This is an optimization exercise on Yosys and OpenROAD, whose aim is small area, not a production implementation. At most, simulation tests tie the RTL to the original design; equivalence was not proved. Not every run is shown, and edits may drop behaviour that the tests do not exercise. Function not checked in run 11: the RTL went through the layout flow alone.

<file path="design/flow/design.v">
`timescale 1ns / 1ps
module vga(
input clk,
input reset,
input [9:0] l_pos,
input [9:0] r_pos,
input [9:0] x_ball_pos,
input [9:0] y_ball_pos,
output reg hsync,
output reg vsync,
output reg [11:0] out
    );
    reg [20:0] counter;
    always @(posedge clk) begin
        if(reset) begin
            counter <= 0;
            hsync <= 0;
            vsync <= 0;
            out <= 0;
        end else begin
            if(counter[0]==0) begin
                hsync <= counter%(1040*2) >= 1712 && counter%(1040*2) < 1952;
                vsync <= counter >= 1324960 && counter < 1337440;
                if(counter%(1040*2) >= 112 && counter%(1040*2) < 1712
                && counter >= 76960 && counter < 1324960) begin
                    out <=  
                    ((counter%(1040*2)-112)/2 < 20)&&((counter-76960)/(1040*2)>=l_pos)&&
                    ((counter-76960)/(1040*2)<l_pos+150) ||
                    ((counter%(1040*2)-112)/2 >= 780)&&((counter-76960)/(1040*2)>=r_pos)&&
                    ((counter-76960)/(1040*2)<r_pos+150) ||
                    counter%(1040*2) == 912 && ((counter-76960)/(1040*2*8))%2 ||
                    (counter%(1040*2)/2-56 >= x_ball_pos && counter%(1040*2)/2-56 < x_ball_pos + 10 &&
                    (counter-76960)/(1040*2) >= y_ball_pos && (counter-76960)/(1040*2) < y_ball_pos + 10)
                    ?8191:0;
                end else begin
                    out <= 0;
                end
            end
            counter <= (counter + 1)%(1040*666*2);
        end
    end
endmodule
`timescale 1ns / 1ps
module pong(
input clk,
input reset,
input l_up,
input l_down,
input r_up,
input r_down,
output reg [9:0] l_pos,
output reg [9:0] r_pos,
output reg [9:0] x_ball_pos,
output reg [9:0] y_ball_pos
    );
    reg [16:0] l_up_c, l_down_c, r_up_c, r_down_c, ball_c;
    reg move_x, move_y;
    always @(posedge clk) begin
        if(reset) begin
            l_up_c <= 0;
            l_down_c <= 0;
            r_up_c <= 0;
            r_down_c <= 0;
            ball_c <= 0;
            l_pos <= 225;
            r_pos <= 225;
            x_ball_pos <= 395;
            y_ball_pos <= 295;
            move_x <= 0;
            move_y <= 0;
        end else begin
            if(l_down&&~l_up)
                l_down_c <= l_down_c + 1;
            else if(l_up&&~l_down)
                l_up_c <= l_up_c + 1;
            if(r_down&&~r_up)
                r_down_c <= r_down_c + 1;
            else if(r_up&&~r_down)
                r_up_c <= r_up_c + 1;
            if(&l_up_c)
                l_pos <= l_pos == 0 ? 0 : l_pos - 1;
            if(&l_down_c)
                l_pos <= l_pos == 449 ? 449 : l_pos + 1;
            if(&r_up_c)
                r_pos <= r_pos == 0 ? 0 : r_pos - 1;
            if(&r_down_c)
                r_pos <= r_pos == 449 ? 449 : r_pos + 1;
            ball_c = ball_c + 1;
            if(&ball_c) begin
                if(x_ball_pos == 20 || x_ball_pos == 769)
                    move_x=~move_x;
                if(y_ball_pos == 0 || y_ball_pos == 589)
                    move_y=~move_y;
                if(x_ball_pos == 20 && (y_ball_pos >= l_pos + 160 || y_ball_pos + 10 < l_pos)) begin
                    x_ball_pos <= 395;
                    y_ball_pos <= 295;
                end else if(x_ball_pos == 769 && (y_ball_pos >= r_pos + 160 || y_ball_pos + 10 < r_pos)) begin
                    x_ball_pos <= 395;
                    y_ball_pos <= 295;
                end else begin
                    x_ball_pos = x_ball_pos + (move_x ? 1 : -1);
                    y_ball_pos = y_ball_pos + (move_y ? 1 : -1);
                end
            end
        end
    end
endmodule
`timescale 1ns / 1ps
module Top(
input clk,
input reset,
input l_down,
input l_up,
input r_down,
input r_up,
output hsync,
output vsync,
output red0,
output red1,
output red2,
output red3,
output grn0,
output grn1,
output grn2,
output grn3,
output blu0,
output blu1,
output blu2,
output blu3
    );
    wire [11:0] out;
    assign red0=out[0];
    assign red1=out[1];
    assign red2=out[2];
    assign red3=out[3];
    assign grn0=out[4];
    assign grn1=out[5];
    assign grn2=out[6];
    assign grn3=out[7];
    assign blu0=out[8];
    assign blu1=out[9];
    assign blu2=out[10];
    assign blu3=out[11];
    wire [9:0] l_pos, r_pos, x_ball_pos, y_ball_pos;
    vga vga_inst(
    .clk(clk),
    .reset(reset),
    .l_pos(l_pos),
    .r_pos(r_pos),
    .x_ball_pos(x_ball_pos),
    .y_ball_pos(y_ball_pos),
    .hsync(hsync),
    .vsync(vsync),
    .out(out)
    );
    pong pong_inst(
    .clk(clk),
    .reset(reset),
    .l_up(l_up),
    .l_down(l_down),
    .r_up(r_up),
    .r_down(r_down),
    .x_ball_pos(x_ball_pos),
    .y_ball_pos(y_ball_pos),
    .l_pos(l_pos),
    .r_pos(r_pos)
    );
endmodule
</file>
<file path="design/flow/run.sh">
#!/bin/bash
# synth_recipe.tcl (not shown) runs the flow's synth.tcl, then flattens the netlist and writes it again
# the make line also repeats each setting of config.mk as NAME=value (left out here)
make -C /OpenROAD-flow-scripts/flow DESIGN_CONFIG=/design/flow/config.mk WORK_HOME=/design/flow/orfs CLKGATE_MAP_FILE= SYNTH_SCRIPT=/design/flow/synth_recipe.tcl finish
</file>
<file path="design/flow/config.mk">
export PLATFORM = sky130hd
export DESIGN_NAME = Top
export DESIGN_NICKNAME = Top
export VERILOG_FILES = /design/flow/design.v
export SDC_FILE = /design/flow/constraint.sdc
export NUM_CORES = 4
export LEC_CHECK = 0
export CAP_MARGIN = 20
export CORE_MARGIN = 2
export CORE_UTILIZATION = 40
export SLEW_MARGIN = 20
</file>
<file path="design/flow/constraint.sdc">
create_clock -name core_clock -period 12.0 [get_ports {clk}]
set_input_delay 2.4000 -clock core_clock [delete_from_list [all_inputs] [get_ports {clk}]]
set_output_delay 2.4000 -clock core_clock [all_outputs]
set_load 0.01 [all_outputs]
</file>
Figure 1. Met4 routing (run 1).
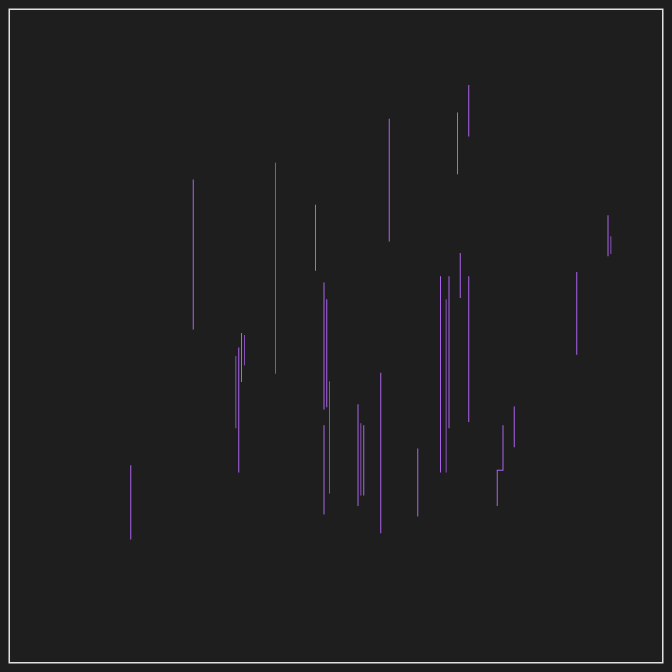
main direction	vertical
wire length on this layer	931 um
nets with wire on the layer	28
share of all routed wire	2.0%

Figure 2. Met1 routing (run 1).
Cells faint in the background.
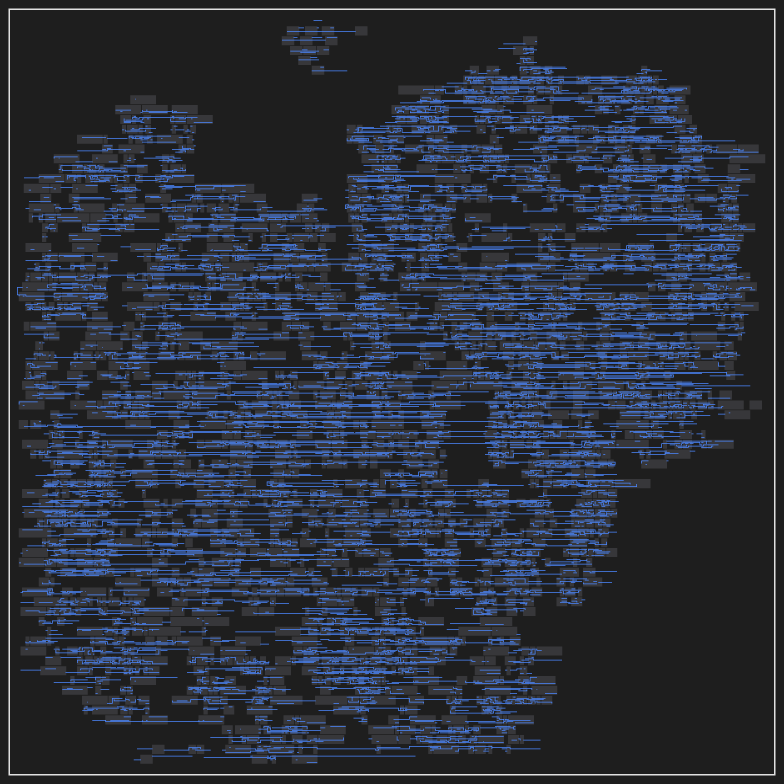
share of all routed wire	47%
wire length on this layer	21.8 mm
main direction	horizontal
longest straight run	42.8 um

==> flow_summary.yaml, run 1 <==
route:
  drcViolationCount: 0
  drt_first_pass_iters: 9
  wl_met1_mm: 21.8
  routedWlPerCell_um: 16.3
  wl_met2_mm: 21.2
  routed.top_layer: "met4"
  vias_per_cell: 5.76
  vias: 16200
placement:
  portBuffers: 19
  place_congestion: 0.899
layout:
  final_cell_mix: "nor2_1, nand2_1, ha_1, a21oi_1, dfxtp_1"
  area_growth_pct: 7.90
  drive_gt1_share_pct: 8.14
  nMultiInputCombCells: 1940
  final_core_util_pct: 43.9
  largest_register: "vga_inst.counter"
  regArea_mm2: 0.00303
  final_cells: 2813
  final_common_cell: "nor2_1"
  diodes: 0
  clock_buffers: 18
  clkCellAreaFrac_pct: 3.22
  nNetsFinal: 2441
  seq_cells: 151
  final-nonclk-buf-share_pct: 2.07
  multi_input_area_mm2: 0.0134
  fillCellCount: 4217
  largest_reg_flops: 21
  multi_input_area_share_pct: 72.6
global_routing:
  busiest_layer: "met2"
  met3_usage_pct: 3.37
  grt_max_degree: 84
  grt-ovfl-total: 0
  antenna_found_initial: 0
  grt_first_pass_wirelength_mm: 77.0
  grtUsageMet1_pct: 28.0
timing:
  final.setup.tns_ns: 0
  clock_skew_ns: 0.0125
  finalSetupViolations: 0
  fmax_mhz: 89.6
  holdWs_ns: 0.471
  period_needed_ns: 11.17
  worstMarginPinSlew_ns: 0.913
  hold_viol_final: 0
floorplan:
  die_area_mm2: 0.0446
  initial_core_util_pct: 40.7
  num_rows: 75
  fp.dieH_um: 211
  die_w_um: 211
  ios: 20
hold_path:
  min_to: "pong_inst.move_x"
  hp-start: "pong_inst.move_x"
  min_path_cells: 2
  hp-class: "reg2reg"
synth:
  synth-seq-area-share_pct: 17.6
  synth-compound-area-share_pct: 23.1
  synth_area_mm2: 0.0172
  ys_warn_count: 2
  synthSimpleGateAreaFrac_pct: 28.5
  synth_top_family_by_area: "simple AND/OR/NAND/NOR gates"
  yosys-top-cells-count: "nor2_1, nand2_1, ha_1"
  ys_types: 131
  postSynthCellCount: 2294
  synth_area_leaders: "dfxtp_1, ha_1, xnor2_1"
  synth.area.mux_share_pct: 1.59
  synthXorXnorAreaFrac_pct: 11.2
  yosys.area.top_type: "dfxtp_1"
worst_setup_path:
  path_max_fanout: 16
  ff2ff_setup_slack_ns: 0.83
  crit_path_start: "vga_inst.counter[5]"
  cp.required_ns: 12.39
  endpoint: "vga_inst.out[10]"
  path_depth: 42
  max_stage_delay_ns: 0.48
  r2r-start: "vga_inst.counter[5]"
  worstReg2RegEnd: "vga_inst.out[10]"
  critPathKind: "reg2reg"
  cp_slowest_cell: "or4b_4"
  critPathBufInv: 3
run_status:
  run_status: "no timing/DRC/antenna violations"
clock_tree:
  cts_root_buf: "clkbuf_16"
  post_cts_buffers: 0
  clk_latency_ns: 0.46
  cts-buffers-inserted: 17
  clk_pin_slew_ns: 0.07
  h-tree-depth: 4
  cts_tree: "yes"
  ctsHoldBuffers: 0
Figure 3. The metal 2 layer (run 1).
Bar = 50 um.
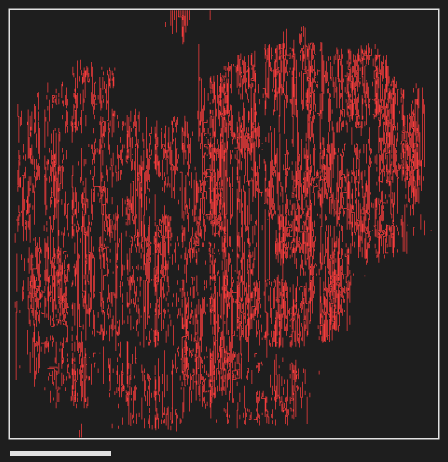
main direction	vertical
nets with wire on the layer	1970
share of all routed wire	46%
wire length on this layer	21.2 mm
grt met2 use: 34.1%
Total Wirelength: 46.0 mm

Figure 4. Worst path highlighted (run 1).
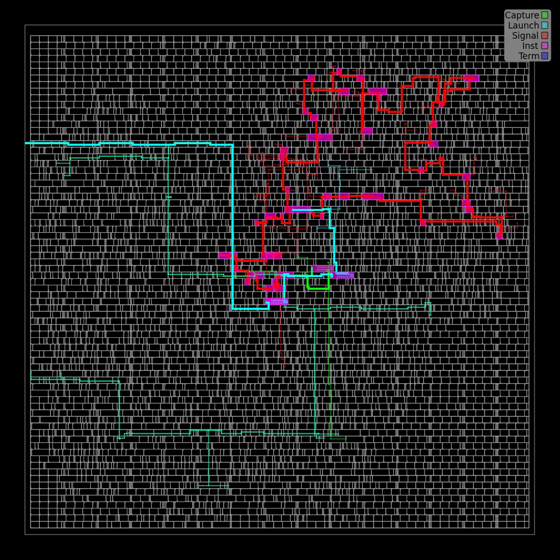

==> run 2: a larger rewrite; changed files in full <==
==> design/flow/design.v <==
module vga(
input clk,
input reset,
input [8:0] l_pos,
input [8:0] r_pos,
input [9:0] x_ball_n,
input [9:0] y_ball_n,
output step,
output reg hsync,
output reg vsync,
output reg col
    );
    function [10:0] sub;
        input [9:0] a;
        input [9:0] b;
        reg c;
        integer i;
        begin
            c = 1'b1;
            for (i = 0; i < 10; i = i + 1) begin
                sub[i] = a[i] ^ b[i] ^ c;
                c = (a[i] & b[i]) | (a[i] & c) | (b[i] & c);
            end
            sub[10] = c;
        end
    endfunction
    reg [11:0] h;
    reg [9:0] v;
    wire [10:0] h2 = h[11:1];
    wire p = h[0];
    wire hend = h == 12'd2079;
    wire vend = v == 10'd665;
    balltimer bt(.clk(clk), .reset(reset), .step(step));
    wire [8:0] pad_n = h2[9] ? ~r_pos : ~l_pos;
    wire [10:0] dp = sub(v, {1'b1, pad_n});           
    wire on_pad = (h2 < 11'd76 || h2 >= 11'd836) && dp[10] && dp[9:0] < 10'd150;
    wire [10:0] dx = sub(h2[9:0], x_ball_n);           
    wire [10:0] dy = sub(v, y_ball_n);                 
    wire on_ball = dx[10] && dx[9:0] < 10'd10 && dy[10] && dy[9:0] < 10'd10;
    wire [9:0] y = v - 10'd37;
    wire on_line = h2 == 11'd456 && y[3];
    wire visible = h2 >= 11'd56 && h2 < 11'd856 && v >= 10'd37 && v < 10'd637;
    always @(posedge clk) begin
        if (reset || hend)
            h <= 12'd0;
        else
            h <= h + 1'b1;
        if (reset || (hend && vend))
            v <= 10'd0;
        else if (hend)
            v <= v + 1'b1;
        if (reset) begin
            hsync <= 1'b0;
            vsync <= 1'b0;
            col <= 1'b0;
        end else if (!p) begin
            hsync <= h2 >= 11'd856 && h2 < 11'd976;
            vsync <= v >= 10'd637 && v < 10'd643;
            col <= visible && (on_pad || on_line || on_ball);
        end
    end
endmodule
module balltimer(
input clk,
input reset,
output step
    );
    reg [16:0] s;
    wire [16:0] q = s ^ 17'h0aaaa;     
    wire z = ~|q[15:0];
    wire fb = q[16] ^ q[13] ^ z;
    assign step = q[16] & z;
    always @(posedge clk)
        s <= reset ? 17'h0aaaa ^ 17'd1 : ({q[15:0], fb} ^ 17'h0aaaa);
endmodule
module pong(
input clk,
input reset,
input l_up,
input l_down,
input r_up,
input r_down,
input step,
output reg [9:0] x_ball_n,
output reg [9:0] y_ball_n,
output [8:0] l_pos,
output [8:0] r_pos
    );
    wire l_up_f, l_down_f, r_up_f, r_down_f;
    stepc l_down_s(.clk(clk), .reset(reset), .en(l_down && ~l_up), .full(l_down_f));
    stepc l_up_s(.clk(clk), .reset(reset), .en(l_up && ~l_down), .full(l_up_f));
    stepc r_down_s(.clk(clk), .reset(reset), .en(r_down && ~r_up), .full(r_down_f));
    stepc r_up_s(.clk(clk), .reset(reset), .en(r_up && ~r_down), .full(r_up_f));
    paddle l_p(.clk(clk), .reset(reset), .dn(l_down_f), .up(l_up_f), .pos(l_pos));
    paddle r_p(.clk(clk), .reset(reset), .dn(r_down_f), .up(r_up_f), .pos(r_pos));
    function [10:0] sub;
        input [9:0] a;
        input [9:0] b;
        reg c;
        integer i;
        begin
            c = 1'b1;
            for (i = 0; i < 10; i = i + 1) begin
                sub[i] = a[i] ^ b[i] ^ c;
                c = (a[i] & b[i]) | (a[i] & c) | (b[i] & c);
            end
            sub[10] = c;
        end
    endfunction
    reg move_x, move_y;
    wire at_l = x_ball_n == ~10'd76;
    wire at_r = x_ball_n == ~10'd825;
    wire at_x = at_l || at_r;
    wire mx = move_x ^ at_x;
    wire my = move_y ^ (y_ball_n == ~10'd37 || y_ball_n == ~10'd626);
    wire [8:0] pad = at_r ? r_pos : l_pos;
    wire [10:0] e = sub({1'b0, pad}, y_ball_n);
    wire hit = e[10] ? e[9:0] <= 10'd10 : e[9:0] > 10'd864;
    wire miss = at_x && !hit;
    function [9:0] step1;
        input [9:0] a;
        input dn;
        reg t;
        integer i;
        begin
            t = 1'b1;
            for (i = 0; i < 10; i = i + 1) begin
                step1[i] = a[i] ^ t;
                t = t & (a[i] ^ dn);
            end
        end
    endfunction
    always @(posedge clk) begin
        if (reset) begin
            x_ball_n <= ~10'd451;
            y_ball_n <= ~10'd332;
            move_x <= 1'b0;
            move_y <= 1'b0;
        end else if (step) begin
            move_x <= mx;
            move_y <= my;
            if (miss) begin
                x_ball_n <= ~10'd451;
                y_ball_n <= ~10'd332;
            end else begin
                x_ball_n <= step1(x_ball_n, mx);
                y_ball_n <= step1(y_ball_n, my);
            end
        end
    end
endmodule
module paddle(
input clk,
input reset,
input dn,
input up,
output reg [8:0] pos
    );
    wire inc = dn && pos != 9'd486;
    wire dec = !dn && up && pos != 9'd37;
    reg [8:0] nx;
    reg t;
    integer i;
    always @(*) begin
        t = inc | dec;
        for (i = 0; i < 9; i = i + 1) begin
            nx[i] = pos[i] ^ t;
            t = t & (pos[i] ^ dec);
        end
    end
    always @(posedge clk)
        if (reset) pos <= 9'd262;
        else pos <= nx;
endmodule
module stepc(
input clk,
input reset,
input en,
output full
    );
    reg [16:0] q;
    wire z = ~|q[15:0];
    wire fb = q[16] ^ q[13] ^ z;
    assign full = z & ~q[16];
    always @(posedge clk)
        if (reset) q <= 17'd1;
        else if (en) q <= {q[15:0], fb};
endmodule
module Top(
input clk,
input reset,
input l_down,
input l_up,
input r_down,
input r_up,
output hsync,
output vsync,
output red0,
output red1,
output red2,
output red3,
output grn0,
output grn1,
output grn2,
output grn3,
output blu0,
output blu1,
output blu2,
output blu3
    );
    wire col;
    assign red0=col;
    assign red1=col;
    assign red2=col;
    assign red3=col;
    assign grn0=col;
    assign grn1=col;
    assign grn2=col;
    assign grn3=col;
    assign blu0=col;
    assign blu1=col;
    assign blu2=col;
    assign blu3=col;
    wire [8:0] l_pos, r_pos;
    wire [9:0] x_ball_pos, y_ball_pos;
    wire step;
    vga vga_inst(
    .clk(clk),
    .reset(reset),
    .l_pos(l_pos),
    .r_pos(r_pos),
    .x_ball_n(x_ball_pos),
    .y_ball_n(y_ball_pos),
    .step(step),
    .hsync(hsync),
    .vsync(vsync),
    .col(col)
    );
    pong pong_inst(
    .clk(clk),
    .reset(reset),
    .l_up(l_up),
    .l_down(l_down),
    .r_up(r_up),
    .r_down(r_down),
    .step(step),
    .x_ball_n(x_ball_pos),
    .y_ball_n(y_ball_pos),
    .l_pos(l_pos),
    .r_pos(r_pos)
    );
endmodule
Figure 5. Worst path highlighted (run 2).
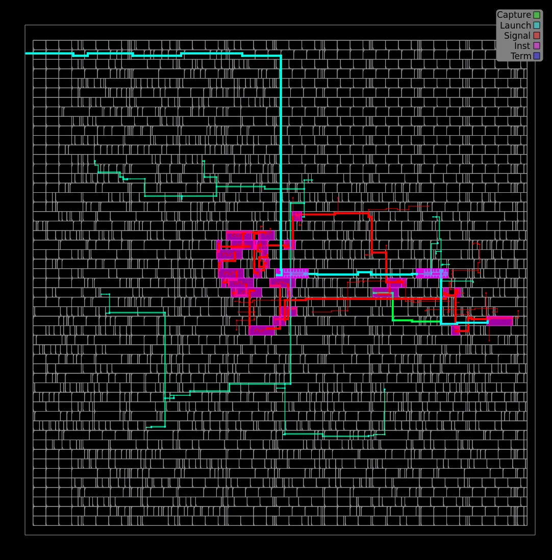
worst setup margin: 5.60 ns
total negative slack: 0 ns

Figure 6. Met1 routing (run 2).
Cells faint in the background.
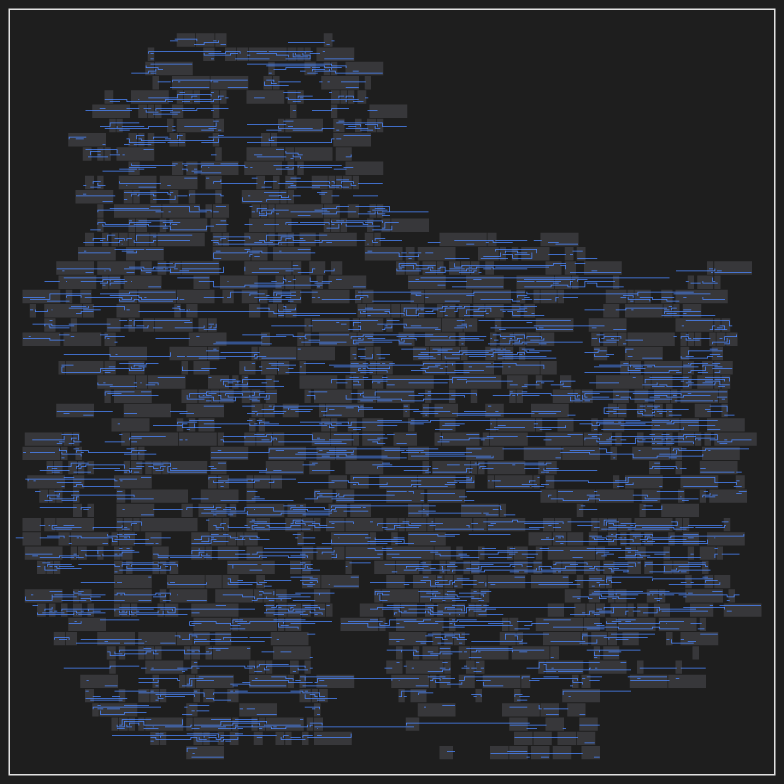
nets with wire on the layer	938
wire length on this layer	8250 um
longest straight run	47.4 um
share of all routed wire	50%
grt met1 use: 22.2%
Total Wirelength: 16.5 mm
routed via count: 6227

==> flow_summary.yaml, run 2 <==
worst_setup_path:
  cp.required_ns: 12.32
  endpoint: "pong_inst.x_ball_n[9]"
  path_depth: 27
  path_max_fanout: 20
  max_stage_delay_ns: 0.41
floorplan:
  die_w_um: 146
  initial_core_util_pct: 41.1
  ios: 20
  die_area_mm2: 0.0213
route:
  wl_met2_mm: 7.63
  drcViolationCount: 0
  drt_first_pass_iters: 5
  wl_met1_mm: 8.25
  vias_per_cell: 5.13
global_routing:
  grt_first_pass_wirelength_mm: 28.3
  met3_usage_pct: 3.79
  antenna_found_initial: 0
  busiest_layer: "met2"
  gr-usage-met2_pct: 24.9
  grt-ovfl-total: 0
synth:
  synth.area.mux_share_pct: 3.92
  synthSimpleGateAreaFrac_pct: 24.3
  synthXorXnorAreaFrac_pct: 6.81
  yosys.area.top_type: "dfxtp_1"
  synth-compound-area-share_pct: 11.4
  postSynthCellCount: 962
layout:
  area_growth_pct: 10.7
  final-nonclk-buf-share_pct: 2.36
  final_cell_mix: "nand2_1, dfxtp_1, a21oi_1, nor2_1, inv_1"
  nNetsFinal: 985
  final_cells: 1215
  drive_gt1_share_pct: 6.32
  regArea_mm2: 0.00300
  nMultiInputCombCells: 687
  multi_input_area_mm2: 0.00452
  clkCellAreaFrac_pct: 6.99
  diodes: 0
timing:
  period_needed_ns: 6.40
  hold_viol_final: 0
  holdWs_ns: 0.391
  fmax_mhz: 156
  finalSetupViolations: 0
hold_path:
  min_to: "vga_inst.bt.s[13]"
  hp-class: "reg2reg"
  min_path_cells: 1
placement:
  portBuffers: 19
  place_congestion: 0.850
clock_tree:
  cts_tree: "yes"
  clk_latency_ns: 0.43
  post_cts_buffers: 0
  h-tree-depth: 4
run_status:
  run_status: "no timing/DRC/antenna violations"
Figure 7. Close-up of the layout (run 2).
Bar = 10 um. Window x 97 to 122, y 24 to 49 um. Cells in grey, sequential cells in the stronger grey; small squares are vias.
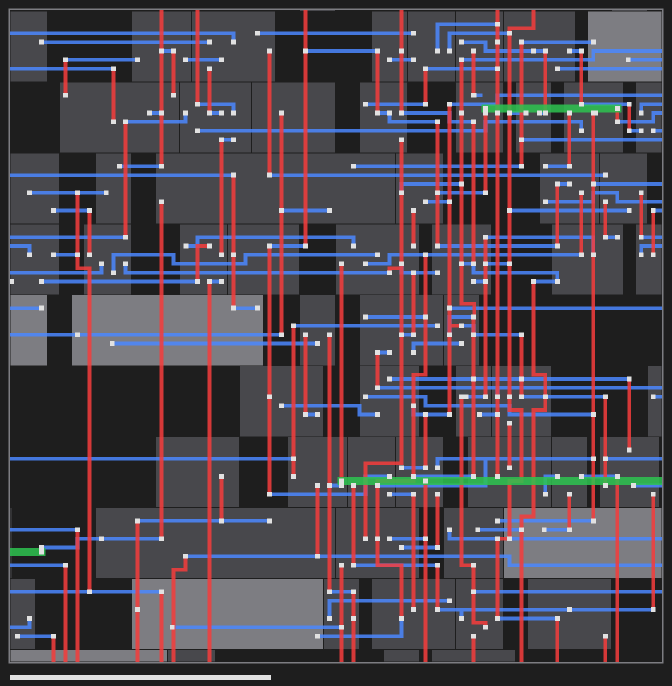
colour	layer
red	met2
blue	met1
green	met3
sequential cells in the window	3
most frequent	nor2_1 (5), nand3_1 (5), o21ai_0 (4)
netlist names of flops here include	`vga_inst.h` (3)
cells with their middle in the window	53

Figure 8. The metal 2 layer (run 2).
Bar = 50 um.
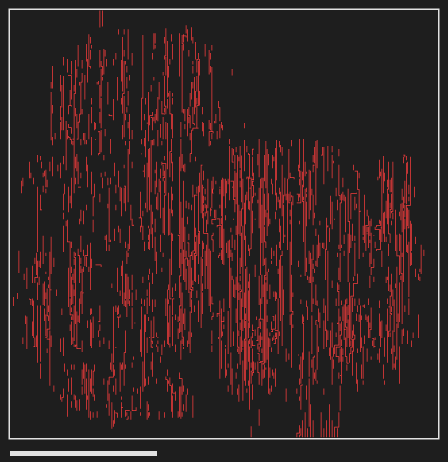

## Run 3: files that changed since run 2, shown whole
removed: design/flow/run.sh
==> design/flow/design.v <==
module vga(
input clk,
input reset,
input [8:0] l_pos,
input [8:0] r_pos,
input [9:0] x_ball_n,
input [9:0] y_ball_pos,
output step,
output hsync,
output vsync,
output reg col
    );
    function [10:0] sub;
        input [9:0] a;
        input [9:0] b;
        reg c;
        integer i;
        begin
            c = 1'b1;
            for (i = 0; i < 10; i = i + 1)
                {c, sub[i]} = a[i] + b[i] + c;
            sub[10] = c;
        end
    endfunction
    reg [11:0] h;
    reg [9:0] v;
    reg ball_v;
    wire [10:0] h2 = h[11:1];
    wire p = h[0];
    wire hend = h == 12'd2079;
    wire vend = v == 10'd665;
    balltimer bt(.clk(clk), .reset(reset), .step(step));
    wire [9:0] b = p ? y_ball_pos : {1'b0, h2[9] ? r_pos : l_pos};
    wire [10:0] d = sub(v, ~b);                        
    wire on_pad = (h2 < 11'd76 || h2 >= 11'd836) && d[10] && d[9:0] < 10'd150;
    wire [10:0] dx = sub(h2[9:0], x_ball_n);           
    wire on_ball = dx[10] && dx[9:0] < 10'd10 && ball_v;
    wire [9:0] y = v - 10'd37;
    wire on_line = h2 == 11'd456 && y[3];
    wire visible = h2 >= 11'd56 && h2 < 11'd856 && v >= 10'd37 && v < 10'd637;
    assign hsync = h >= 12'd1713 && h <= 12'd1952;
    assign vsync = (v >= 10'd637 && v < 10'd643 && !(v == 10'd637 && h == 12'd0)) ||
                   (v == 10'd643 && h == 12'd0);
    always @(posedge clk) begin
        if (reset || hend)
            h <= 12'd0;
        else
            h <= h + 1'b1;
        if (reset || (hend && vend))
            v <= 10'd0;
        else if (hend)
            v <= v + 1'b1;
        ball_v <= d[10] && d[9:0] < 10'd10;
        if (reset)
            col <= 1'b0;
        else if (!p)
            col <= visible && (on_pad || on_line || on_ball);
    end
endmodule
module balltimer(
input clk,
input reset,
output step
    );
    reg [16:0] s;
    wire [16:0] q = s ^ 17'h0aaaa;     
    wire z = ~|q[15:0];
    wire fb = q[16] ^ q[13] ^ z;
    assign step = q[16] & z;
    always @(posedge clk)
        s <= reset ? 17'h0aaaa ^ 17'd1 : ({q[15:0], fb} ^ 17'h0aaaa);
endmodule
module pong(
input clk,
input reset,
input l_up,
input l_down,
input r_up,
input r_down,
input step,
output reg [9:0] x_ball_n,
output reg [9:0] y_ball_pos,
output [8:0] l_pos,
output [8:0] r_pos
    );
    wire l_up_f, l_down_f, r_up_f, r_down_f;
    stepc l_down_s(.clk(clk), .reset(reset), .en(l_down && ~l_up), .full(l_down_f));
    stepc l_up_s(.clk(clk), .reset(reset), .en(l_up && ~l_down), .full(l_up_f));
    stepc r_down_s(.clk(clk), .reset(reset), .en(r_down && ~r_up), .full(r_down_f));
    stepc r_up_s(.clk(clk), .reset(reset), .en(r_up && ~r_down), .full(r_up_f));
    paddle l_p(.clk(clk), .reset(reset), .dn(l_down_f), .up(l_up_f), .pos(l_pos));
    paddle r_p(.clk(clk), .reset(reset), .dn(r_down_f), .up(r_up_f), .pos(r_pos));
    function [10:0] sub;
        input [9:0] a;
        input [9:0] b;
        reg c;
        integer i;
        begin
            c = 1'b1;
            for (i = 0; i < 10; i = i + 1)
                {c, sub[i]} = a[i] + b[i] + c;
            sub[10] = c;
        end
    endfunction
    reg move_x, move_y;
    wire at_l = x_ball_n == ~10'd76;
    wire at_r = x_ball_n == ~10'd825;
    wire at_x = at_l || at_r;
    wire mx = move_x ^ at_x;
    wire my = move_y ^ (y_ball_pos == 10'd37 || y_ball_pos == 10'd626);
    wire [8:0] pad = at_r ? r_pos : l_pos;
    wire [10:0] e = sub(y_ball_pos, ~{1'b0, pad});
    wire hit = e[10] ? e[9:0] < 10'd160 : e[9:0] >= 10'd1014;
    wire miss = at_x && !hit;
    function [9:0] step1;
        input [9:0] a;
        input dn;
        reg t;
        integer i;
        begin
            t = 1'b1;
            for (i = 0; i < 10; i = i + 1) begin
                step1[i] = a[i] ^ t;
                t = t & (a[i] ^ dn);
            end
        end
    endfunction
    always @(posedge clk) begin
        if (reset) begin
            x_ball_n <= ~10'd451;
            y_ball_pos <= 10'd332;
            move_x <= 1'b0;
            move_y <= 1'b0;
        end else if (step) begin
            move_x <= mx;
            move_y <= my;
            if (miss) begin
                x_ball_n <= ~10'd451;
                y_ball_pos <= 10'd332;
            end else begin
                x_ball_n <= step1(x_ball_n, mx);
                y_ball_pos <= step1(y_ball_pos, !my);
            end
        end
    end
endmodule
module paddle(
input clk,
input reset,
input dn,
input up,
output reg [8:0] pos
    );
    wire inc = dn && pos != 9'd486;
    wire dec = !dn && up && pos != 9'd37;
    reg [8:0] nx;
    reg t;
    integer i;
    always @(*) begin
        t = inc | dec;
        for (i = 0; i < 9; i = i + 1) begin
            nx[i] = pos[i] ^ t;
            t = t & (pos[i] ^ dec);
        end
    end
    always @(posedge clk)
        if (reset) pos <= 9'd262;
        else pos <= nx;
endmodule
module stepc(
input clk,
input reset,
input en,
output full
    );
    reg [16:0] q;
    wire z = ~|q[15:0];
    wire fb = q[16] ^ q[13] ^ z;
    assign full = z & ~q[16];
    always @(posedge clk)
        if (reset) q <= 17'd1;
        else if (en) q <= {q[15:0], fb};
endmodule
module Top(
input clk,
input reset,
input l_down,
input l_up,
input r_down,
input r_up,
output hsync,
output vsync,
output red0,
output red1,
output red2,
output red3,
output grn0,
output grn1,
output grn2,
output grn3,
output blu0,
output blu1,
output blu2,
output blu3
    );
    wire col;
    assign red0=col;
    assign red1=col;
    assign red2=col;
    assign red3=col;
    assign grn0=col;
    assign grn1=col;
    assign grn2=col;
    assign grn3=col;
    assign blu0=col;
    assign blu1=col;
    assign blu2=col;
    assign blu3=col;
    wire [8:0] l_pos, r_pos;
    wire [9:0] x_ball_pos, y_ball_pos;
    wire step;
    vga vga_inst(
    .clk(clk),
    .reset(reset),
    .l_pos(l_pos),
    .r_pos(r_pos),
    .x_ball_n(x_ball_pos),
    .y_ball_pos(y_ball_pos),
    .step(step),
    .hsync(hsync),
    .vsync(vsync),
    .col(col)
    );
    pong pong_inst(
    .clk(clk),
    .reset(reset),
    .l_up(l_up),
    .l_down(l_down),
    .r_up(r_up),
    .r_down(r_down),
    .step(step),
    .x_ball_n(x_ball_pos),
    .y_ball_pos(y_ball_pos),
    .l_pos(l_pos),
    .r_pos(r_pos)
    );
endmodule
==> design/flow/flow/run.sh <==
#!/bin/bash
# Own flow: the standard layout (standard.sh), except that ABC maps the
# combinational logic with an area-oriented script (area.abc) instead of
# ORFS's speed script. The synthesis is otherwise ORFS's synth.tcl as
# synth_recipe.tcl runs it, so registers, their names and cell types are the
# standard synthesis's.
set -euo pipefail
here=$(pwd)
mkdir -p "$here/mysynth"
# ORFS's synth.tcl with the ABC script swapped after synth_preamble.tcl
python3 - "$FLOW_HOME/scripts/synth.tcl" "$here/mysynth/synth_mod.tcl" "$here/flow/area.abc" <<'PY'
import sys
src, dst, abc = sys.argv[1:4]
s = open(src).read()
anchor = "source $::env(SCRIPTS_DIR)/synth_preamble.tcl\n"
assert s.count(anchor) == 1
s = s.replace(anchor, anchor + (
    "set abc_args [list -script {%s} {*}$lib_args {*}$lib_dont_use_args"
    " -constr $::env(OBJECTS_DIR)/abc.constr]\n" % abc), 1)
open(dst, "w").write(s)
PY
# synth_recipe.tcl, sourcing the patched synth.tcl
sed "s#source \$::env(SCRIPTS_DIR)/synth.tcl#source $here/mysynth/synth_mod.tcl#" \
    "$here/synth_recipe.tcl" > "$here/mysynth/synth_own.tcl"
grep -q "mysynth/synth_mod.tcl" "$here/mysynth/synth_own.tcl"
bash "$here/standard.sh" SYNTH_SCRIPT="$here/mysynth/synth_own.tcl" finish > "$here/flow_make.log" 2>&1
==> design/flow/flow/area.abc <==
strash
dch -f
amap
topo
stime -c
==> design/flow/standard.sh <==
#!/bin/bash
# synth_recipe.tcl (not shown) runs the flow's synth.tcl, then flattens the netlist and writes it again
# the make line also repeats each setting of config.mk as NAME=value (left out here)
make -C /OpenROAD-flow-scripts/flow DESIGN_CONFIG=/design/flow/config.mk WORK_HOME=/design/flow/orfs CLKGATE_MAP_FILE= SYNTH_SCRIPT=/design/flow/synth_recipe.tcl "${@:-finish}"
Figure 9. The metal 2 layer (run 3).
Bar = 50 um.
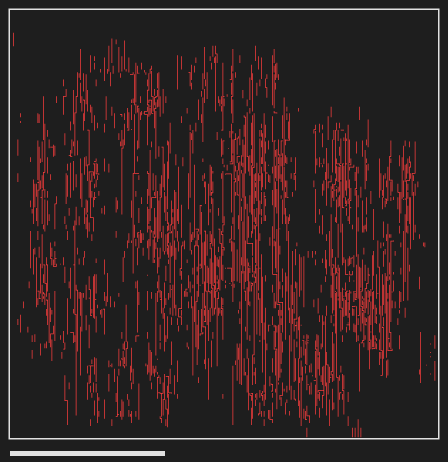
nets with wire on the layer	738
longest straight run	44.2 um
main direction	vertical
grt met2 use: 27.6%
routed via count: 6339
Total Wirelength: 16.6 mm

Figure 10. Worst path highlighted (run 3).
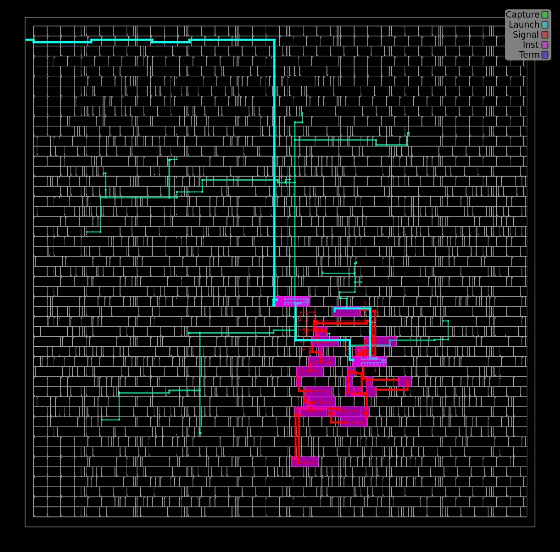
fin crit period: 6.26 ns
fin cells: 1136
worst setup margin: 5.74 ns

==> flow_summary.yaml, run 3 <==
synth:
  ys_types: 41
  synth.area.mux_share_pct: 0
  avgSynthCellArea_um2: 8.36
  yosys-top-cells-count: "dfxtp_1, nor2_1, clkinv_1"
  synthXorXnorAreaFrac_pct: 0
  ys.flop_type: "dfxtp_1"
  synth_area_mm2: 0.00721
  ys_ff_latch: 149
  synthMostInstantiatedCell: "dfxtp_1"
  yosys.area.top_type: "dfxtp_1"
  yosysTopAreaCellShare_pct: 41.3
  async_flop_share_pct: 0
  postSynthCellCount: 863
  synth_fa_ha_area_share_pct: 8.60
  synth_area_leaders: "dfxtp_1, nor2_1, fa_1"
  synthSimpleGateAreaFrac_pct: 18.3
  synth_top_family_by_area: "compound AO/OA/AOI/OAI gates"
  synth-seq-area-share_pct: 41.3
  synth-compound-area-share_pct: 24.3
worst_setup_path:
  startpoint_type: "register"
  crit_path_start: "vga_inst.h[0]"
  cpMostUsedCell: "fa_1"
  path_depth: 26
  worstReg2RegEnd: "vga_inst.col"
  ff2ff_setup_slack_ns: 5.74
  critPathTopFamily: "adder cells"
  endpoint_kind: "register"
  cp.required_ns: 12.35
  critPathKind: "reg2reg"
  crit_arrival_ns: 6.61
  critPathBufInv: 6
  endpoint: "vga_inst.col"
  path_max_fanout: 14
  max_stage_delay_ns: 0.59
  r2r-start: "vga_inst.h[0]"
placement:
  place_congestion: 0.847
  portBuffers: 19
  place_inst: 1105
  hpwl_mm: 11.7
layout:
  nNetsFinal: 936
  drive_gt1_share_pct: 3.97
  final_common_cell: "dfxtp_1"
  multi_input_area_share_pct: 45.1
  final_core_util_pct: 45.9
  final-nonclk-buf-share_pct: 2.81
  clock_buffers: 20
  inverters: 121
  largestClassByArea: "multi-input gates"
  final_cell_mix: "dfxtp_1, nor2_1, clkinv_1, a22oi_1, nand2_1"
  seq_share_pct: 36.4
  diodes: 0
  regArea_mm2: 0.00298
  area_growth_pct: 13.6
  clkCellAreaFrac_pct: 6.67
  multi_input_area_mm2: 0.00370
  fillCellCount: 1762
  buffers: 25
  nMultiInputCombCells: 582
clock_tree:
  cts-buffers-inserted: 17
  post_cts_buffers: 0
  cts_root_buf: "clkbuf_16"
  cts_tree: "yes"
  cts.sinks: 149
  clk_pin_slew_ns: 0.06
  cts.path.max_buffers: 2
  clk_latency_ns: 0.42
  h-tree-depth: 4
  ctsHoldBuffers: 0
  cts_resized: 0
hold_path:
  hp-class: "reg2reg"
  min_path_cells: 1
  hp-start: "vga_inst.bt.s[0]"
  min_to: "vga_inst.bt.s[1]"
timing:
  holdWs_ns: 0.376
  hold_viol_final: 0
  finalSetupViolations: 0
  slew_headroom_pct: 38.1
  fmax_mhz: 160
  min_period_over_period_pct: 52.2
  worstMarginPinSlew_ns: 0.923
  final-max-slew-violation-count: 0
  clock_skew_ns: 0.00854
  final.setup.tns_ns: 0
route:
  drt_first_pass_iters: 5
  routed.top_layer: "met4"
  wl_met1_mm: 8.08
  wl_met2_mm: 7.50
  routedWlPerCell_um: 14.6
  dr.first_iter.drc_count: 434
  vias_per_cell: 5.58
  antenna_left: 0
  drcViolationCount: 0
floorplan:
  n_tap_cell: 229
  core-area_mm2: 0.0178
  ios: 20
  num_rows: 49
  die_area_mm2: 0.0191
  fp.dieH_um: 138
  initial_core_util_pct: 40.4
  die_w_um: 138
global_routing:
  grtUsageMet1_pct: 24.0
  grt-ovfl-total: 0
  antenna_found_initial: 0
  grt_max_degree: 63
  grt.total_usage_pct: 17.6
  grt_first_pass_wirelength_mm: 27.8
  grt_pass1_vias: 5691
  busiest_layer: "met2"
job:
  max_cap_viol_count: 0
run_status:
  run_status: "no timing/DRC/antenna violations"
Figure 11. Signal wires on met3 (run 3).
Cells faint in the background.
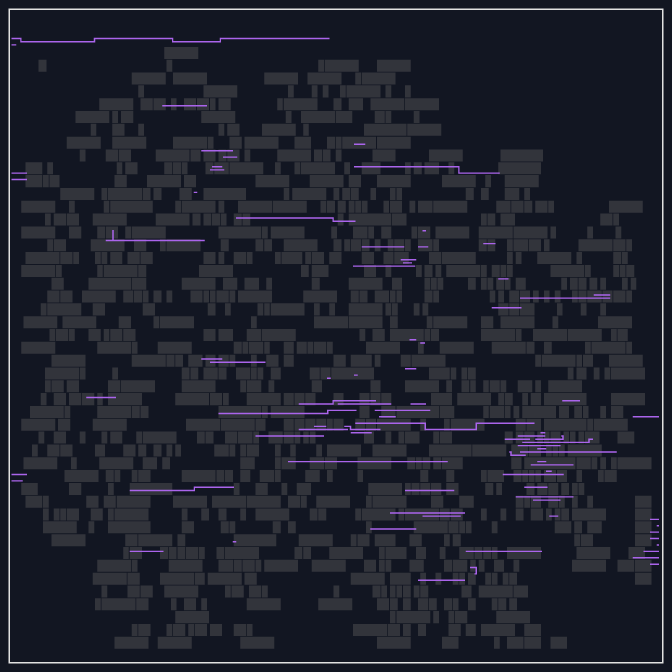
share of all routed wire	4.2%
nets with wire on the layer	65
longest straight run	33.6 um
wire length on this layer	702 um
main direction	horizontal
met3 Use GR: 3.84%

Figure 12. Met1 routing (run 3).
Cells faint in the background.
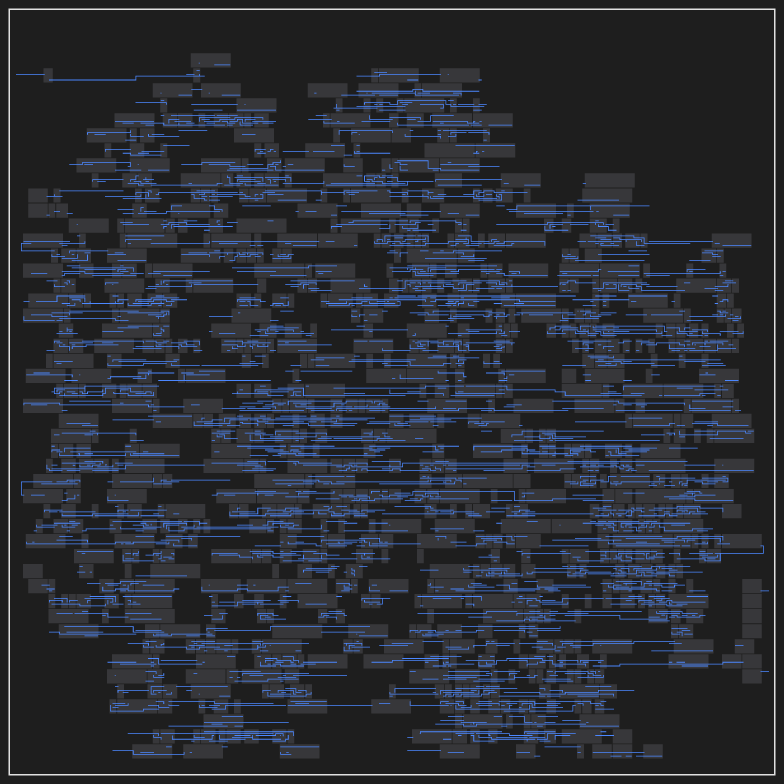

## Run 4: what changed since run 3
--- a/design/flow/config.mk
+++ b/design/flow/config.mk
@@ -7,5 +7,7 @@
 export LEC_CHECK = 0
 export CAP_MARGIN = 20
 export CORE_MARGIN = 2
-export CORE_UTILIZATION = 40
+export CORE_UTILIZATION = 60
+export CTS_BUF_LIST = sky130_fd_sc_hd__clkbuf_8
+export CTS_CLUSTER_SIZE = 50
 export SLEW_MARGIN = 20
Figure 13. Met1 routing (run 4).
Cells faint in the background.
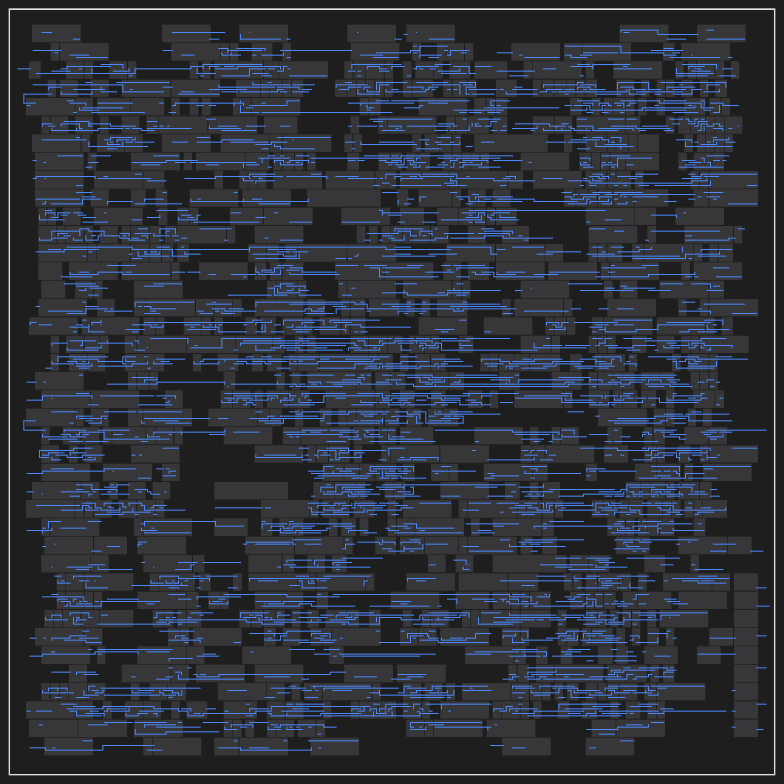
nets with wire on the layer	878
wire length on this layer	7070 um
longest straight run	26.2 um
grt met1 use: 31.9%
Total Wirelength: 16.3 mm
routed via count: 6535

Figure 14. Worst path highlighted (run 4).
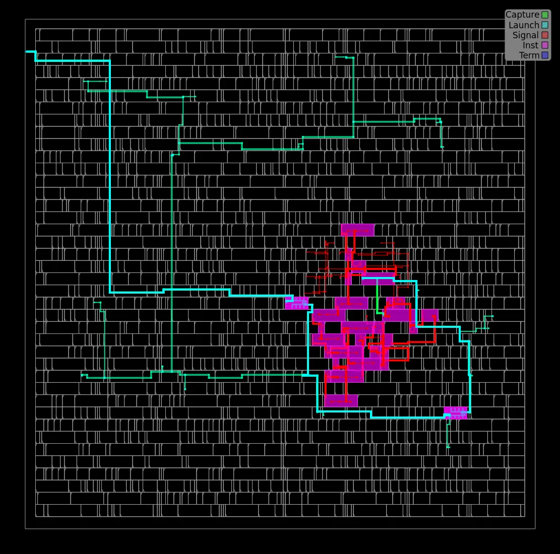
Final Util: 67.4%
fin crit period: 6.35 ns
worst setup margin: 5.65 ns
fin cells: 1055

Figure 15. Signal wires on met3 (run 4).
Cells faint in the background.
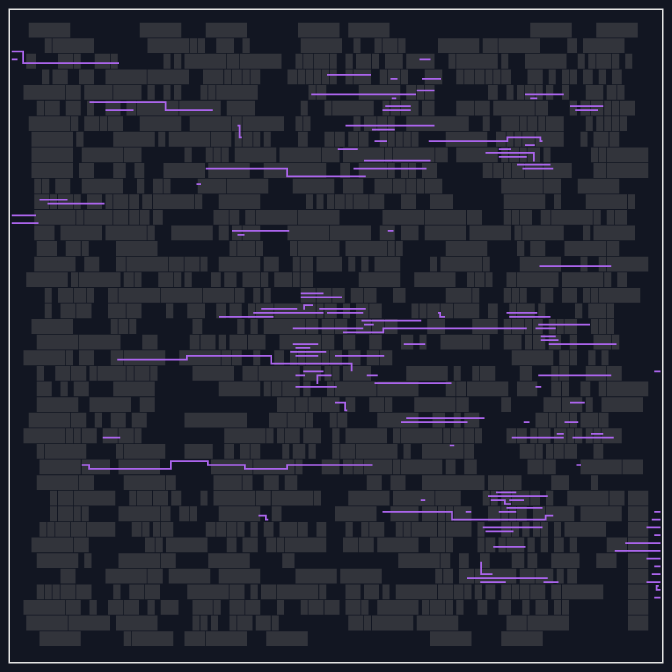
wire length on this layer	792 um
longest straight run	24.8 um
share of all routed wire	4.9%
nets with wire on the layer	97
met3 Use GR: 6.32%

==> flow_summary.yaml, run 4 <==
timing:
  min_period_over_period_pct: 53.0
  slew_headroom_pct: 51.8
  holdWs_ns: 0.390
  final.setup.tns_ns: 0
  finalSetupViolations: 0
  worstMarginPinSlew_ns: 0.716
  final-max-slew-violation-count: 0
  rsz0062_at_grt: "no"
  fmax_mhz: 157
  hold_viol_final: 0
  clock_skew_ns: 0.0113
worst_setup_path:
  cp.required_ns: 12.38
  worstReg2RegEnd: "vga_inst.col"
  r2r-start: "vga_inst.h[0]"
  path_max_fanout: 14
  endpoint: "vga_inst.col"
  crit_arrival_ns: 6.74
  max_stage_delay_ns: 0.61
  crit_path_start: "vga_inst.h[0]"
  critPathBufInv: 6
  critPathKind: "reg2reg"
  ff2ff_setup_slack_ns: 5.65
  r2r_cells: 26
  endpoint_kind: "register"
  cp_slowest_cell: "dfxtp_1"
  cpMostUsedCell: "fa_1"
  startpoint_type: "register"
  critPathTopFamily: "adder cells"
  path_depth: 26
clock_tree:
  cts_tree: "yes"
  cts_resized: 0
  clk_latency_ns: 0.45
  h-tree-depth: 4
  clk_pin_slew_ns: 0.08
  cts.sinks: 149
  cts-buffers-inserted: 17
  cts_root_buf: "clkbuf_8"
  post_cts_buffers: 0
  ctsHoldBuffers: 0
  cts.path.max_buffers: 2
hold_path:
  hp-class: "reg2reg"
  hp-start: "vga_inst.bt.s[6]"
  min_to: "vga_inst.bt.s[7]"
  min_path_cells: 1
synth:
  ys_ff_latch: 149
  synth-compound-area-share_pct: 24.3
  synthMostInstantiatedCell: "dfxtp_1"
  postSynthCellCount: 863
  ys.flop_type: "dfxtp_1"
  synth_fa_ha_area_share_pct: 8.60
  synth.area.mux_share_pct: 0
  yosysTopAreaCellShare_pct: 41.3
  ys_warn_count: 5
  synth_edf_count: 0
  synth-seq-area-share_pct: 41.3
  synthXorXnorAreaFrac_pct: 0
  async_flop_share_pct: 0
  synth_area_mm2: 0.00721
  syn-num-nets: 903
  synthSimpleGateAreaFrac_pct: 18.3
  yosys-top-cells-count: "dfxtp_1, nor2_1, clkinv_1"
  avgSynthCellArea_um2: 8.36
  synth_area_leaders: "dfxtp_1, nor2_1, fa_1"
  ys_types: 41
  yosys.area.top_type: "dfxtp_1"
  synth_top_family_by_area: "compound AO/OA/AOI/OAI gates"
layout:
  diodes: 0
  multi_input_area_mm2: 0.00370
  seq_cells: 149
  final_cell_mix: "dfxtp_1, nor2_1, clkinv_1, a22oi_1, nand2_1"
  multi_input_area_share_pct: 46.3
  final-nonclk-buf-share_pct: 2.88
  final_common_cell: "dfxtp_1"
  regArea_mm2: 0.00298
  area_growth_pct: 10.8
  nNetsFinal: 936
  fillCellCount: 1009
  nMultiInputCombCells: 582
  drive_gt1_share_pct: 4.19
  clkCellAreaFrac_pct: 5.51
  buffers: 25
  seq_share_pct: 37.3
  largestClassByArea: "multi-input gates"
  clock_buffers: 19
  inverters: 121
  fin_area_mm2: 0.00800
route:
  wl_met1_mm: 7.07
  drt_first_pass_iters: 5
  wl_met3_um: 791
  wl_met2_mm: 8.12
  routed.top_layer: "met4"
  vias_per_cell: 6.19
  dr.first_iter.drc_count: 626
  drcViolationCount: 0
  antenna_left: 0
  routedWlPerCell_um: 15.5
global_routing:
  grt_max_degree: 64
  gr-usage-met2_pct: 45.6
  grt-ovfl-total: 0
  grt.total_usage_pct: 26.4
  antenna_found_initial: 0
  busiest_layer: "met2"
  grt_first_pass_wirelength_mm: 27.6
  grt_pass1_vias: 6111
placement:
  hpwl_mm: 11.8
  place_ws_ns: 5.68
  placed_area_mm2: 0.00754
  place_inst: 1023
  place_congestion: 0.966
  portBuffers: 19
floorplan:
  fp.dieH_um: 114
  initial_core_util_pct: 60.8
  ios: 20
  num_rows: 40
  core-area_mm2: 0.0119
  die_w_um: 114
  n_tap_cell: 147
  die_area_mm2: 0.0129
run_status:
  run_status: "no timing/DRC/antenna violations"
job:
  max_cap_viol_count: 0
## Run 5: what changed since run 4
--- a/design/flow/config.mk
+++ b/design/flow/config.mk
@@ -9,5 +9,6 @@
 export CORE_MARGIN = 2
 export CORE_UTILIZATION = 60
 export CTS_BUF_LIST = sky130_fd_sc_hd__clkbuf_8
-export CTS_CLUSTER_SIZE = 50
+export CTS_CLUSTER_DIAMETER = 200
+export CTS_CLUSTER_SIZE = 40
 export SLEW_MARGIN = 20
Figure 16. Met4 routing (run 5).
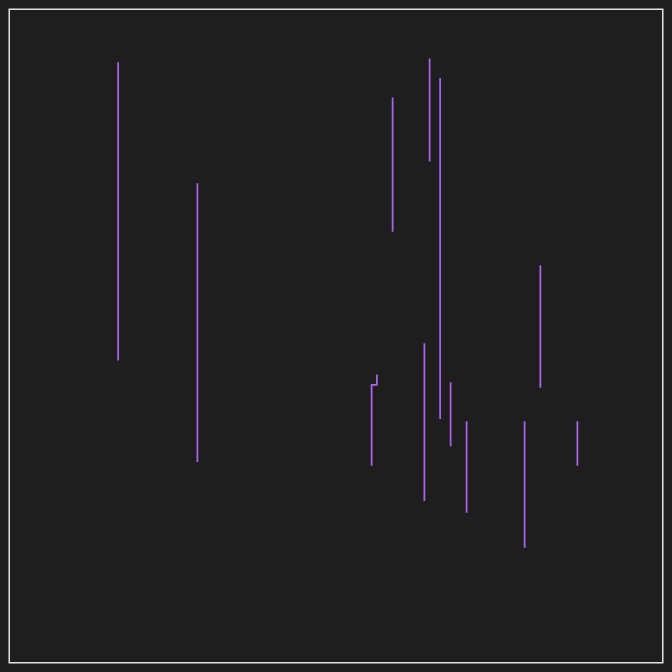
nets with wire on the layer	10
share of all routed wire	2.0%
wire length on this layer	321 um
main direction	vertical
longest straight run	59.2 um

==> flow_summary.yaml, run 5 <==
run_status:
  run_status: "no timing/DRC/antenna violations"
layout:
  regArea_mm2: 0.00298
  drive_gt1_share_pct: 4.19
  multi_input_area_share_pct: 46.3
  final_cells: 1055
  clkCellAreaFrac_pct: 5.51
  final_cell_mix: "dfxtp_1, nor2_1, clkinv_1, a22oi_1, nand2_1"
  final_core_util_pct: 67.4
  area_growth_pct: 10.8
synth:
  yosysTopAreaCellShare_pct: 41.3
  ys_ff_latch: 149
  ys_warn_count: 5
  yosys.area.top_type: "dfxtp_1"
  avgSynthCellArea_um2: 8.36
  synthSimpleGateAreaFrac_pct: 18.3
  postSynthCellCount: 863
  yosys-top-cells-count: "dfxtp_1, nor2_1, clkinv_1"
  synth_area_mm2: 0.00721
  syn-num-nets: 903
hold_path:
  hp-class: "reg2reg"
  hp-start: "vga_inst.bt.s[6]"
  min_to: "vga_inst.bt.s[7]"
route:
  wl_met1_mm: 7.07
  wl_met2_mm: 8.12
  drcViolationCount: 0
  antenna_left: 0
  dr.first_iter.drc_count: 626
  routedWlPerCell_um: 15.5
  vias: 6535
timing:
  clock_skew_ns: 0.0113
  period_needed_ns: 6.35
  fmax_mhz: 157
  worstMarginPinSlew_ns: 0.716
  final.setup.tns_ns: 0
  rsz0062_at_grt: "no"
floorplan:
  initial_core_util_pct: 60.8
  n_tap_cell: 147
  die_area_mm2: 0.0129
  num_rows: 40
  fp.dieH_um: 114
placement:
  portBuffers: 19
  hpwl_mm: 11.8
  placed_area_mm2: 0.00754
clock_tree:
  cts.path.max_buffers: 2
  cts_root_buf: "clkbuf_8"
  cts.sinks: 149
  clk_latency_ns: 0.45
global_routing:
  grt.total_usage_pct: 26.4
  grtUsageMet1_pct: 31.9
  met3_usage_pct: 6.32
  grt-ovfl-total: 0
  grt_max_degree: 64
  antenna_found_initial: 0
  grt_pass1_vias: 6111
worst_setup_path:
  cp.required_ns: 12.38
  path_max_fanout: 14
  critPathTopFamily: "adder cells"
  crit_path_start: "vga_inst.h[0]"
  cp_slowest_cell: "dfxtp_1"
Figure 17. The metal 2 layer (run 5).
Bar = 20 um.
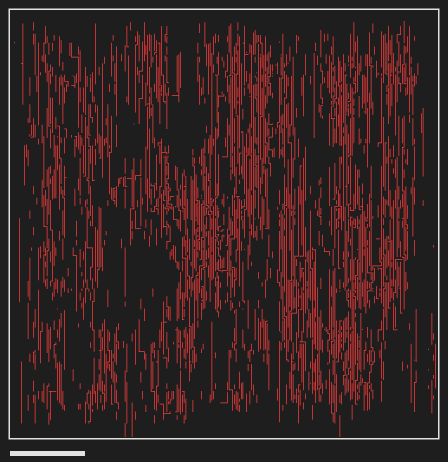
wire length on this layer	8120 um
nets with wire on the layer	811
longest straight run	40.5 um
main direction	vertical
share of all routed wire	50%

## Run 6: what changed since run 5
--- a/design/flow/config.mk
+++ b/design/flow/config.mk
@@ -8,7 +8,7 @@
 export CAP_MARGIN = 20
 export CORE_MARGIN = 2
 export CORE_UTILIZATION = 60
-export CTS_BUF_LIST = sky130_fd_sc_hd__clkbuf_8
-export CTS_CLUSTER_DIAMETER = 200
-export CTS_CLUSTER_SIZE = 40
+export CTS_BUF_LIST = sky130_fd_sc_hd__clkbuf_16
+export CTS_CLUSTER_DIAMETER = 300
+export CTS_CLUSTER_SIZE = 80
 export SLEW_MARGIN = 20
Figure 18. Met1 routing (run 6).
Cells faint in the background.
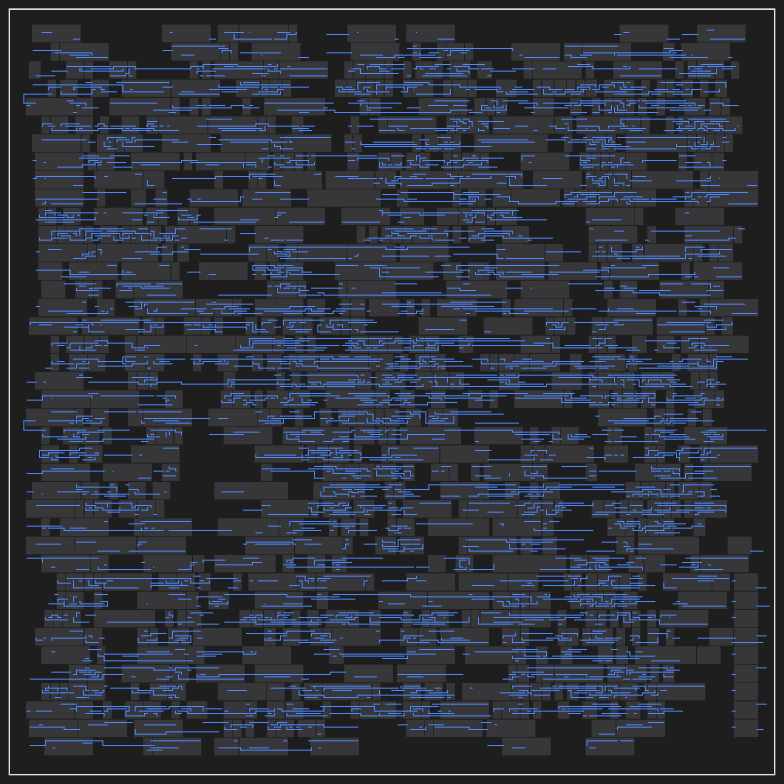
main direction	horizontal
nets with wire on the layer	879
share of all routed wire	43%
longest straight run	24.8 um

Figure 19. Met4 routing (run 6).
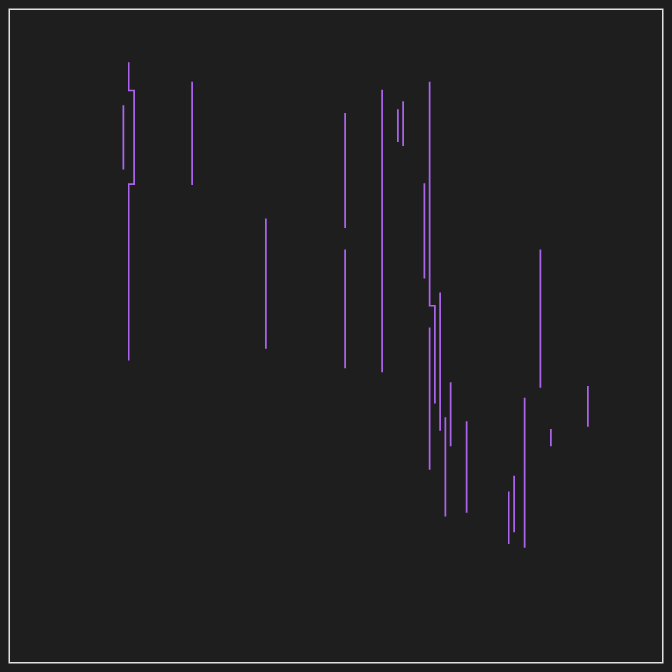
longest straight run	49.0 um
wire length on this layer	449 um
nets with wire on the layer	21
main direction	vertical
Total Wirelength: 16.8 mm
routed via count: 6676

==> flow_summary.yaml, run 6 <==
clock_tree:
  clk_latency_ns: 0.42
  ctsHoldBuffers: 0
  post_cts_buffers: 0
  cts_root_buf: "clkbuf_16"
  cts.sinks: 149
  cts-buffers-inserted: 17
  cts_tree: "yes"
  cts_resized: 0
  clk_pin_slew_ns: 0.06
  h-tree-depth: 4
  cts.path.max_buffers: 2
synth:
  avgSynthCellArea_um2: 8.36
  ys_warn_count: 5
  yosysTopAreaCellShare_pct: 41.3
  synth_top_family_by_area: "compound AO/OA/AOI/OAI gates"
  synth_area_leaders: "dfxtp_1, nor2_1, fa_1"
  postSynthCellCount: 863
  ys_ff_latch: 149
  synth_edf_count: 0
  synth-seq-area-share_pct: 41.3
  async_flop_share_pct: 0
  synthMostInstantiatedCell: "dfxtp_1"
  syn-num-nets: 903
  synthXorXnorAreaFrac_pct: 0
  synthSimpleGateAreaFrac_pct: 18.3
  synth_area_mm2: 0.00721
  ys_types: 41
  yosys.area.top_type: "dfxtp_1"
  synth-compound-area-share_pct: 24.3
  yosys-top-cells-count: "dfxtp_1, nor2_1, clkinv_1"
  synth_fa_ha_area_share_pct: 8.60
  ys.flop_type: "dfxtp_1"
  synth.area.mux_share_pct: 0
placement:
  place_ws_ns: 5.68
  place_inst: 1023
  portBuffers: 19
  hpwl_mm: 11.8
  placed_area_mm2: 0.00754
  place_congestion: 0.966
layout:
  nNetsFinal: 936
  final_cell_mix: "dfxtp_1, nor2_1, clkinv_1, a22oi_1, nand2_1"
  multi_input_area_mm2: 0.00370
  inverters: 121
  nMultiInputCombCells: 582
  fin_area_mm2: 0.00817
  final_core_util_pct: 68.9
  fillCellCount: 984
  seq_share_pct: 36.5
  seq_cells: 149
  final-nonclk-buf-share_pct: 2.82
  final_cells: 1055
  diodes: 0
  area_growth_pct: 13.2
  clkCellAreaFrac_pct: 7.49
  regArea_mm2: 0.00298
  largestClassByArea: "multi-input gates"
  buffers: 25
  clock_buffers: 17
  drive_gt1_share_pct: 3.96
  multi_input_area_share_pct: 45.4
  final_common_cell: "dfxtp_1"
worst_setup_path:
  startpoint_type: "register"
  crit_path_start: "vga_inst.h[0]"
  cpMostUsedCell: "fa_1"
  crit_arrival_ns: 6.73
  path_max_fanout: 14
  critPathTopFamily: "adder cells"
  endpoint_kind: "register"
  endpoint: "vga_inst.col"
  worstReg2RegEnd: "vga_inst.col"
  path_depth: 26
  cp_slowest_cell: "dfxtp_1"
  r2r-start: "vga_inst.h[0]"
  r2r_cells: 26
  critPathBufInv: 6
  max_stage_delay_ns: 0.60
  ff2ff_setup_slack_ns: 5.63
  cp.required_ns: 12.36
  critPathKind: "reg2reg"
global_routing:
  grt_first_pass_wirelength_mm: 28.2
  grt_pass1_vias: 6196
  grt-ovfl-total: 0
  busiest_layer: "met2"
  antenna_found_initial: 0
  grt_max_degree: 64
  grt.total_usage_pct: 27.0
  met3_usage_pct: 6.16
  grtUsageMet1_pct: 32.7
  gr-usage-met2_pct: 46.4
route:
  routedWlPerCell_um: 15.9
  drt_first_pass_iters: 6
  drcViolationCount: 0
  wl_met1_mm: 7.22
  routed.top_layer: "met4"
  wl_met2_mm: 8.23
  wl_met3_um: 864
  vias_per_cell: 6.33
  dr.first_iter.drc_count: 645
  antenna_left: 0
hold_path:
  min_to: "vga_inst.bt.s[3]"
  hp-start: "vga_inst.bt.s[2]"
  hp-class: "reg2reg"
  min_path_cells: 1
timing:
  rsz0062_at_grt: "no"
  final.setup.tns_ns: 0
  period_needed_ns: 6.37
  slew_headroom_pct: 50.2
  holdWs_ns: 0.384
  min_period_over_period_pct: 53.1
  worst_slack_ns: 5.63
  fmax_mhz: 157
  clock_skew_ns: 0.00594
  worstMarginPinSlew_ns: 0.739
  finalSetupViolations: 0
  hold_viol_final: 0
  final-max-slew-violation-count: 0
floorplan:
  ios: 20
  num_rows: 40
  fp.dieH_um: 114
  die_area_mm2: 0.0129
  core-area_mm2: 0.0119
  die_w_um: 114
  initial_core_util_pct: 60.8
  n_tap_cell: 147
run_status:
  run_status: "no timing/DRC/antenna violations"
job:
  max_cap_viol_count: 0
Figure 20. The metal 2 layer (run 6).
Bar = 20 um.
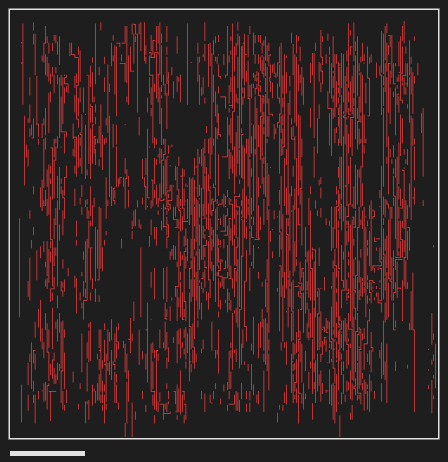
longest straight run	34.3 um
share of all routed wire	49%

Figure 21. Signal wires on met3 (run 6).
Cells faint in the background.
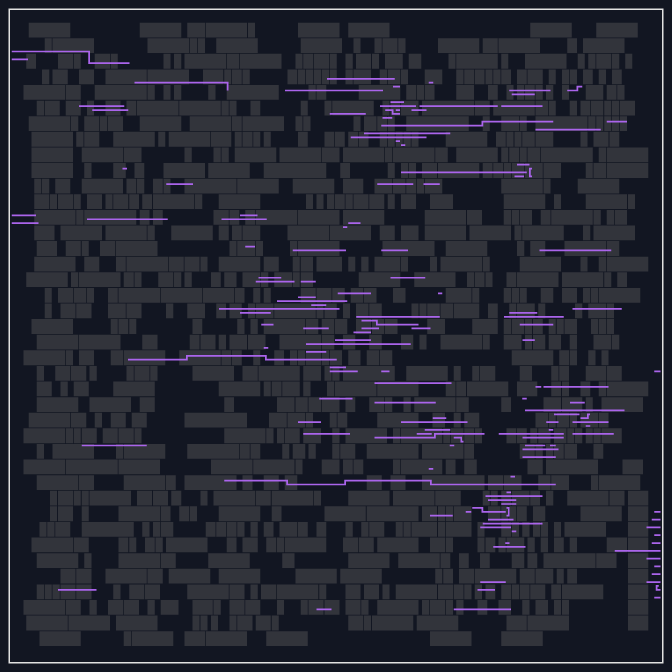

## Run 7: what changed since run 6
--- a/design/flow/flow/run.sh
+++ b/design/flow/flow/run.sh
@@ -23,4 +23,8 @@
 sed "s#source \$::env(SCRIPTS_DIR)/synth.tcl#source $here/mysynth/synth_mod.tcl#" \
     "$here/synth_recipe.tcl" > "$here/mysynth/synth_own.tcl"
 grep -q "mysynth/synth_mod.tcl" "$here/mysynth/synth_own.tcl"
-bash "$here/standard.sh" SYNTH_SCRIPT="$here/mysynth/synth_own.tcl" finish > "$here/flow_make.log" 2>&1
+# CTS without dummy balancing loads; port buffers of the smallest buffer
+bash "$here/standard.sh" SYNTH_SCRIPT="$here/mysynth/synth_own.tcl" \
+    "CTS_ARGS=-sink_clustering_enable -repair_clock_nets -buf_list sky130_fd_sc_hd__clkbuf_8 -dont_use_dummy_load" \
+    "BUFFER_PORTS_ARGS=-buffer_cell sky130_fd_sc_hd__buf_1" \
+    finish > "$here/flow_make.log" 2>&1
--- a/design/flow/config.mk
+++ b/design/flow/config.mk
@@ -8,7 +8,6 @@
 export CAP_MARGIN = 20
 export CORE_MARGIN = 2
 export CORE_UTILIZATION = 60
-export CTS_BUF_LIST = sky130_fd_sc_hd__clkbuf_16
-export CTS_CLUSTER_DIAMETER = 300
-export CTS_CLUSTER_SIZE = 80
+export CTS_BUF_LIST = sky130_fd_sc_hd__clkbuf_8
+export CTS_CLUSTER_SIZE = 50
 export SLEW_MARGIN = 20
Figure 22. Signal wires on met3 (run 7).
Cells faint in the background.
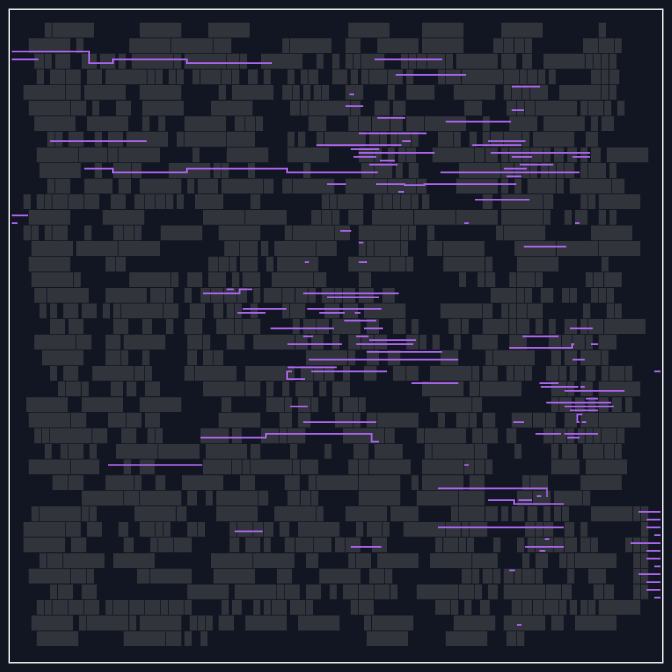
main direction	horizontal
nets with wire on the layer	84
routed via count: 6521
Total Wirelength: 16.5 mm

Figure 23. Met4 routing (run 7).
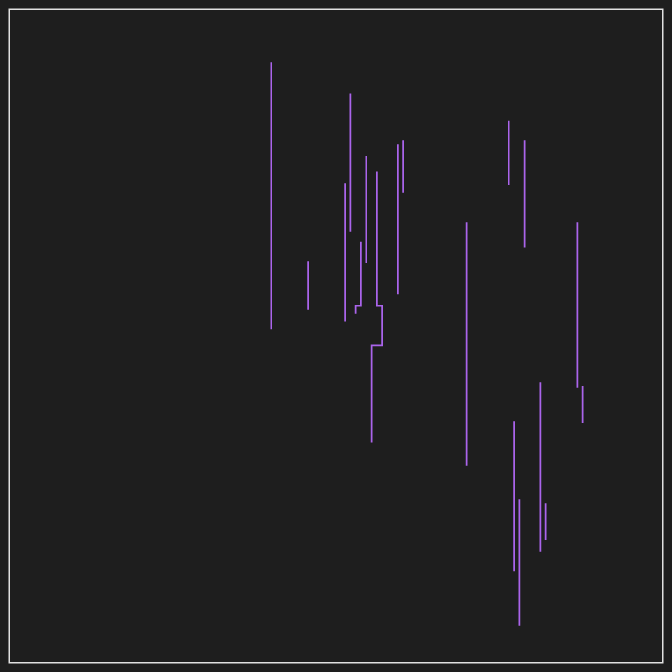
longest straight run	46.2 um
nets with wire on the layer	17
wire length on this layer	407 um

==> flow_summary.yaml, run 7 <==
run_status:
  run_status: "no timing/DRC/antenna violations"
synth:
  synth.area.mux_share_pct: 0
  synth_area_leaders: "dfxtp_1, nor2_1, fa_1"
  synth-compound-area-share_pct: 24.3
  synthXorXnorAreaFrac_pct: 0
  synth-seq-area-share_pct: 41.3
  ys_warn_count: 5
  avgSynthCellArea_um2: 8.36
  synthMostInstantiatedCell: "dfxtp_1"
  async_flop_share_pct: 0
  synth_fa_ha_area_share_pct: 8.60
  yosys-top-cells-count: "dfxtp_1, nor2_1, clkinv_1"
  ys_types: 41
  yosys.area.top_type: "dfxtp_1"
  postSynthCellCount: 863
  ys_ff_latch: 149
  syn-num-nets: 903
  synth_edf_count: 0
  synth_top_family_by_area: "compound AO/OA/AOI/OAI gates"
  yosysTopAreaCellShare_pct: 41.3
worst_setup_path:
  path_max_fanout: 10
  crit_arrival_ns: 6.98
  endpoint_kind: "register"
  r2r_cells: 26
  endpoint: "pong_inst.y_ball_pos[9]"
  critPathTopFamily: "adder cells"
  startpoint_type: "register"
  cp_slowest_cell: "o31ai_1"
  ff2ff_setup_slack_ns: 5.33
  critPathKind: "reg2reg"
  crit_path_start: "pong_inst.x_ball_n[2]"
  cp.required_ns: 12.31
  worstReg2RegEnd: "pong_inst.y_ball_pos[9]"
  r2r-start: "pong_inst.x_ball_n[2]"
  path_depth: 26
  max_stage_delay_ns: 0.67
layout:
  fillCellCount: 1035
  final_core_util_pct: 64.7
  diodes: 0
  final_common_cell: "dfxtp_1"
  area_growth_pct: 6.31
  largestClassByArea: "multi-input gates"
  final_cell_mix: "dfxtp_1, nor2_1, clkinv_1, a22oi_1, nand2_1"
  seq_share_pct: 38.9
  inverters: 121
  seq_cells: 149
  fin_area_mm2: 0.00767
  nNetsFinal: 936
  regArea_mm2: 0.00298
  multi_input_area_share_pct: 48.2
  clock_buffers: 17
  nMultiInputCombCells: 582
  clkCellAreaFrac_pct: 3.05
  buffers: 25
  drive_gt1_share_pct: 2.80
placement:
  place_congestion: 0.973
  hpwl_mm: 11.8
  portBuffers: 19
  placed_area_mm2: 0.00743
  place_inst: 1024
clock_tree:
  cts_tree: "yes"
  cts.path.max_buffers: 2
  clk_pin_slew_ns: 0.06
  clk_latency_ns: 0.45
  cts-buffers-inserted: 17
  cts_root_buf: "clkbuf_8"
  cts.sinks: 149
  h-tree-depth: 4
  cts_resized: 0
  post_cts_buffers: 0
  ctsHoldBuffers: 0
timing:
  final.setup.tns_ns: 0
  period_needed_ns: 6.67
  finalSetupViolations: 0
  clock_skew_ns: 0.0215
  rsz0062_at_grt: "no"
  hold_viol_final: 0
  min_period_over_period_pct: 55.6
  holdWs_ns: 0.388
  slew_headroom_pct: 32.4
  worst_slack_ns: 5.33
  final-max-slew-violation-count: 0
  fmax_mhz: 150
route:
  routed.top_layer: "met4"
  antenna_left: 0
  routedWlPerCell_um: 15.8
  wl_met2_mm: 8.08
  dr.first_iter.drc_count: 576
  vias_per_cell: 6.26
  wl_met3_um: 789
  wl_met1_mm: 7.17
hold_path:
  hp-class: "reg2reg"
  hp-start: "vga_inst.bt.s[14]"
  min_to: "vga_inst.bt.s[15]"
  min_path_cells: 1
job:
  max_cap_viol_count: 0
global_routing:
  grtUsageMet1_pct: 33.6
  gr-usage-met2_pct: 45.5
  grt-ovfl-total: 0
  grt_max_degree: 60
  grt.total_usage_pct: 26.8
  grt_first_pass_wirelength_mm: 28.2
floorplan:
  initial_core_util_pct: 60.8
  n_tap_cell: 147
  num_rows: 40
  core-area_mm2: 0.0119
  die_area_mm2: 0.0129
  ios: 20
Figure 24. The metal 2 layer (run 7).
Bar = 20 um.
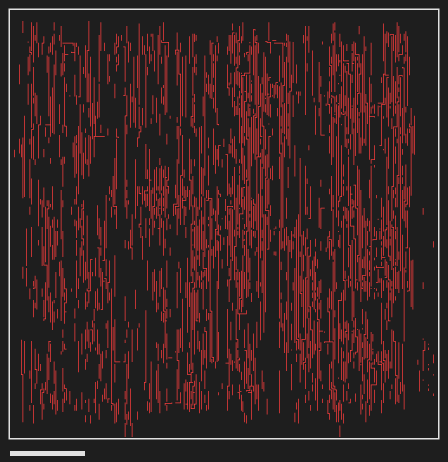
nets with wire on the layer	800
longest straight run	35.7 um

Figure 25. Worst path highlighted (run 7).
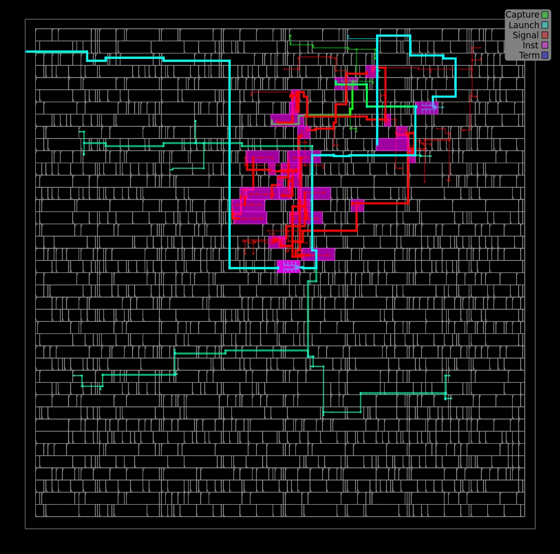

## Run 8: what changed since run 7
==> design/flow/flow/area.abc (replaced) <==
strash
&get -n
&deepsyn -T 60
&put
dch -f
amap
topo
stime -c
--- a/design/flow/config.mk
+++ b/design/flow/config.mk
@@ -8,6 +8,4 @@
 export CAP_MARGIN = 20
 export CORE_MARGIN = 2
 export CORE_UTILIZATION = 60
-export CTS_BUF_LIST = sky130_fd_sc_hd__clkbuf_8
-export CTS_CLUSTER_SIZE = 50
 export SLEW_MARGIN = 20
Figure 26. Worst path highlighted (run 8).
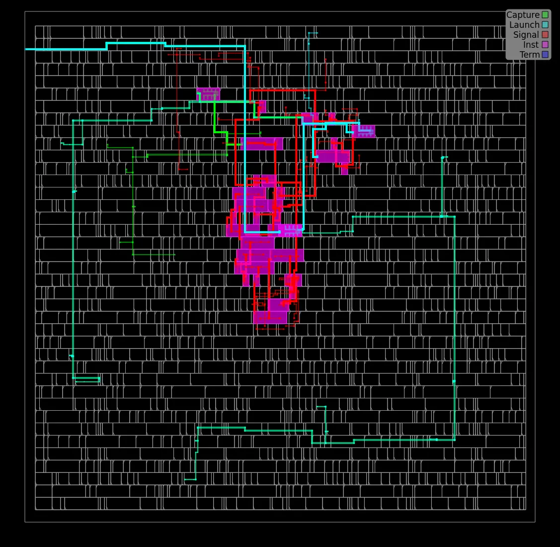
fin cells: 1019
worst setup margin: 4.63 ns
Final Util: 65.1%

Figure 27. Met1 routing (run 8).
Cells faint in the background.
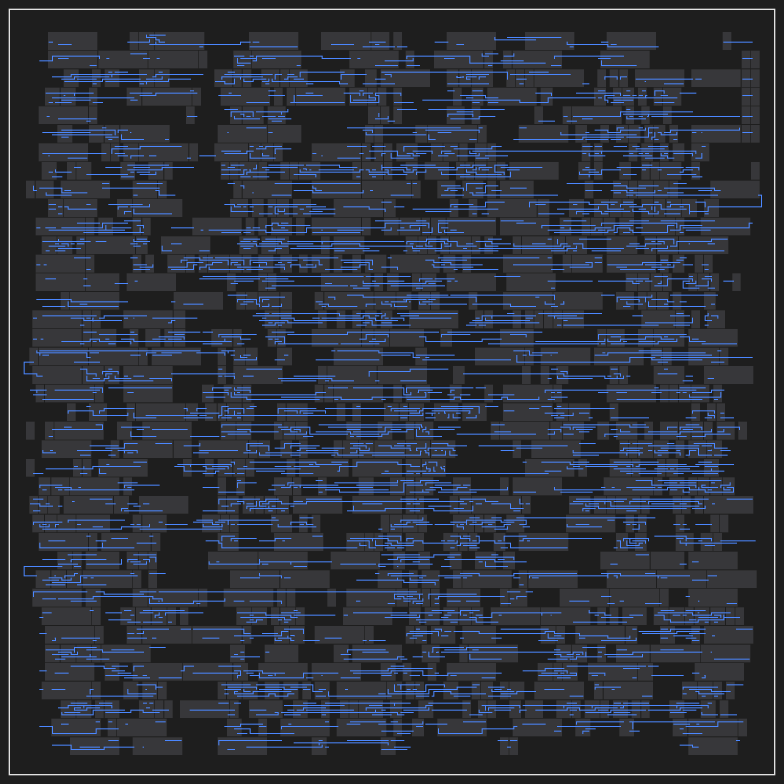
longest straight run	37.7 um
share of all routed wire	45%
nets with wire on the layer	857
wire length on this layer	6890 um

==> flow_summary.yaml, run 8 <==
route:
  dr.first_iter.drc_count: 439
  wl_met2_mm: 7.31
  antenna_left: 0
  vias: 6138
synth:
  yosys.area.top_type: "dfxtp_1"
  synthMostInstantiatedCell: "clkinv_1"
  synth_edf_count: 0
  synth.area.mux_share_pct: 0
  ys_ff_latch: 149
  yosys-top-cells-count: "clkinv_1, dfxtp_1, nor2_1"
  synth_area_leaders: "dfxtp_1, clkinv_1, fa_1"
  avgSynthCellArea_um2: 8.26
  synth_fa_ha_area_share_pct: 8.87
  ys_warn_count: 5
  postSynthCellCount: 847
  syn-num-nets: 887
  synthXorXnorAreaFrac_pct: 0
clock_tree:
  post_cts_buffers: 0
  cts.path.max_buffers: 2
  clk_pin_slew_ns: 0.07
  cts-buffers-inserted: 17
  cts_tree: "yes"
  h-tree-depth: 4
layout:
  multi_input_area_share_pct: 44.3
  drive_gt1_share_pct: 2.51
  regArea_mm2: 0.00298
  nMultiInputCombCells: 515
  nNetsFinal: 918
  final_cell_mix: "clkinv_1, dfxtp_1, nor2_1, o22ai_1, nand2_1"
  clkCellAreaFrac_pct: 3.15
  fin_area_mm2: 0.00743
  final_common_cell: "clkinv_1"
  seq_cells: 149
  seq_share_pct: 40.1
  largestClassByArea: "multi-input gates"
worst_setup_path:
  max_stage_delay_ns: 0.54
  cp_slowest_cell: "nor3_2"
  crit_arrival_ns: 7.70
  startpoint_type: "register"
  crit_path_start: "pong_inst.x_ball_n[1]"
  cp.required_ns: 12.34
  ff2ff_setup_slack_ns: 4.63
  endpoint_kind: "register"
timing:
  final.setup.tns_ns: 0
  hold_viol_final: 0
  rsz0062_at_grt: "no"
  slew_headroom_pct: 43.2
  min_period_over_period_pct: 61.4
  clock_skew_ns: 0.0320
  finalSetupViolations: 0
  holdWs_ns: 0.381
  period_needed_ns: 7.37
floorplan:
  initial_core_util_pct: 61.3
  n_tap_cell: 143
  core-area_mm2: 0.0114
  ios: 20
hold_path:
  min_path_cells: 1
  hp-class: "reg2reg"
  min_to: "vga_inst.bt.s[7]"
placement:
  hpwl_mm: 11.5
  place_congestion: 0.932
global_routing:
  grtUsageMet1_pct: 31.9
run_status:
  run_status: "no timing/DRC/antenna violations"
job:
  max_cap_viol_count: 0
Figure 28. The metal 2 layer (run 8).
Bar = 20 um.
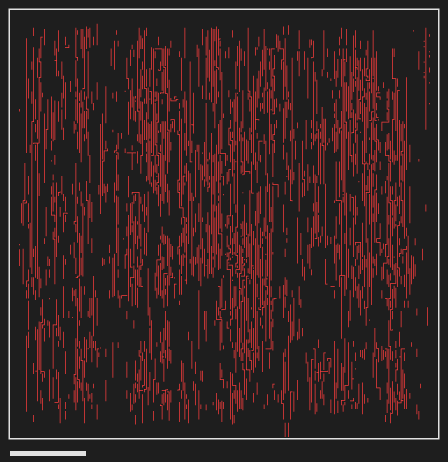
longest straight run	39.8 um
share of all routed wire	48%
main direction	vertical

Figure 29. Signal wires on met3 (run 8).
Cells faint in the background.
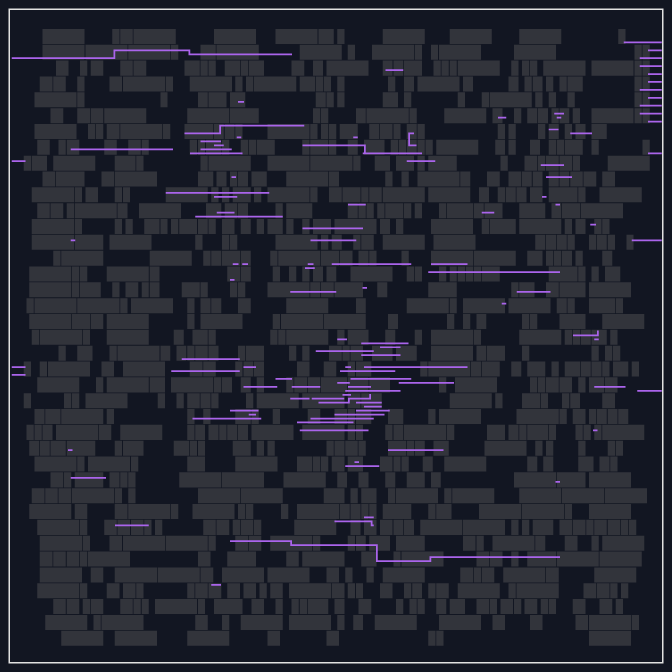

## Run 9: what changed since run 8
--- a/design/flow/flow/run.sh
+++ b/design/flow/flow/run.sh
@@ -23,8 +23,10 @@
 sed "s#source \$::env(SCRIPTS_DIR)/synth.tcl#source $here/mysynth/synth_mod.tcl#" \
     "$here/synth_recipe.tcl" > "$here/mysynth/synth_own.tcl"
 grep -q "mysynth/synth_mod.tcl" "$here/mysynth/synth_own.tcl"
-# CTS without dummy balancing loads; port buffers of the smallest buffer
+# CTS without dummy balancing loads; port buffers of the smallest buffer;
+# no pass-through buffers from synthesis (placement is not timing driven, so
+# nothing would remove them)
 bash "$here/standard.sh" SYNTH_SCRIPT="$here/mysynth/synth_own.tcl" \
     "CTS_ARGS=-sink_clustering_enable -repair_clock_nets -buf_list sky130_fd_sc_hd__clkbuf_8 -dont_use_dummy_load" \
-    "BUFFER_PORTS_ARGS=-buffer_cell sky130_fd_sc_hd__buf_1" \
+    "BUFFER_PORTS_ARGS=-buffer_cell sky130_fd_sc_hd__buf_1" SYNTH_INSBUF=0 \
     finish > "$here/flow_make.log" 2>&1
--- a/design/flow/config.mk
+++ b/design/flow/config.mk
@@ -8,4 +8,5 @@
 export CAP_MARGIN = 20
 export CORE_MARGIN = 2
 export CORE_UTILIZATION = 60
+export GPL_TIMING_DRIVEN = 0
 export SLEW_MARGIN = 20
Figure 30. Signal wires on met3 (run 9).
Cells faint in the background.
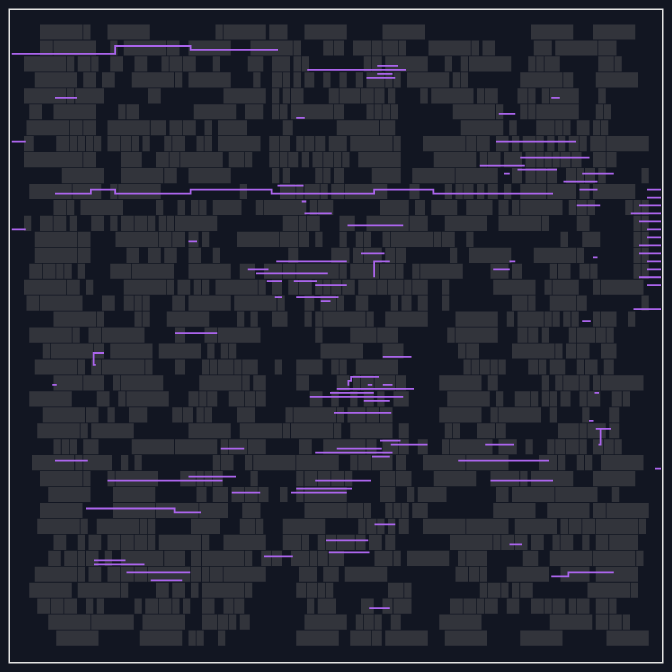
wire length on this layer	648 um
main direction	horizontal
nets with wire on the layer	74
longest straight run	20.2 um
routed via count: 6028
Total Wirelength: 14.6 mm
met3 Use GR: 4.81%

Figure 31. Met4 routing (run 9).
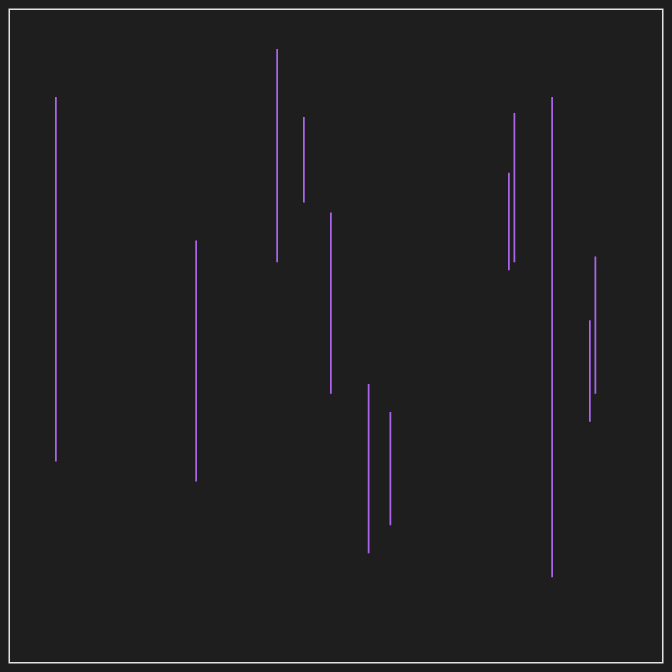
nets with wire on the layer	11
longest straight run	81.6 um

Figure 32. Met1 routing (run 9).
Cells faint in the background.
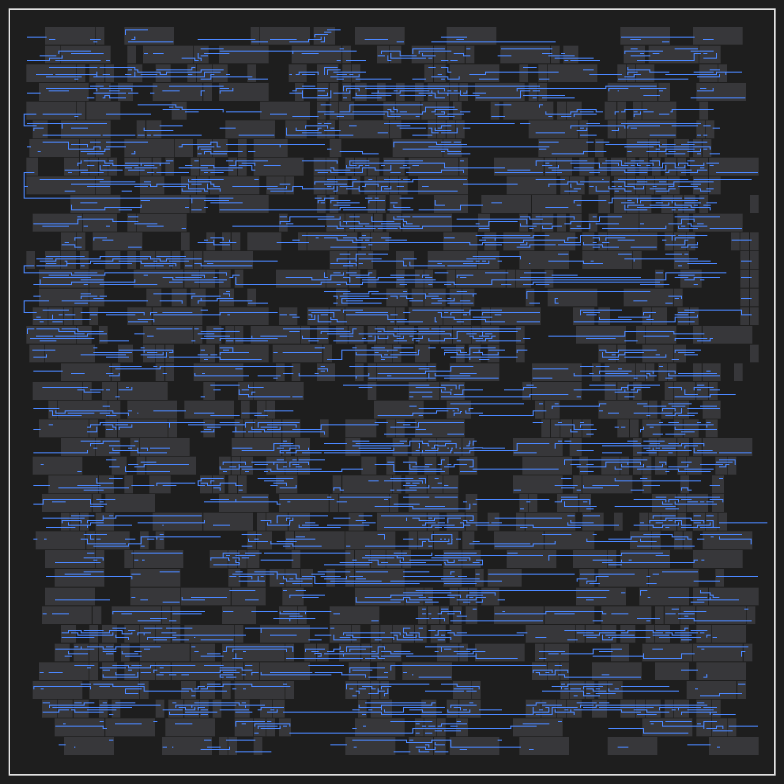
main direction	horizontal
share of all routed wire	48%
grt met1 use: 32.6%

==> flow_summary.yaml, run 9 <==
run_status:
  run_status: "no timing/DRC/antenna violations"
layout:
  nNetsFinal: 908
  seq_share_pct: 40.1
  regArea_mm2: 0.00298
  seq_cells: 149
  largestClassByArea: "multi-input gates"
  nMultiInputCombCells: 503
  final-nonclk-buf-share_pct: 1.65
  final_common_cell: "clkinv_1"
  clkCellAreaFrac_pct: 3.15
  fin_area_mm2: 0.00744
  multi_input_area_share_pct: 43.9
  diodes: 0
  inverters: 174
  fillCellCount: 971
  clock_buffers: 17
  multi_input_area_mm2: 0.00326
  area_growth_pct: 7.84
  final_core_util_pct: 65.7
  buffers: 23
  final_cell_mix: "clkinv_1, dfxtp_1, nor2_1, o22ai_1, o21ai_0"
  drive_gt1_share_pct: 2.66
  final_cells: 1009
synth:
  avgSynthCellArea_um2: 8.35
  async_flop_share_pct: 0
  yosys-top-cells-count: "clkinv_1, dfxtp_1, nor2_1"
  synth_fa_ha_area_share_pct: 9.00
  yosys.area.top_type: "dfxtp_1"
  synthXorXnorAreaFrac_pct: 0
  ys_types: 41
  synth-compound-area-share_pct: 22.4
  ys_ff_latch: 149
  synth_edf_count: 0
  synthSimpleGateAreaFrac_pct: 15.9
  ys_warn_count: 5
  synth_top_family_by_area: "compound AO/OA/AOI/OAI gates"
  synth_area_leaders: "dfxtp_1, clkinv_1, fa_1"
  postSynthCellCount: 826
  yosysTopAreaCellShare_pct: 43.3
  ys.flop_type: "dfxtp_1"
  synthMostInstantiatedCell: "clkinv_1"
  synth-seq-area-share_pct: 43.3
  synth_area_mm2: 0.00690
  syn-num-nets: 866
  synth.area.mux_share_pct: 0
global_routing:
  grt.total_usage_pct: 24.5
  grt_first_pass_wirelength_mm: 24.7
  grt-ovfl-total: 0
  grt_pass1_vias: 5420
  gr-usage-met2_pct: 39.0
  busiest_layer: "met2"
  grt_max_degree: 29
  antenna_found_initial: 0
worst_setup_path:
  path_max_fanout: 12
  endpoint_kind: "register"
  crit_path_start: "pong_inst.x_ball_n[1]"
  critPathTopFamily: "adder cells"
  ff2ff_setup_slack_ns: 4.29
  critPathKind: "reg2reg"
  r2r_cells: 28
  cp_slowest_cell: "nor2_1"
  endpoint: "pong_inst.x_ball_n[4]"
  critPathBufInv: 9
  crit_arrival_ns: 8.08
  path_depth: 28
  startpoint_type: "register"
  cp.required_ns: 12.37
  worstReg2RegEnd: "pong_inst.x_ball_n[4]"
  r2r-start: "pong_inst.x_ball_n[1]"
  cpMostUsedCell: "clkinv_1"
  max_stage_delay_ns: 0.70
timing:
  slew_headroom_pct: 40.3
  worst_slack_ns: 4.29
  min_period_over_period_pct: 64.2
  hold_viol_final: 0
  finalSetupViolations: 0
  clock_skew_ns: 0.0316
  rsz0062_at_grt: "no"
  holdWs_ns: 0.378
  final-max-slew-violation-count: 0
  final.setup.tns_ns: 0
  worstMarginPinSlew_ns: 0.892
  period_needed_ns: 7.71
  fmax_mhz: 130
hold_path:
  hp-class: "reg2reg"
  min_path_cells: 1
  hp-start: "vga_inst.bt.s[8]"
  min_to: "vga_inst.bt.s[9]"
route:
  wl_met3_um: 648
  routed.top_layer: "met4"
  drcViolationCount: 0
  dr.first_iter.drc_count: 483
  antenna_left: 0
  wl_met2_mm: 6.61
  vias_per_cell: 5.97
  drt_first_pass_iters: 8
  routedWlPerCell_um: 14.5
  wl_met1_mm: 6.98
clock_tree:
  cts-buffers-inserted: 17
  cts_tree: "yes"
  cts_resized: 0
  cts.path.max_buffers: 2
  cts.sinks: 149
  h-tree-depth: 4
  ctsHoldBuffers: 0
  clk_latency_ns: 0.45
  clk_pin_slew_ns: 0.07
  cts_root_buf: "clkbuf_8"
  post_cts_buffers: 0
floorplan:
  ios: 20
  core-area_mm2: 0.0113
  fp.dieH_um: 111
  n_tap_cell: 143
  die_w_um: 111
  die_area_mm2: 0.0124
  num_rows: 39
  initial_core_util_pct: 60.9
job:
  max_cap_viol_count: 0
placement:
  place_ws_ns: 4.35
  hpwl_mm: 11.1
  placed_area_mm2: 0.00720
  place_inst: 992
  portBuffers: 19
  place_congestion: 0.932
Figure 33. The metal 2 layer (run 9).
Bar = 20 um.
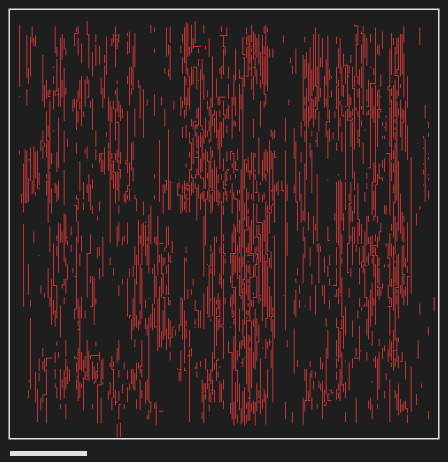

## Run 10: what changed since run 9
--- a/design/flow/flow/run.sh
+++ b/design/flow/flow/run.sh
@@ -25,8 +25,9 @@
 grep -q "mysynth/synth_mod.tcl" "$here/mysynth/synth_own.tcl"
 # CTS without dummy balancing loads; port buffers of the smallest buffer;
 # no pass-through buffers from synthesis (placement is not timing driven, so
-# nothing would remove them)
+# nothing would remove them); adders left to ABC rather than mapped to
+# full-adder cells first
 bash "$here/standard.sh" SYNTH_SCRIPT="$here/mysynth/synth_own.tcl" \
     "CTS_ARGS=-sink_clustering_enable -repair_clock_nets -buf_list sky130_fd_sc_hd__clkbuf_8 -dont_use_dummy_load" \
-    "BUFFER_PORTS_ARGS=-buffer_cell sky130_fd_sc_hd__buf_1" SYNTH_INSBUF=0 \
+    "BUFFER_PORTS_ARGS=-buffer_cell sky130_fd_sc_hd__buf_1" SYNTH_INSBUF=0 ADDER_MAP_FILE= \
     finish > "$here/flow_make.log" 2>&1
Figure 34. The metal 2 layer (run 10).
Bar = 20 um.
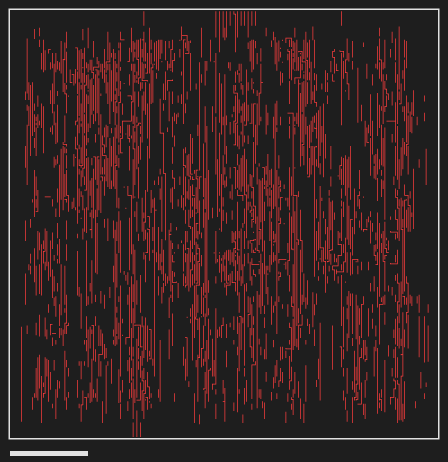
nets with wire on the layer	806
longest straight run	48.6 um

Figure 35. Signal wires on met3 (run 10).
Cells faint in the background.
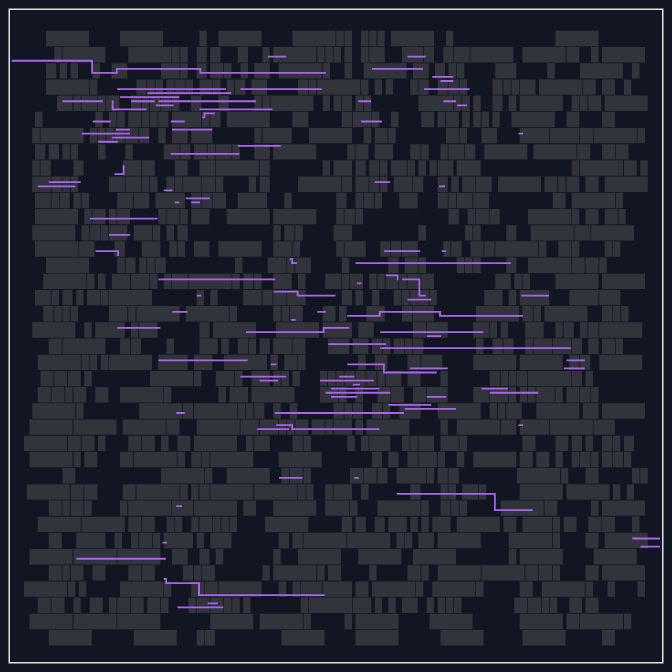
wire length on this layer	739 um
main direction	horizontal
longest straight run	31.7 um
share of all routed wire	4.7%

==> flow_summary.yaml, run 10 <==
floorplan:
  core-area_mm2: 0.0108
  num_rows: 38
  initial_core_util_pct: 61.6
  n_tap_cell: 140
  die_w_um: 110
  die_area_mm2: 0.0120
  fp.dieH_um: 110
layout:
  drive_gt1_share_pct: 2.45
  final-nonclk-buf-share_pct: 1.32
  inverters: 159
  final_common_cell: "clkinv_1"
  clkCellAreaFrac_pct: 3.25
  nNetsFinal: 907
  seq_cells: 149
  buffers: 22
  final_cell_mix: "clkinv_1, dfxtp_1, nor2_1, o22ai_1, nand2_1"
  seq_share_pct: 41.5
  fin_area_mm2: 0.00719
  multi_input_area_share_pct: 43.2
  diodes: 0
  regArea_mm2: 0.00298
worst_setup_path:
  crit_arrival_ns: 6.17
  cp.required_ns: 12.35
  cp_slowest_cell: "a31oi_1"
  r2r_cells: 19
  critPathBufInv: 2
  path_depth: 19
  max_stage_delay_ns: 0.78
  crit_path_start: "pong_inst.x_ball_n[4]"
  endpoint_kind: "register"
  startpoint_type: "register"
  endpoint: "pong_inst.x_ball_n[0]"
  path_max_fanout: 13
  worstReg2RegEnd: "pong_inst.x_ball_n[0]"
  r2r-start: "pong_inst.x_ball_n[4]"
  critPathKind: "reg2reg"
clock_tree:
  clk_latency_ns: 0.46
  cts-buffers-inserted: 17
  cts_resized: 0
  h-tree-depth: 4
  ctsHoldBuffers: 0
  post_cts_buffers: 0
  clk_pin_slew_ns: 0.08
  cts.path.max_buffers: 2
  cts.sinks: 149
synth:
  synth_fa_ha_area_share_pct: 0
  ys_ff_latch: 149
  synth.area.mux_share_pct: 0
  async_flop_share_pct: 0
  synth_area_leaders: "dfxtp_1, clkinv_1, o22ai_1"
  ys.flop_type: "dfxtp_1"
  ys_types: 47
  yosysTopAreaCellShare_pct: 44.7
  synthXorXnorAreaFrac_pct: 0.131
  synthMostInstantiatedCell: "clkinv_1"
  yosys-top-cells-count: "clkinv_1, dfxtp_1, nor2_1"
  synth-compound-area-share_pct: 27.8
  synthSimpleGateAreaFrac_pct: 18.5
  yosys.area.top_type: "dfxtp_1"
  avgSynthCellArea_um2: 7.77
  synth_top_family_by_area: "compound AO/OA/AOI/OAI gates"
  syn-num-nets: 866
route:
  dr.first_iter.drc_count: 452
  vias: 6434
  vias_per_cell: 6.19
  drcViolationCount: 0
  wl_met3_um: 739
  wirelength_mm: 15.6
  routedWlPerCell_um: 15.0
  routed.top_layer: "met4"
  drt_first_pass_iters: 6
  wl_met2_mm: 7.26
  antenna_left: 0
timing:
  final-max-slew-violation-count: 0
  final.setup.tns_ns: 0
  clock_skew_ns: 0.0340
  slew_headroom_pct: 32.4
  hold_viol_final: 0
  min_period_over_period_pct: 48.5
  rsz0062_at_grt: "no"
hold_path:
  min_path_cells: 1
  hp-start: "vga_inst.bt.s[2]"
job:
  max_cap_viol_count: 0
global_routing:
  grt.total_usage_pct: 27.4
  met3_usage_pct: 6.58
  grt_max_degree: 34
  gr-usage-met2_pct: 44.0
  busiest_layer: "met2"
  grtUsageMet1_pct: 35.1
  grt-ovfl-total: 0
  grt_first_pass_wirelength_mm: 25.9
  antenna_found_initial: 0
run_status:
  run_status: "no timing/DRC/antenna violations"
placement:
  place_ws_ns: 6.39
  placed_area_mm2: 0.00696
  portBuffers: 19
  place_congestion: 0.942
Figure 36. Worst path highlighted (run 10).
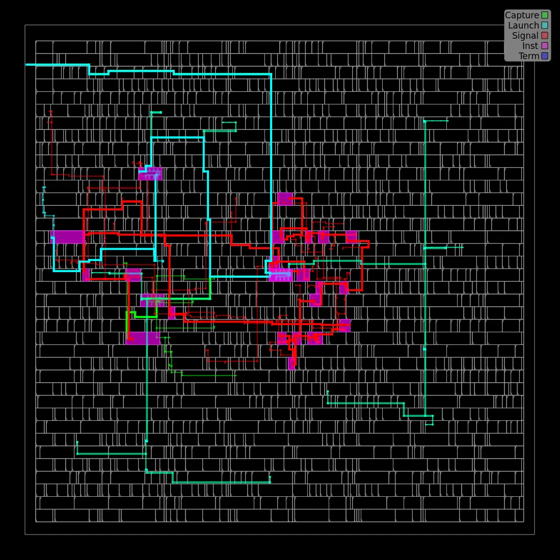
Final Util: 66.3%
fin crit period: 5.82 ns
worst setup margin: 6.18 ns
fin cells: 1039

Figure 37. Met1 routing (run 10).
Cells faint in the background.
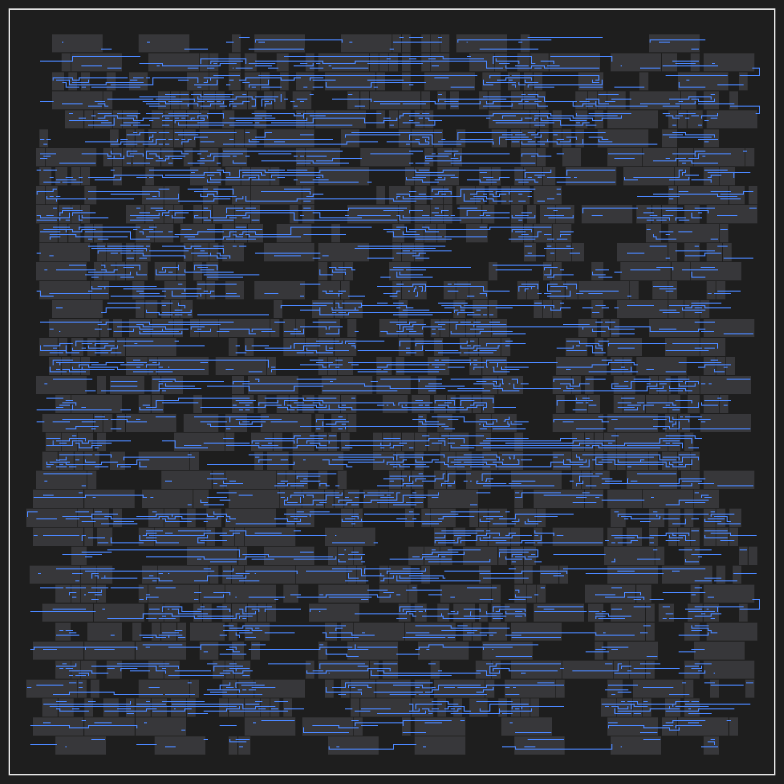

## Run 11: what changed since run 10
--- a/design/flow/design.v
+++ b/design/flow/design.v
@@ -173,13 +173,13 @@
 input en,
 output full
     );
-    reg [16:0] q;
-    wire z = ~|q[15:0];
-    wire fb = q[16] ^ q[13] ^ z;
-    assign full = z & ~q[16];
+    reg [16:0] s;
+    wire z = &s[15:0];                   
+    wire fb_n = ~(s[16] ^ s[13] ^ z);     
+    assign full = z & s[16];
     always @(posedge clk)
-        if (reset) q <= 17'd1;
-        else if (en) q <= {q[15:0], fb};
+        if (reset) s <= ~17'd1;
+        else if (en) s <= {s[15:0], fb_n};
 endmodule
 module Top(
 input clk,
Figure 38. Met1 routing (run 11).
Cells faint in the background.
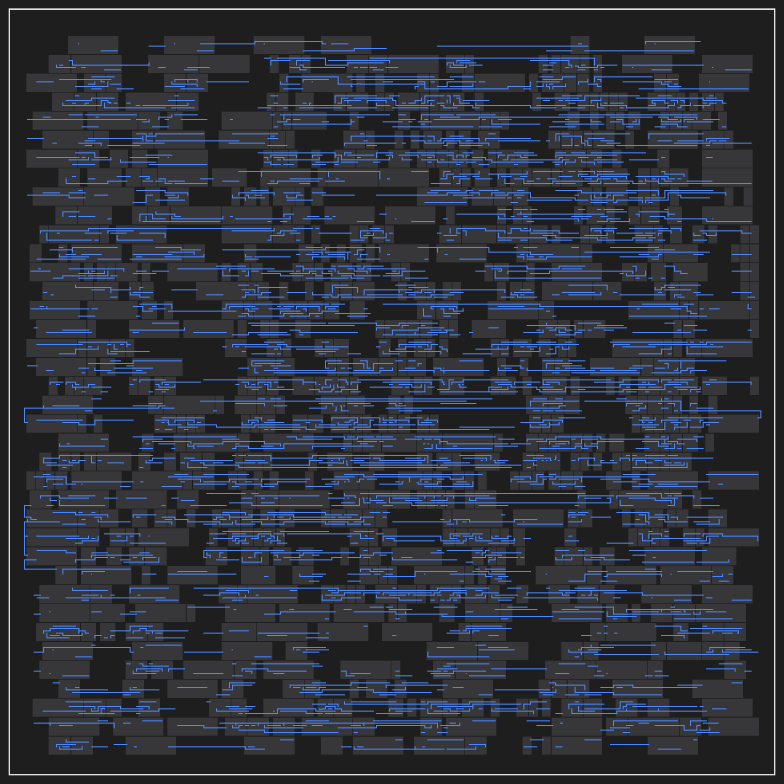
longest straight run	38.2 um
share of all routed wire	46%
nets with wire on the layer	817
wire length on this layer	7100 um
grt met1 use: 35.5%
Total Wirelength: 15.5 mm

Figure 39. Met4 routing (run 11).
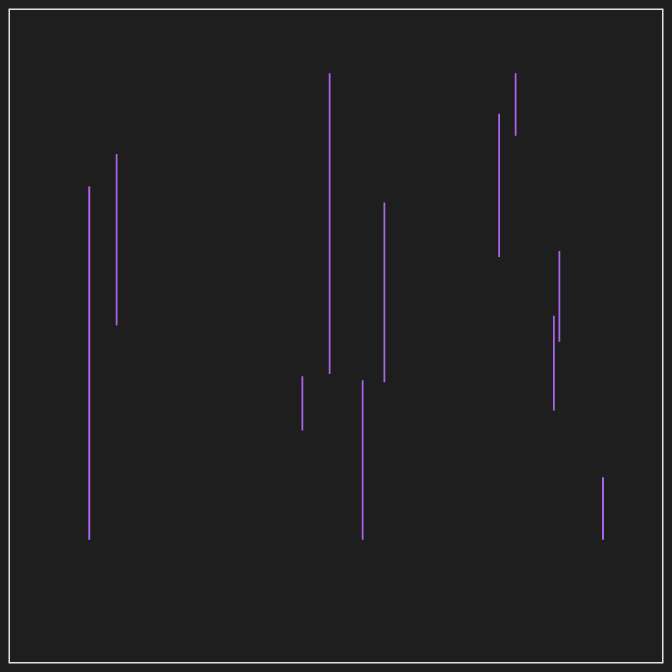
nets with wire on the layer	8
wire length on this layer	278 um
share of all routed wire	1.8%
routed via count: 6328

==> flow_summary.yaml, run 11 <==
run_status:
  run_status: "no timing/DRC/antenna violations"
worst_setup_path:
  crit_path_start: "pong_inst.x_ball_n[2]"
  path_depth: 21
  crit_arrival_ns: 5.53
  endpoint: "pong_inst.y_ball_pos[1]"
  max_stage_delay_ns: 0.70
  startpoint_type: "register"
  cp_slowest_cell: "dfxtp_1"
  path_max_fanout: 15
  critPathKind: "reg2reg"
  critPathBufInv: 4
  endpoint_kind: "register"
  worstReg2RegEnd: "pong_inst.y_ball_pos[1]"
  cp.required_ns: 12.35
  r2r-start: "pong_inst.x_ball_n[2]"
  r2r_cells: 21
floorplan:
  fp.dieH_um: 110
  num_rows: 38
  initial_core_util_pct: 61.6
  die_area_mm2: 0.0120
  core-area_mm2: 0.0109
  n_tap_cell: 140
  die_w_um: 110
synth:
  ys.flop_type: "dfxtp_1"
  synth_top_family_by_area: "compound AO/OA/AOI/OAI gates"
  synth_fa_ha_area_share_pct: 0
  synth-compound-area-share_pct: 29.3
  synth_area_leaders: "dfxtp_1, o22a_1, nor2_1"
  yosys-top-cells-count: "dfxtp_1, nor2_1, clkinv_1"
  async_flop_share_pct: 0
  synthXorXnorAreaFrac_pct: 0
  yosys.area.top_type: "dfxtp_1"
  ys_types: 42
  yosysTopAreaCellShare_pct: 44.5
  avgSynthCellArea_um2: 8.21
  synthMostInstantiatedCell: "dfxtp_1"
  synthSimpleGateAreaFrac_pct: 20.6
  synth.area.mux_share_pct: 0
  ys_ff_latch: 149
  syn-num-nets: 823
clock_tree:
  ctsHoldBuffers: 0
  cts_resized: 0
  cts-buffers-inserted: 17
  cts.path.max_buffers: 2
  post_cts_buffers: 0
  cts.sinks: 149
  clk_pin_slew_ns: 0.08
  clk_latency_ns: 0.45
  h-tree-depth: 4
  cts_root_buf: "clkbuf_8"
placement:
  place_ws_ns: 6.89
  placed_area_mm2: 0.00698
  place_congestion: 0.944
  portBuffers: 19
layout:
  final-nonclk-buf-share_pct: 1.32
  seq_share_pct: 41.3
  clkCellAreaFrac_pct: 3.24
  fin_area_mm2: 0.00721
  final_core_util_pct: 66.3
  drive_gt1_share_pct: 2.45
  nNetsFinal: 864
  diodes: 0
  multi_input_area_share_pct: 46.4
  seq_cells: 149
  fillCellCount: 932
  final_cells: 996
  final_common_cell: "dfxtp_1"
  buffers: 22
  inverters: 101
timing:
  slew_headroom_pct: 42.1
  min_period_over_period_pct: 43.2
  final.setup.tns_ns: 0
  final-max-slew-violation-count: 0
  worst_slack_ns: 6.81
  rsz0062_at_grt: "no"
  period_needed_ns: 5.19
  clock_skew_ns: 0.0371
global_routing:
  antenna_found_initial: 0
  grt-ovfl-total: 0
  grt_first_pass_wirelength_mm: 26.1
  gr-usage-met2_pct: 45.1
  busiest_layer: "met2"
  grt_max_degree: 30
route:
  routed.top_layer: "met4"
  wl_met2_mm: 7.18
  drt_first_pass_iters: 9
  drcViolationCount: 0
  vias_per_cell: 6.35
  routedWlPerCell_um: 15.5
  antenna_left: 0
  wl_met3_um: 929
  dr.first_iter.drc_count: 637
hold_path:
  min_to: "vga_inst.bt.s[7]"
  hp-start: "vga_inst.bt.s[6]"
job:
  max_cap_viol_count: 0
Figure 40. Signal wires on met3 (run 11).
Cells faint in the background.
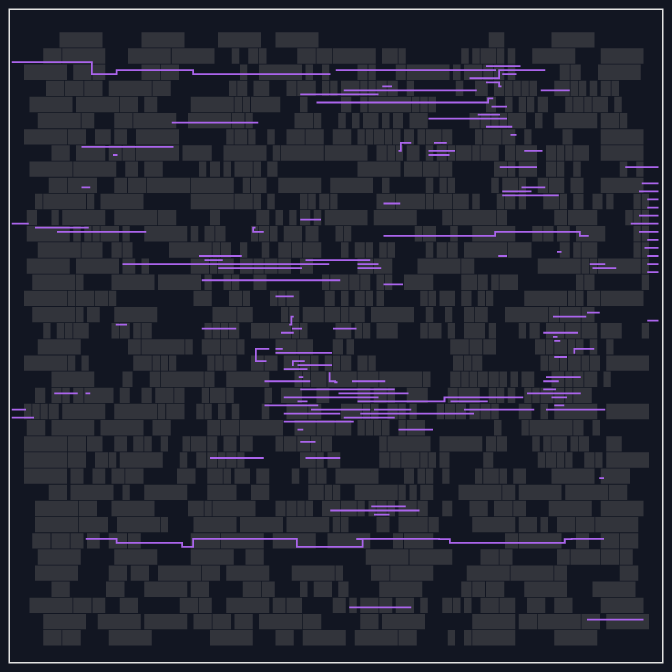
longest straight run	34.5 um
main direction	horizontal
met3 Use GR: 6.28%

## afterwards: timing with drivers on the ports
The results above use ideal ports. As a check the final layouts listed here were re-extracted and re-timed, cells and wires unchanged.
Step 1 assumes that a clkbuf_16 drives the clock port and a buf_2 every other input.
Step 2 moves the port delays by t, midway between the first and last clock arrival at a register: inputs arrive t later, outputs are due t later. That takes back most of the time a late clock gives input paths.
Three values: ideal, step 1, step 2; two values: the first two.
| run | t (ns) | slack for setup (ns) | worst setup path at the end |
|---|---|---|---|
| run 1 | 0.503 | 0.834 / 0.834 / 0.834 | register to register |
| run 2 | 0.471 | 5.603 / 5.603 / 5.603 | register to register |
| run 3 | 0.459 | 5.739 / 5.739 / 5.739 | register to register |
| run 4 | 0.483 | 5.646 / 5.646 / 5.646 | register to register |
| run 5 | 0.483 | 5.646 / 5.646 / 5.646 | register to register |
| run 6 | 0.464 | 5.630 / 5.630 / 5.630 | register to register |
| run 7 | 0.471 | 5.330 / 5.330 / 5.330 | register to register |
| run 8 | 0.477 | 4.633 / 4.633 / 4.633 | register to register |
| run 9 | 0.470 | 4.292 / 4.292 / 4.292 | register to register |
| run 10 | 0.476 | 6.180 / 6.180 / 6.180 | register to register |
| run 11 | 0.471 | 6.812 / 6.812 / 6.812 | register to register |
After both steps every run listed still meets setup and hold.
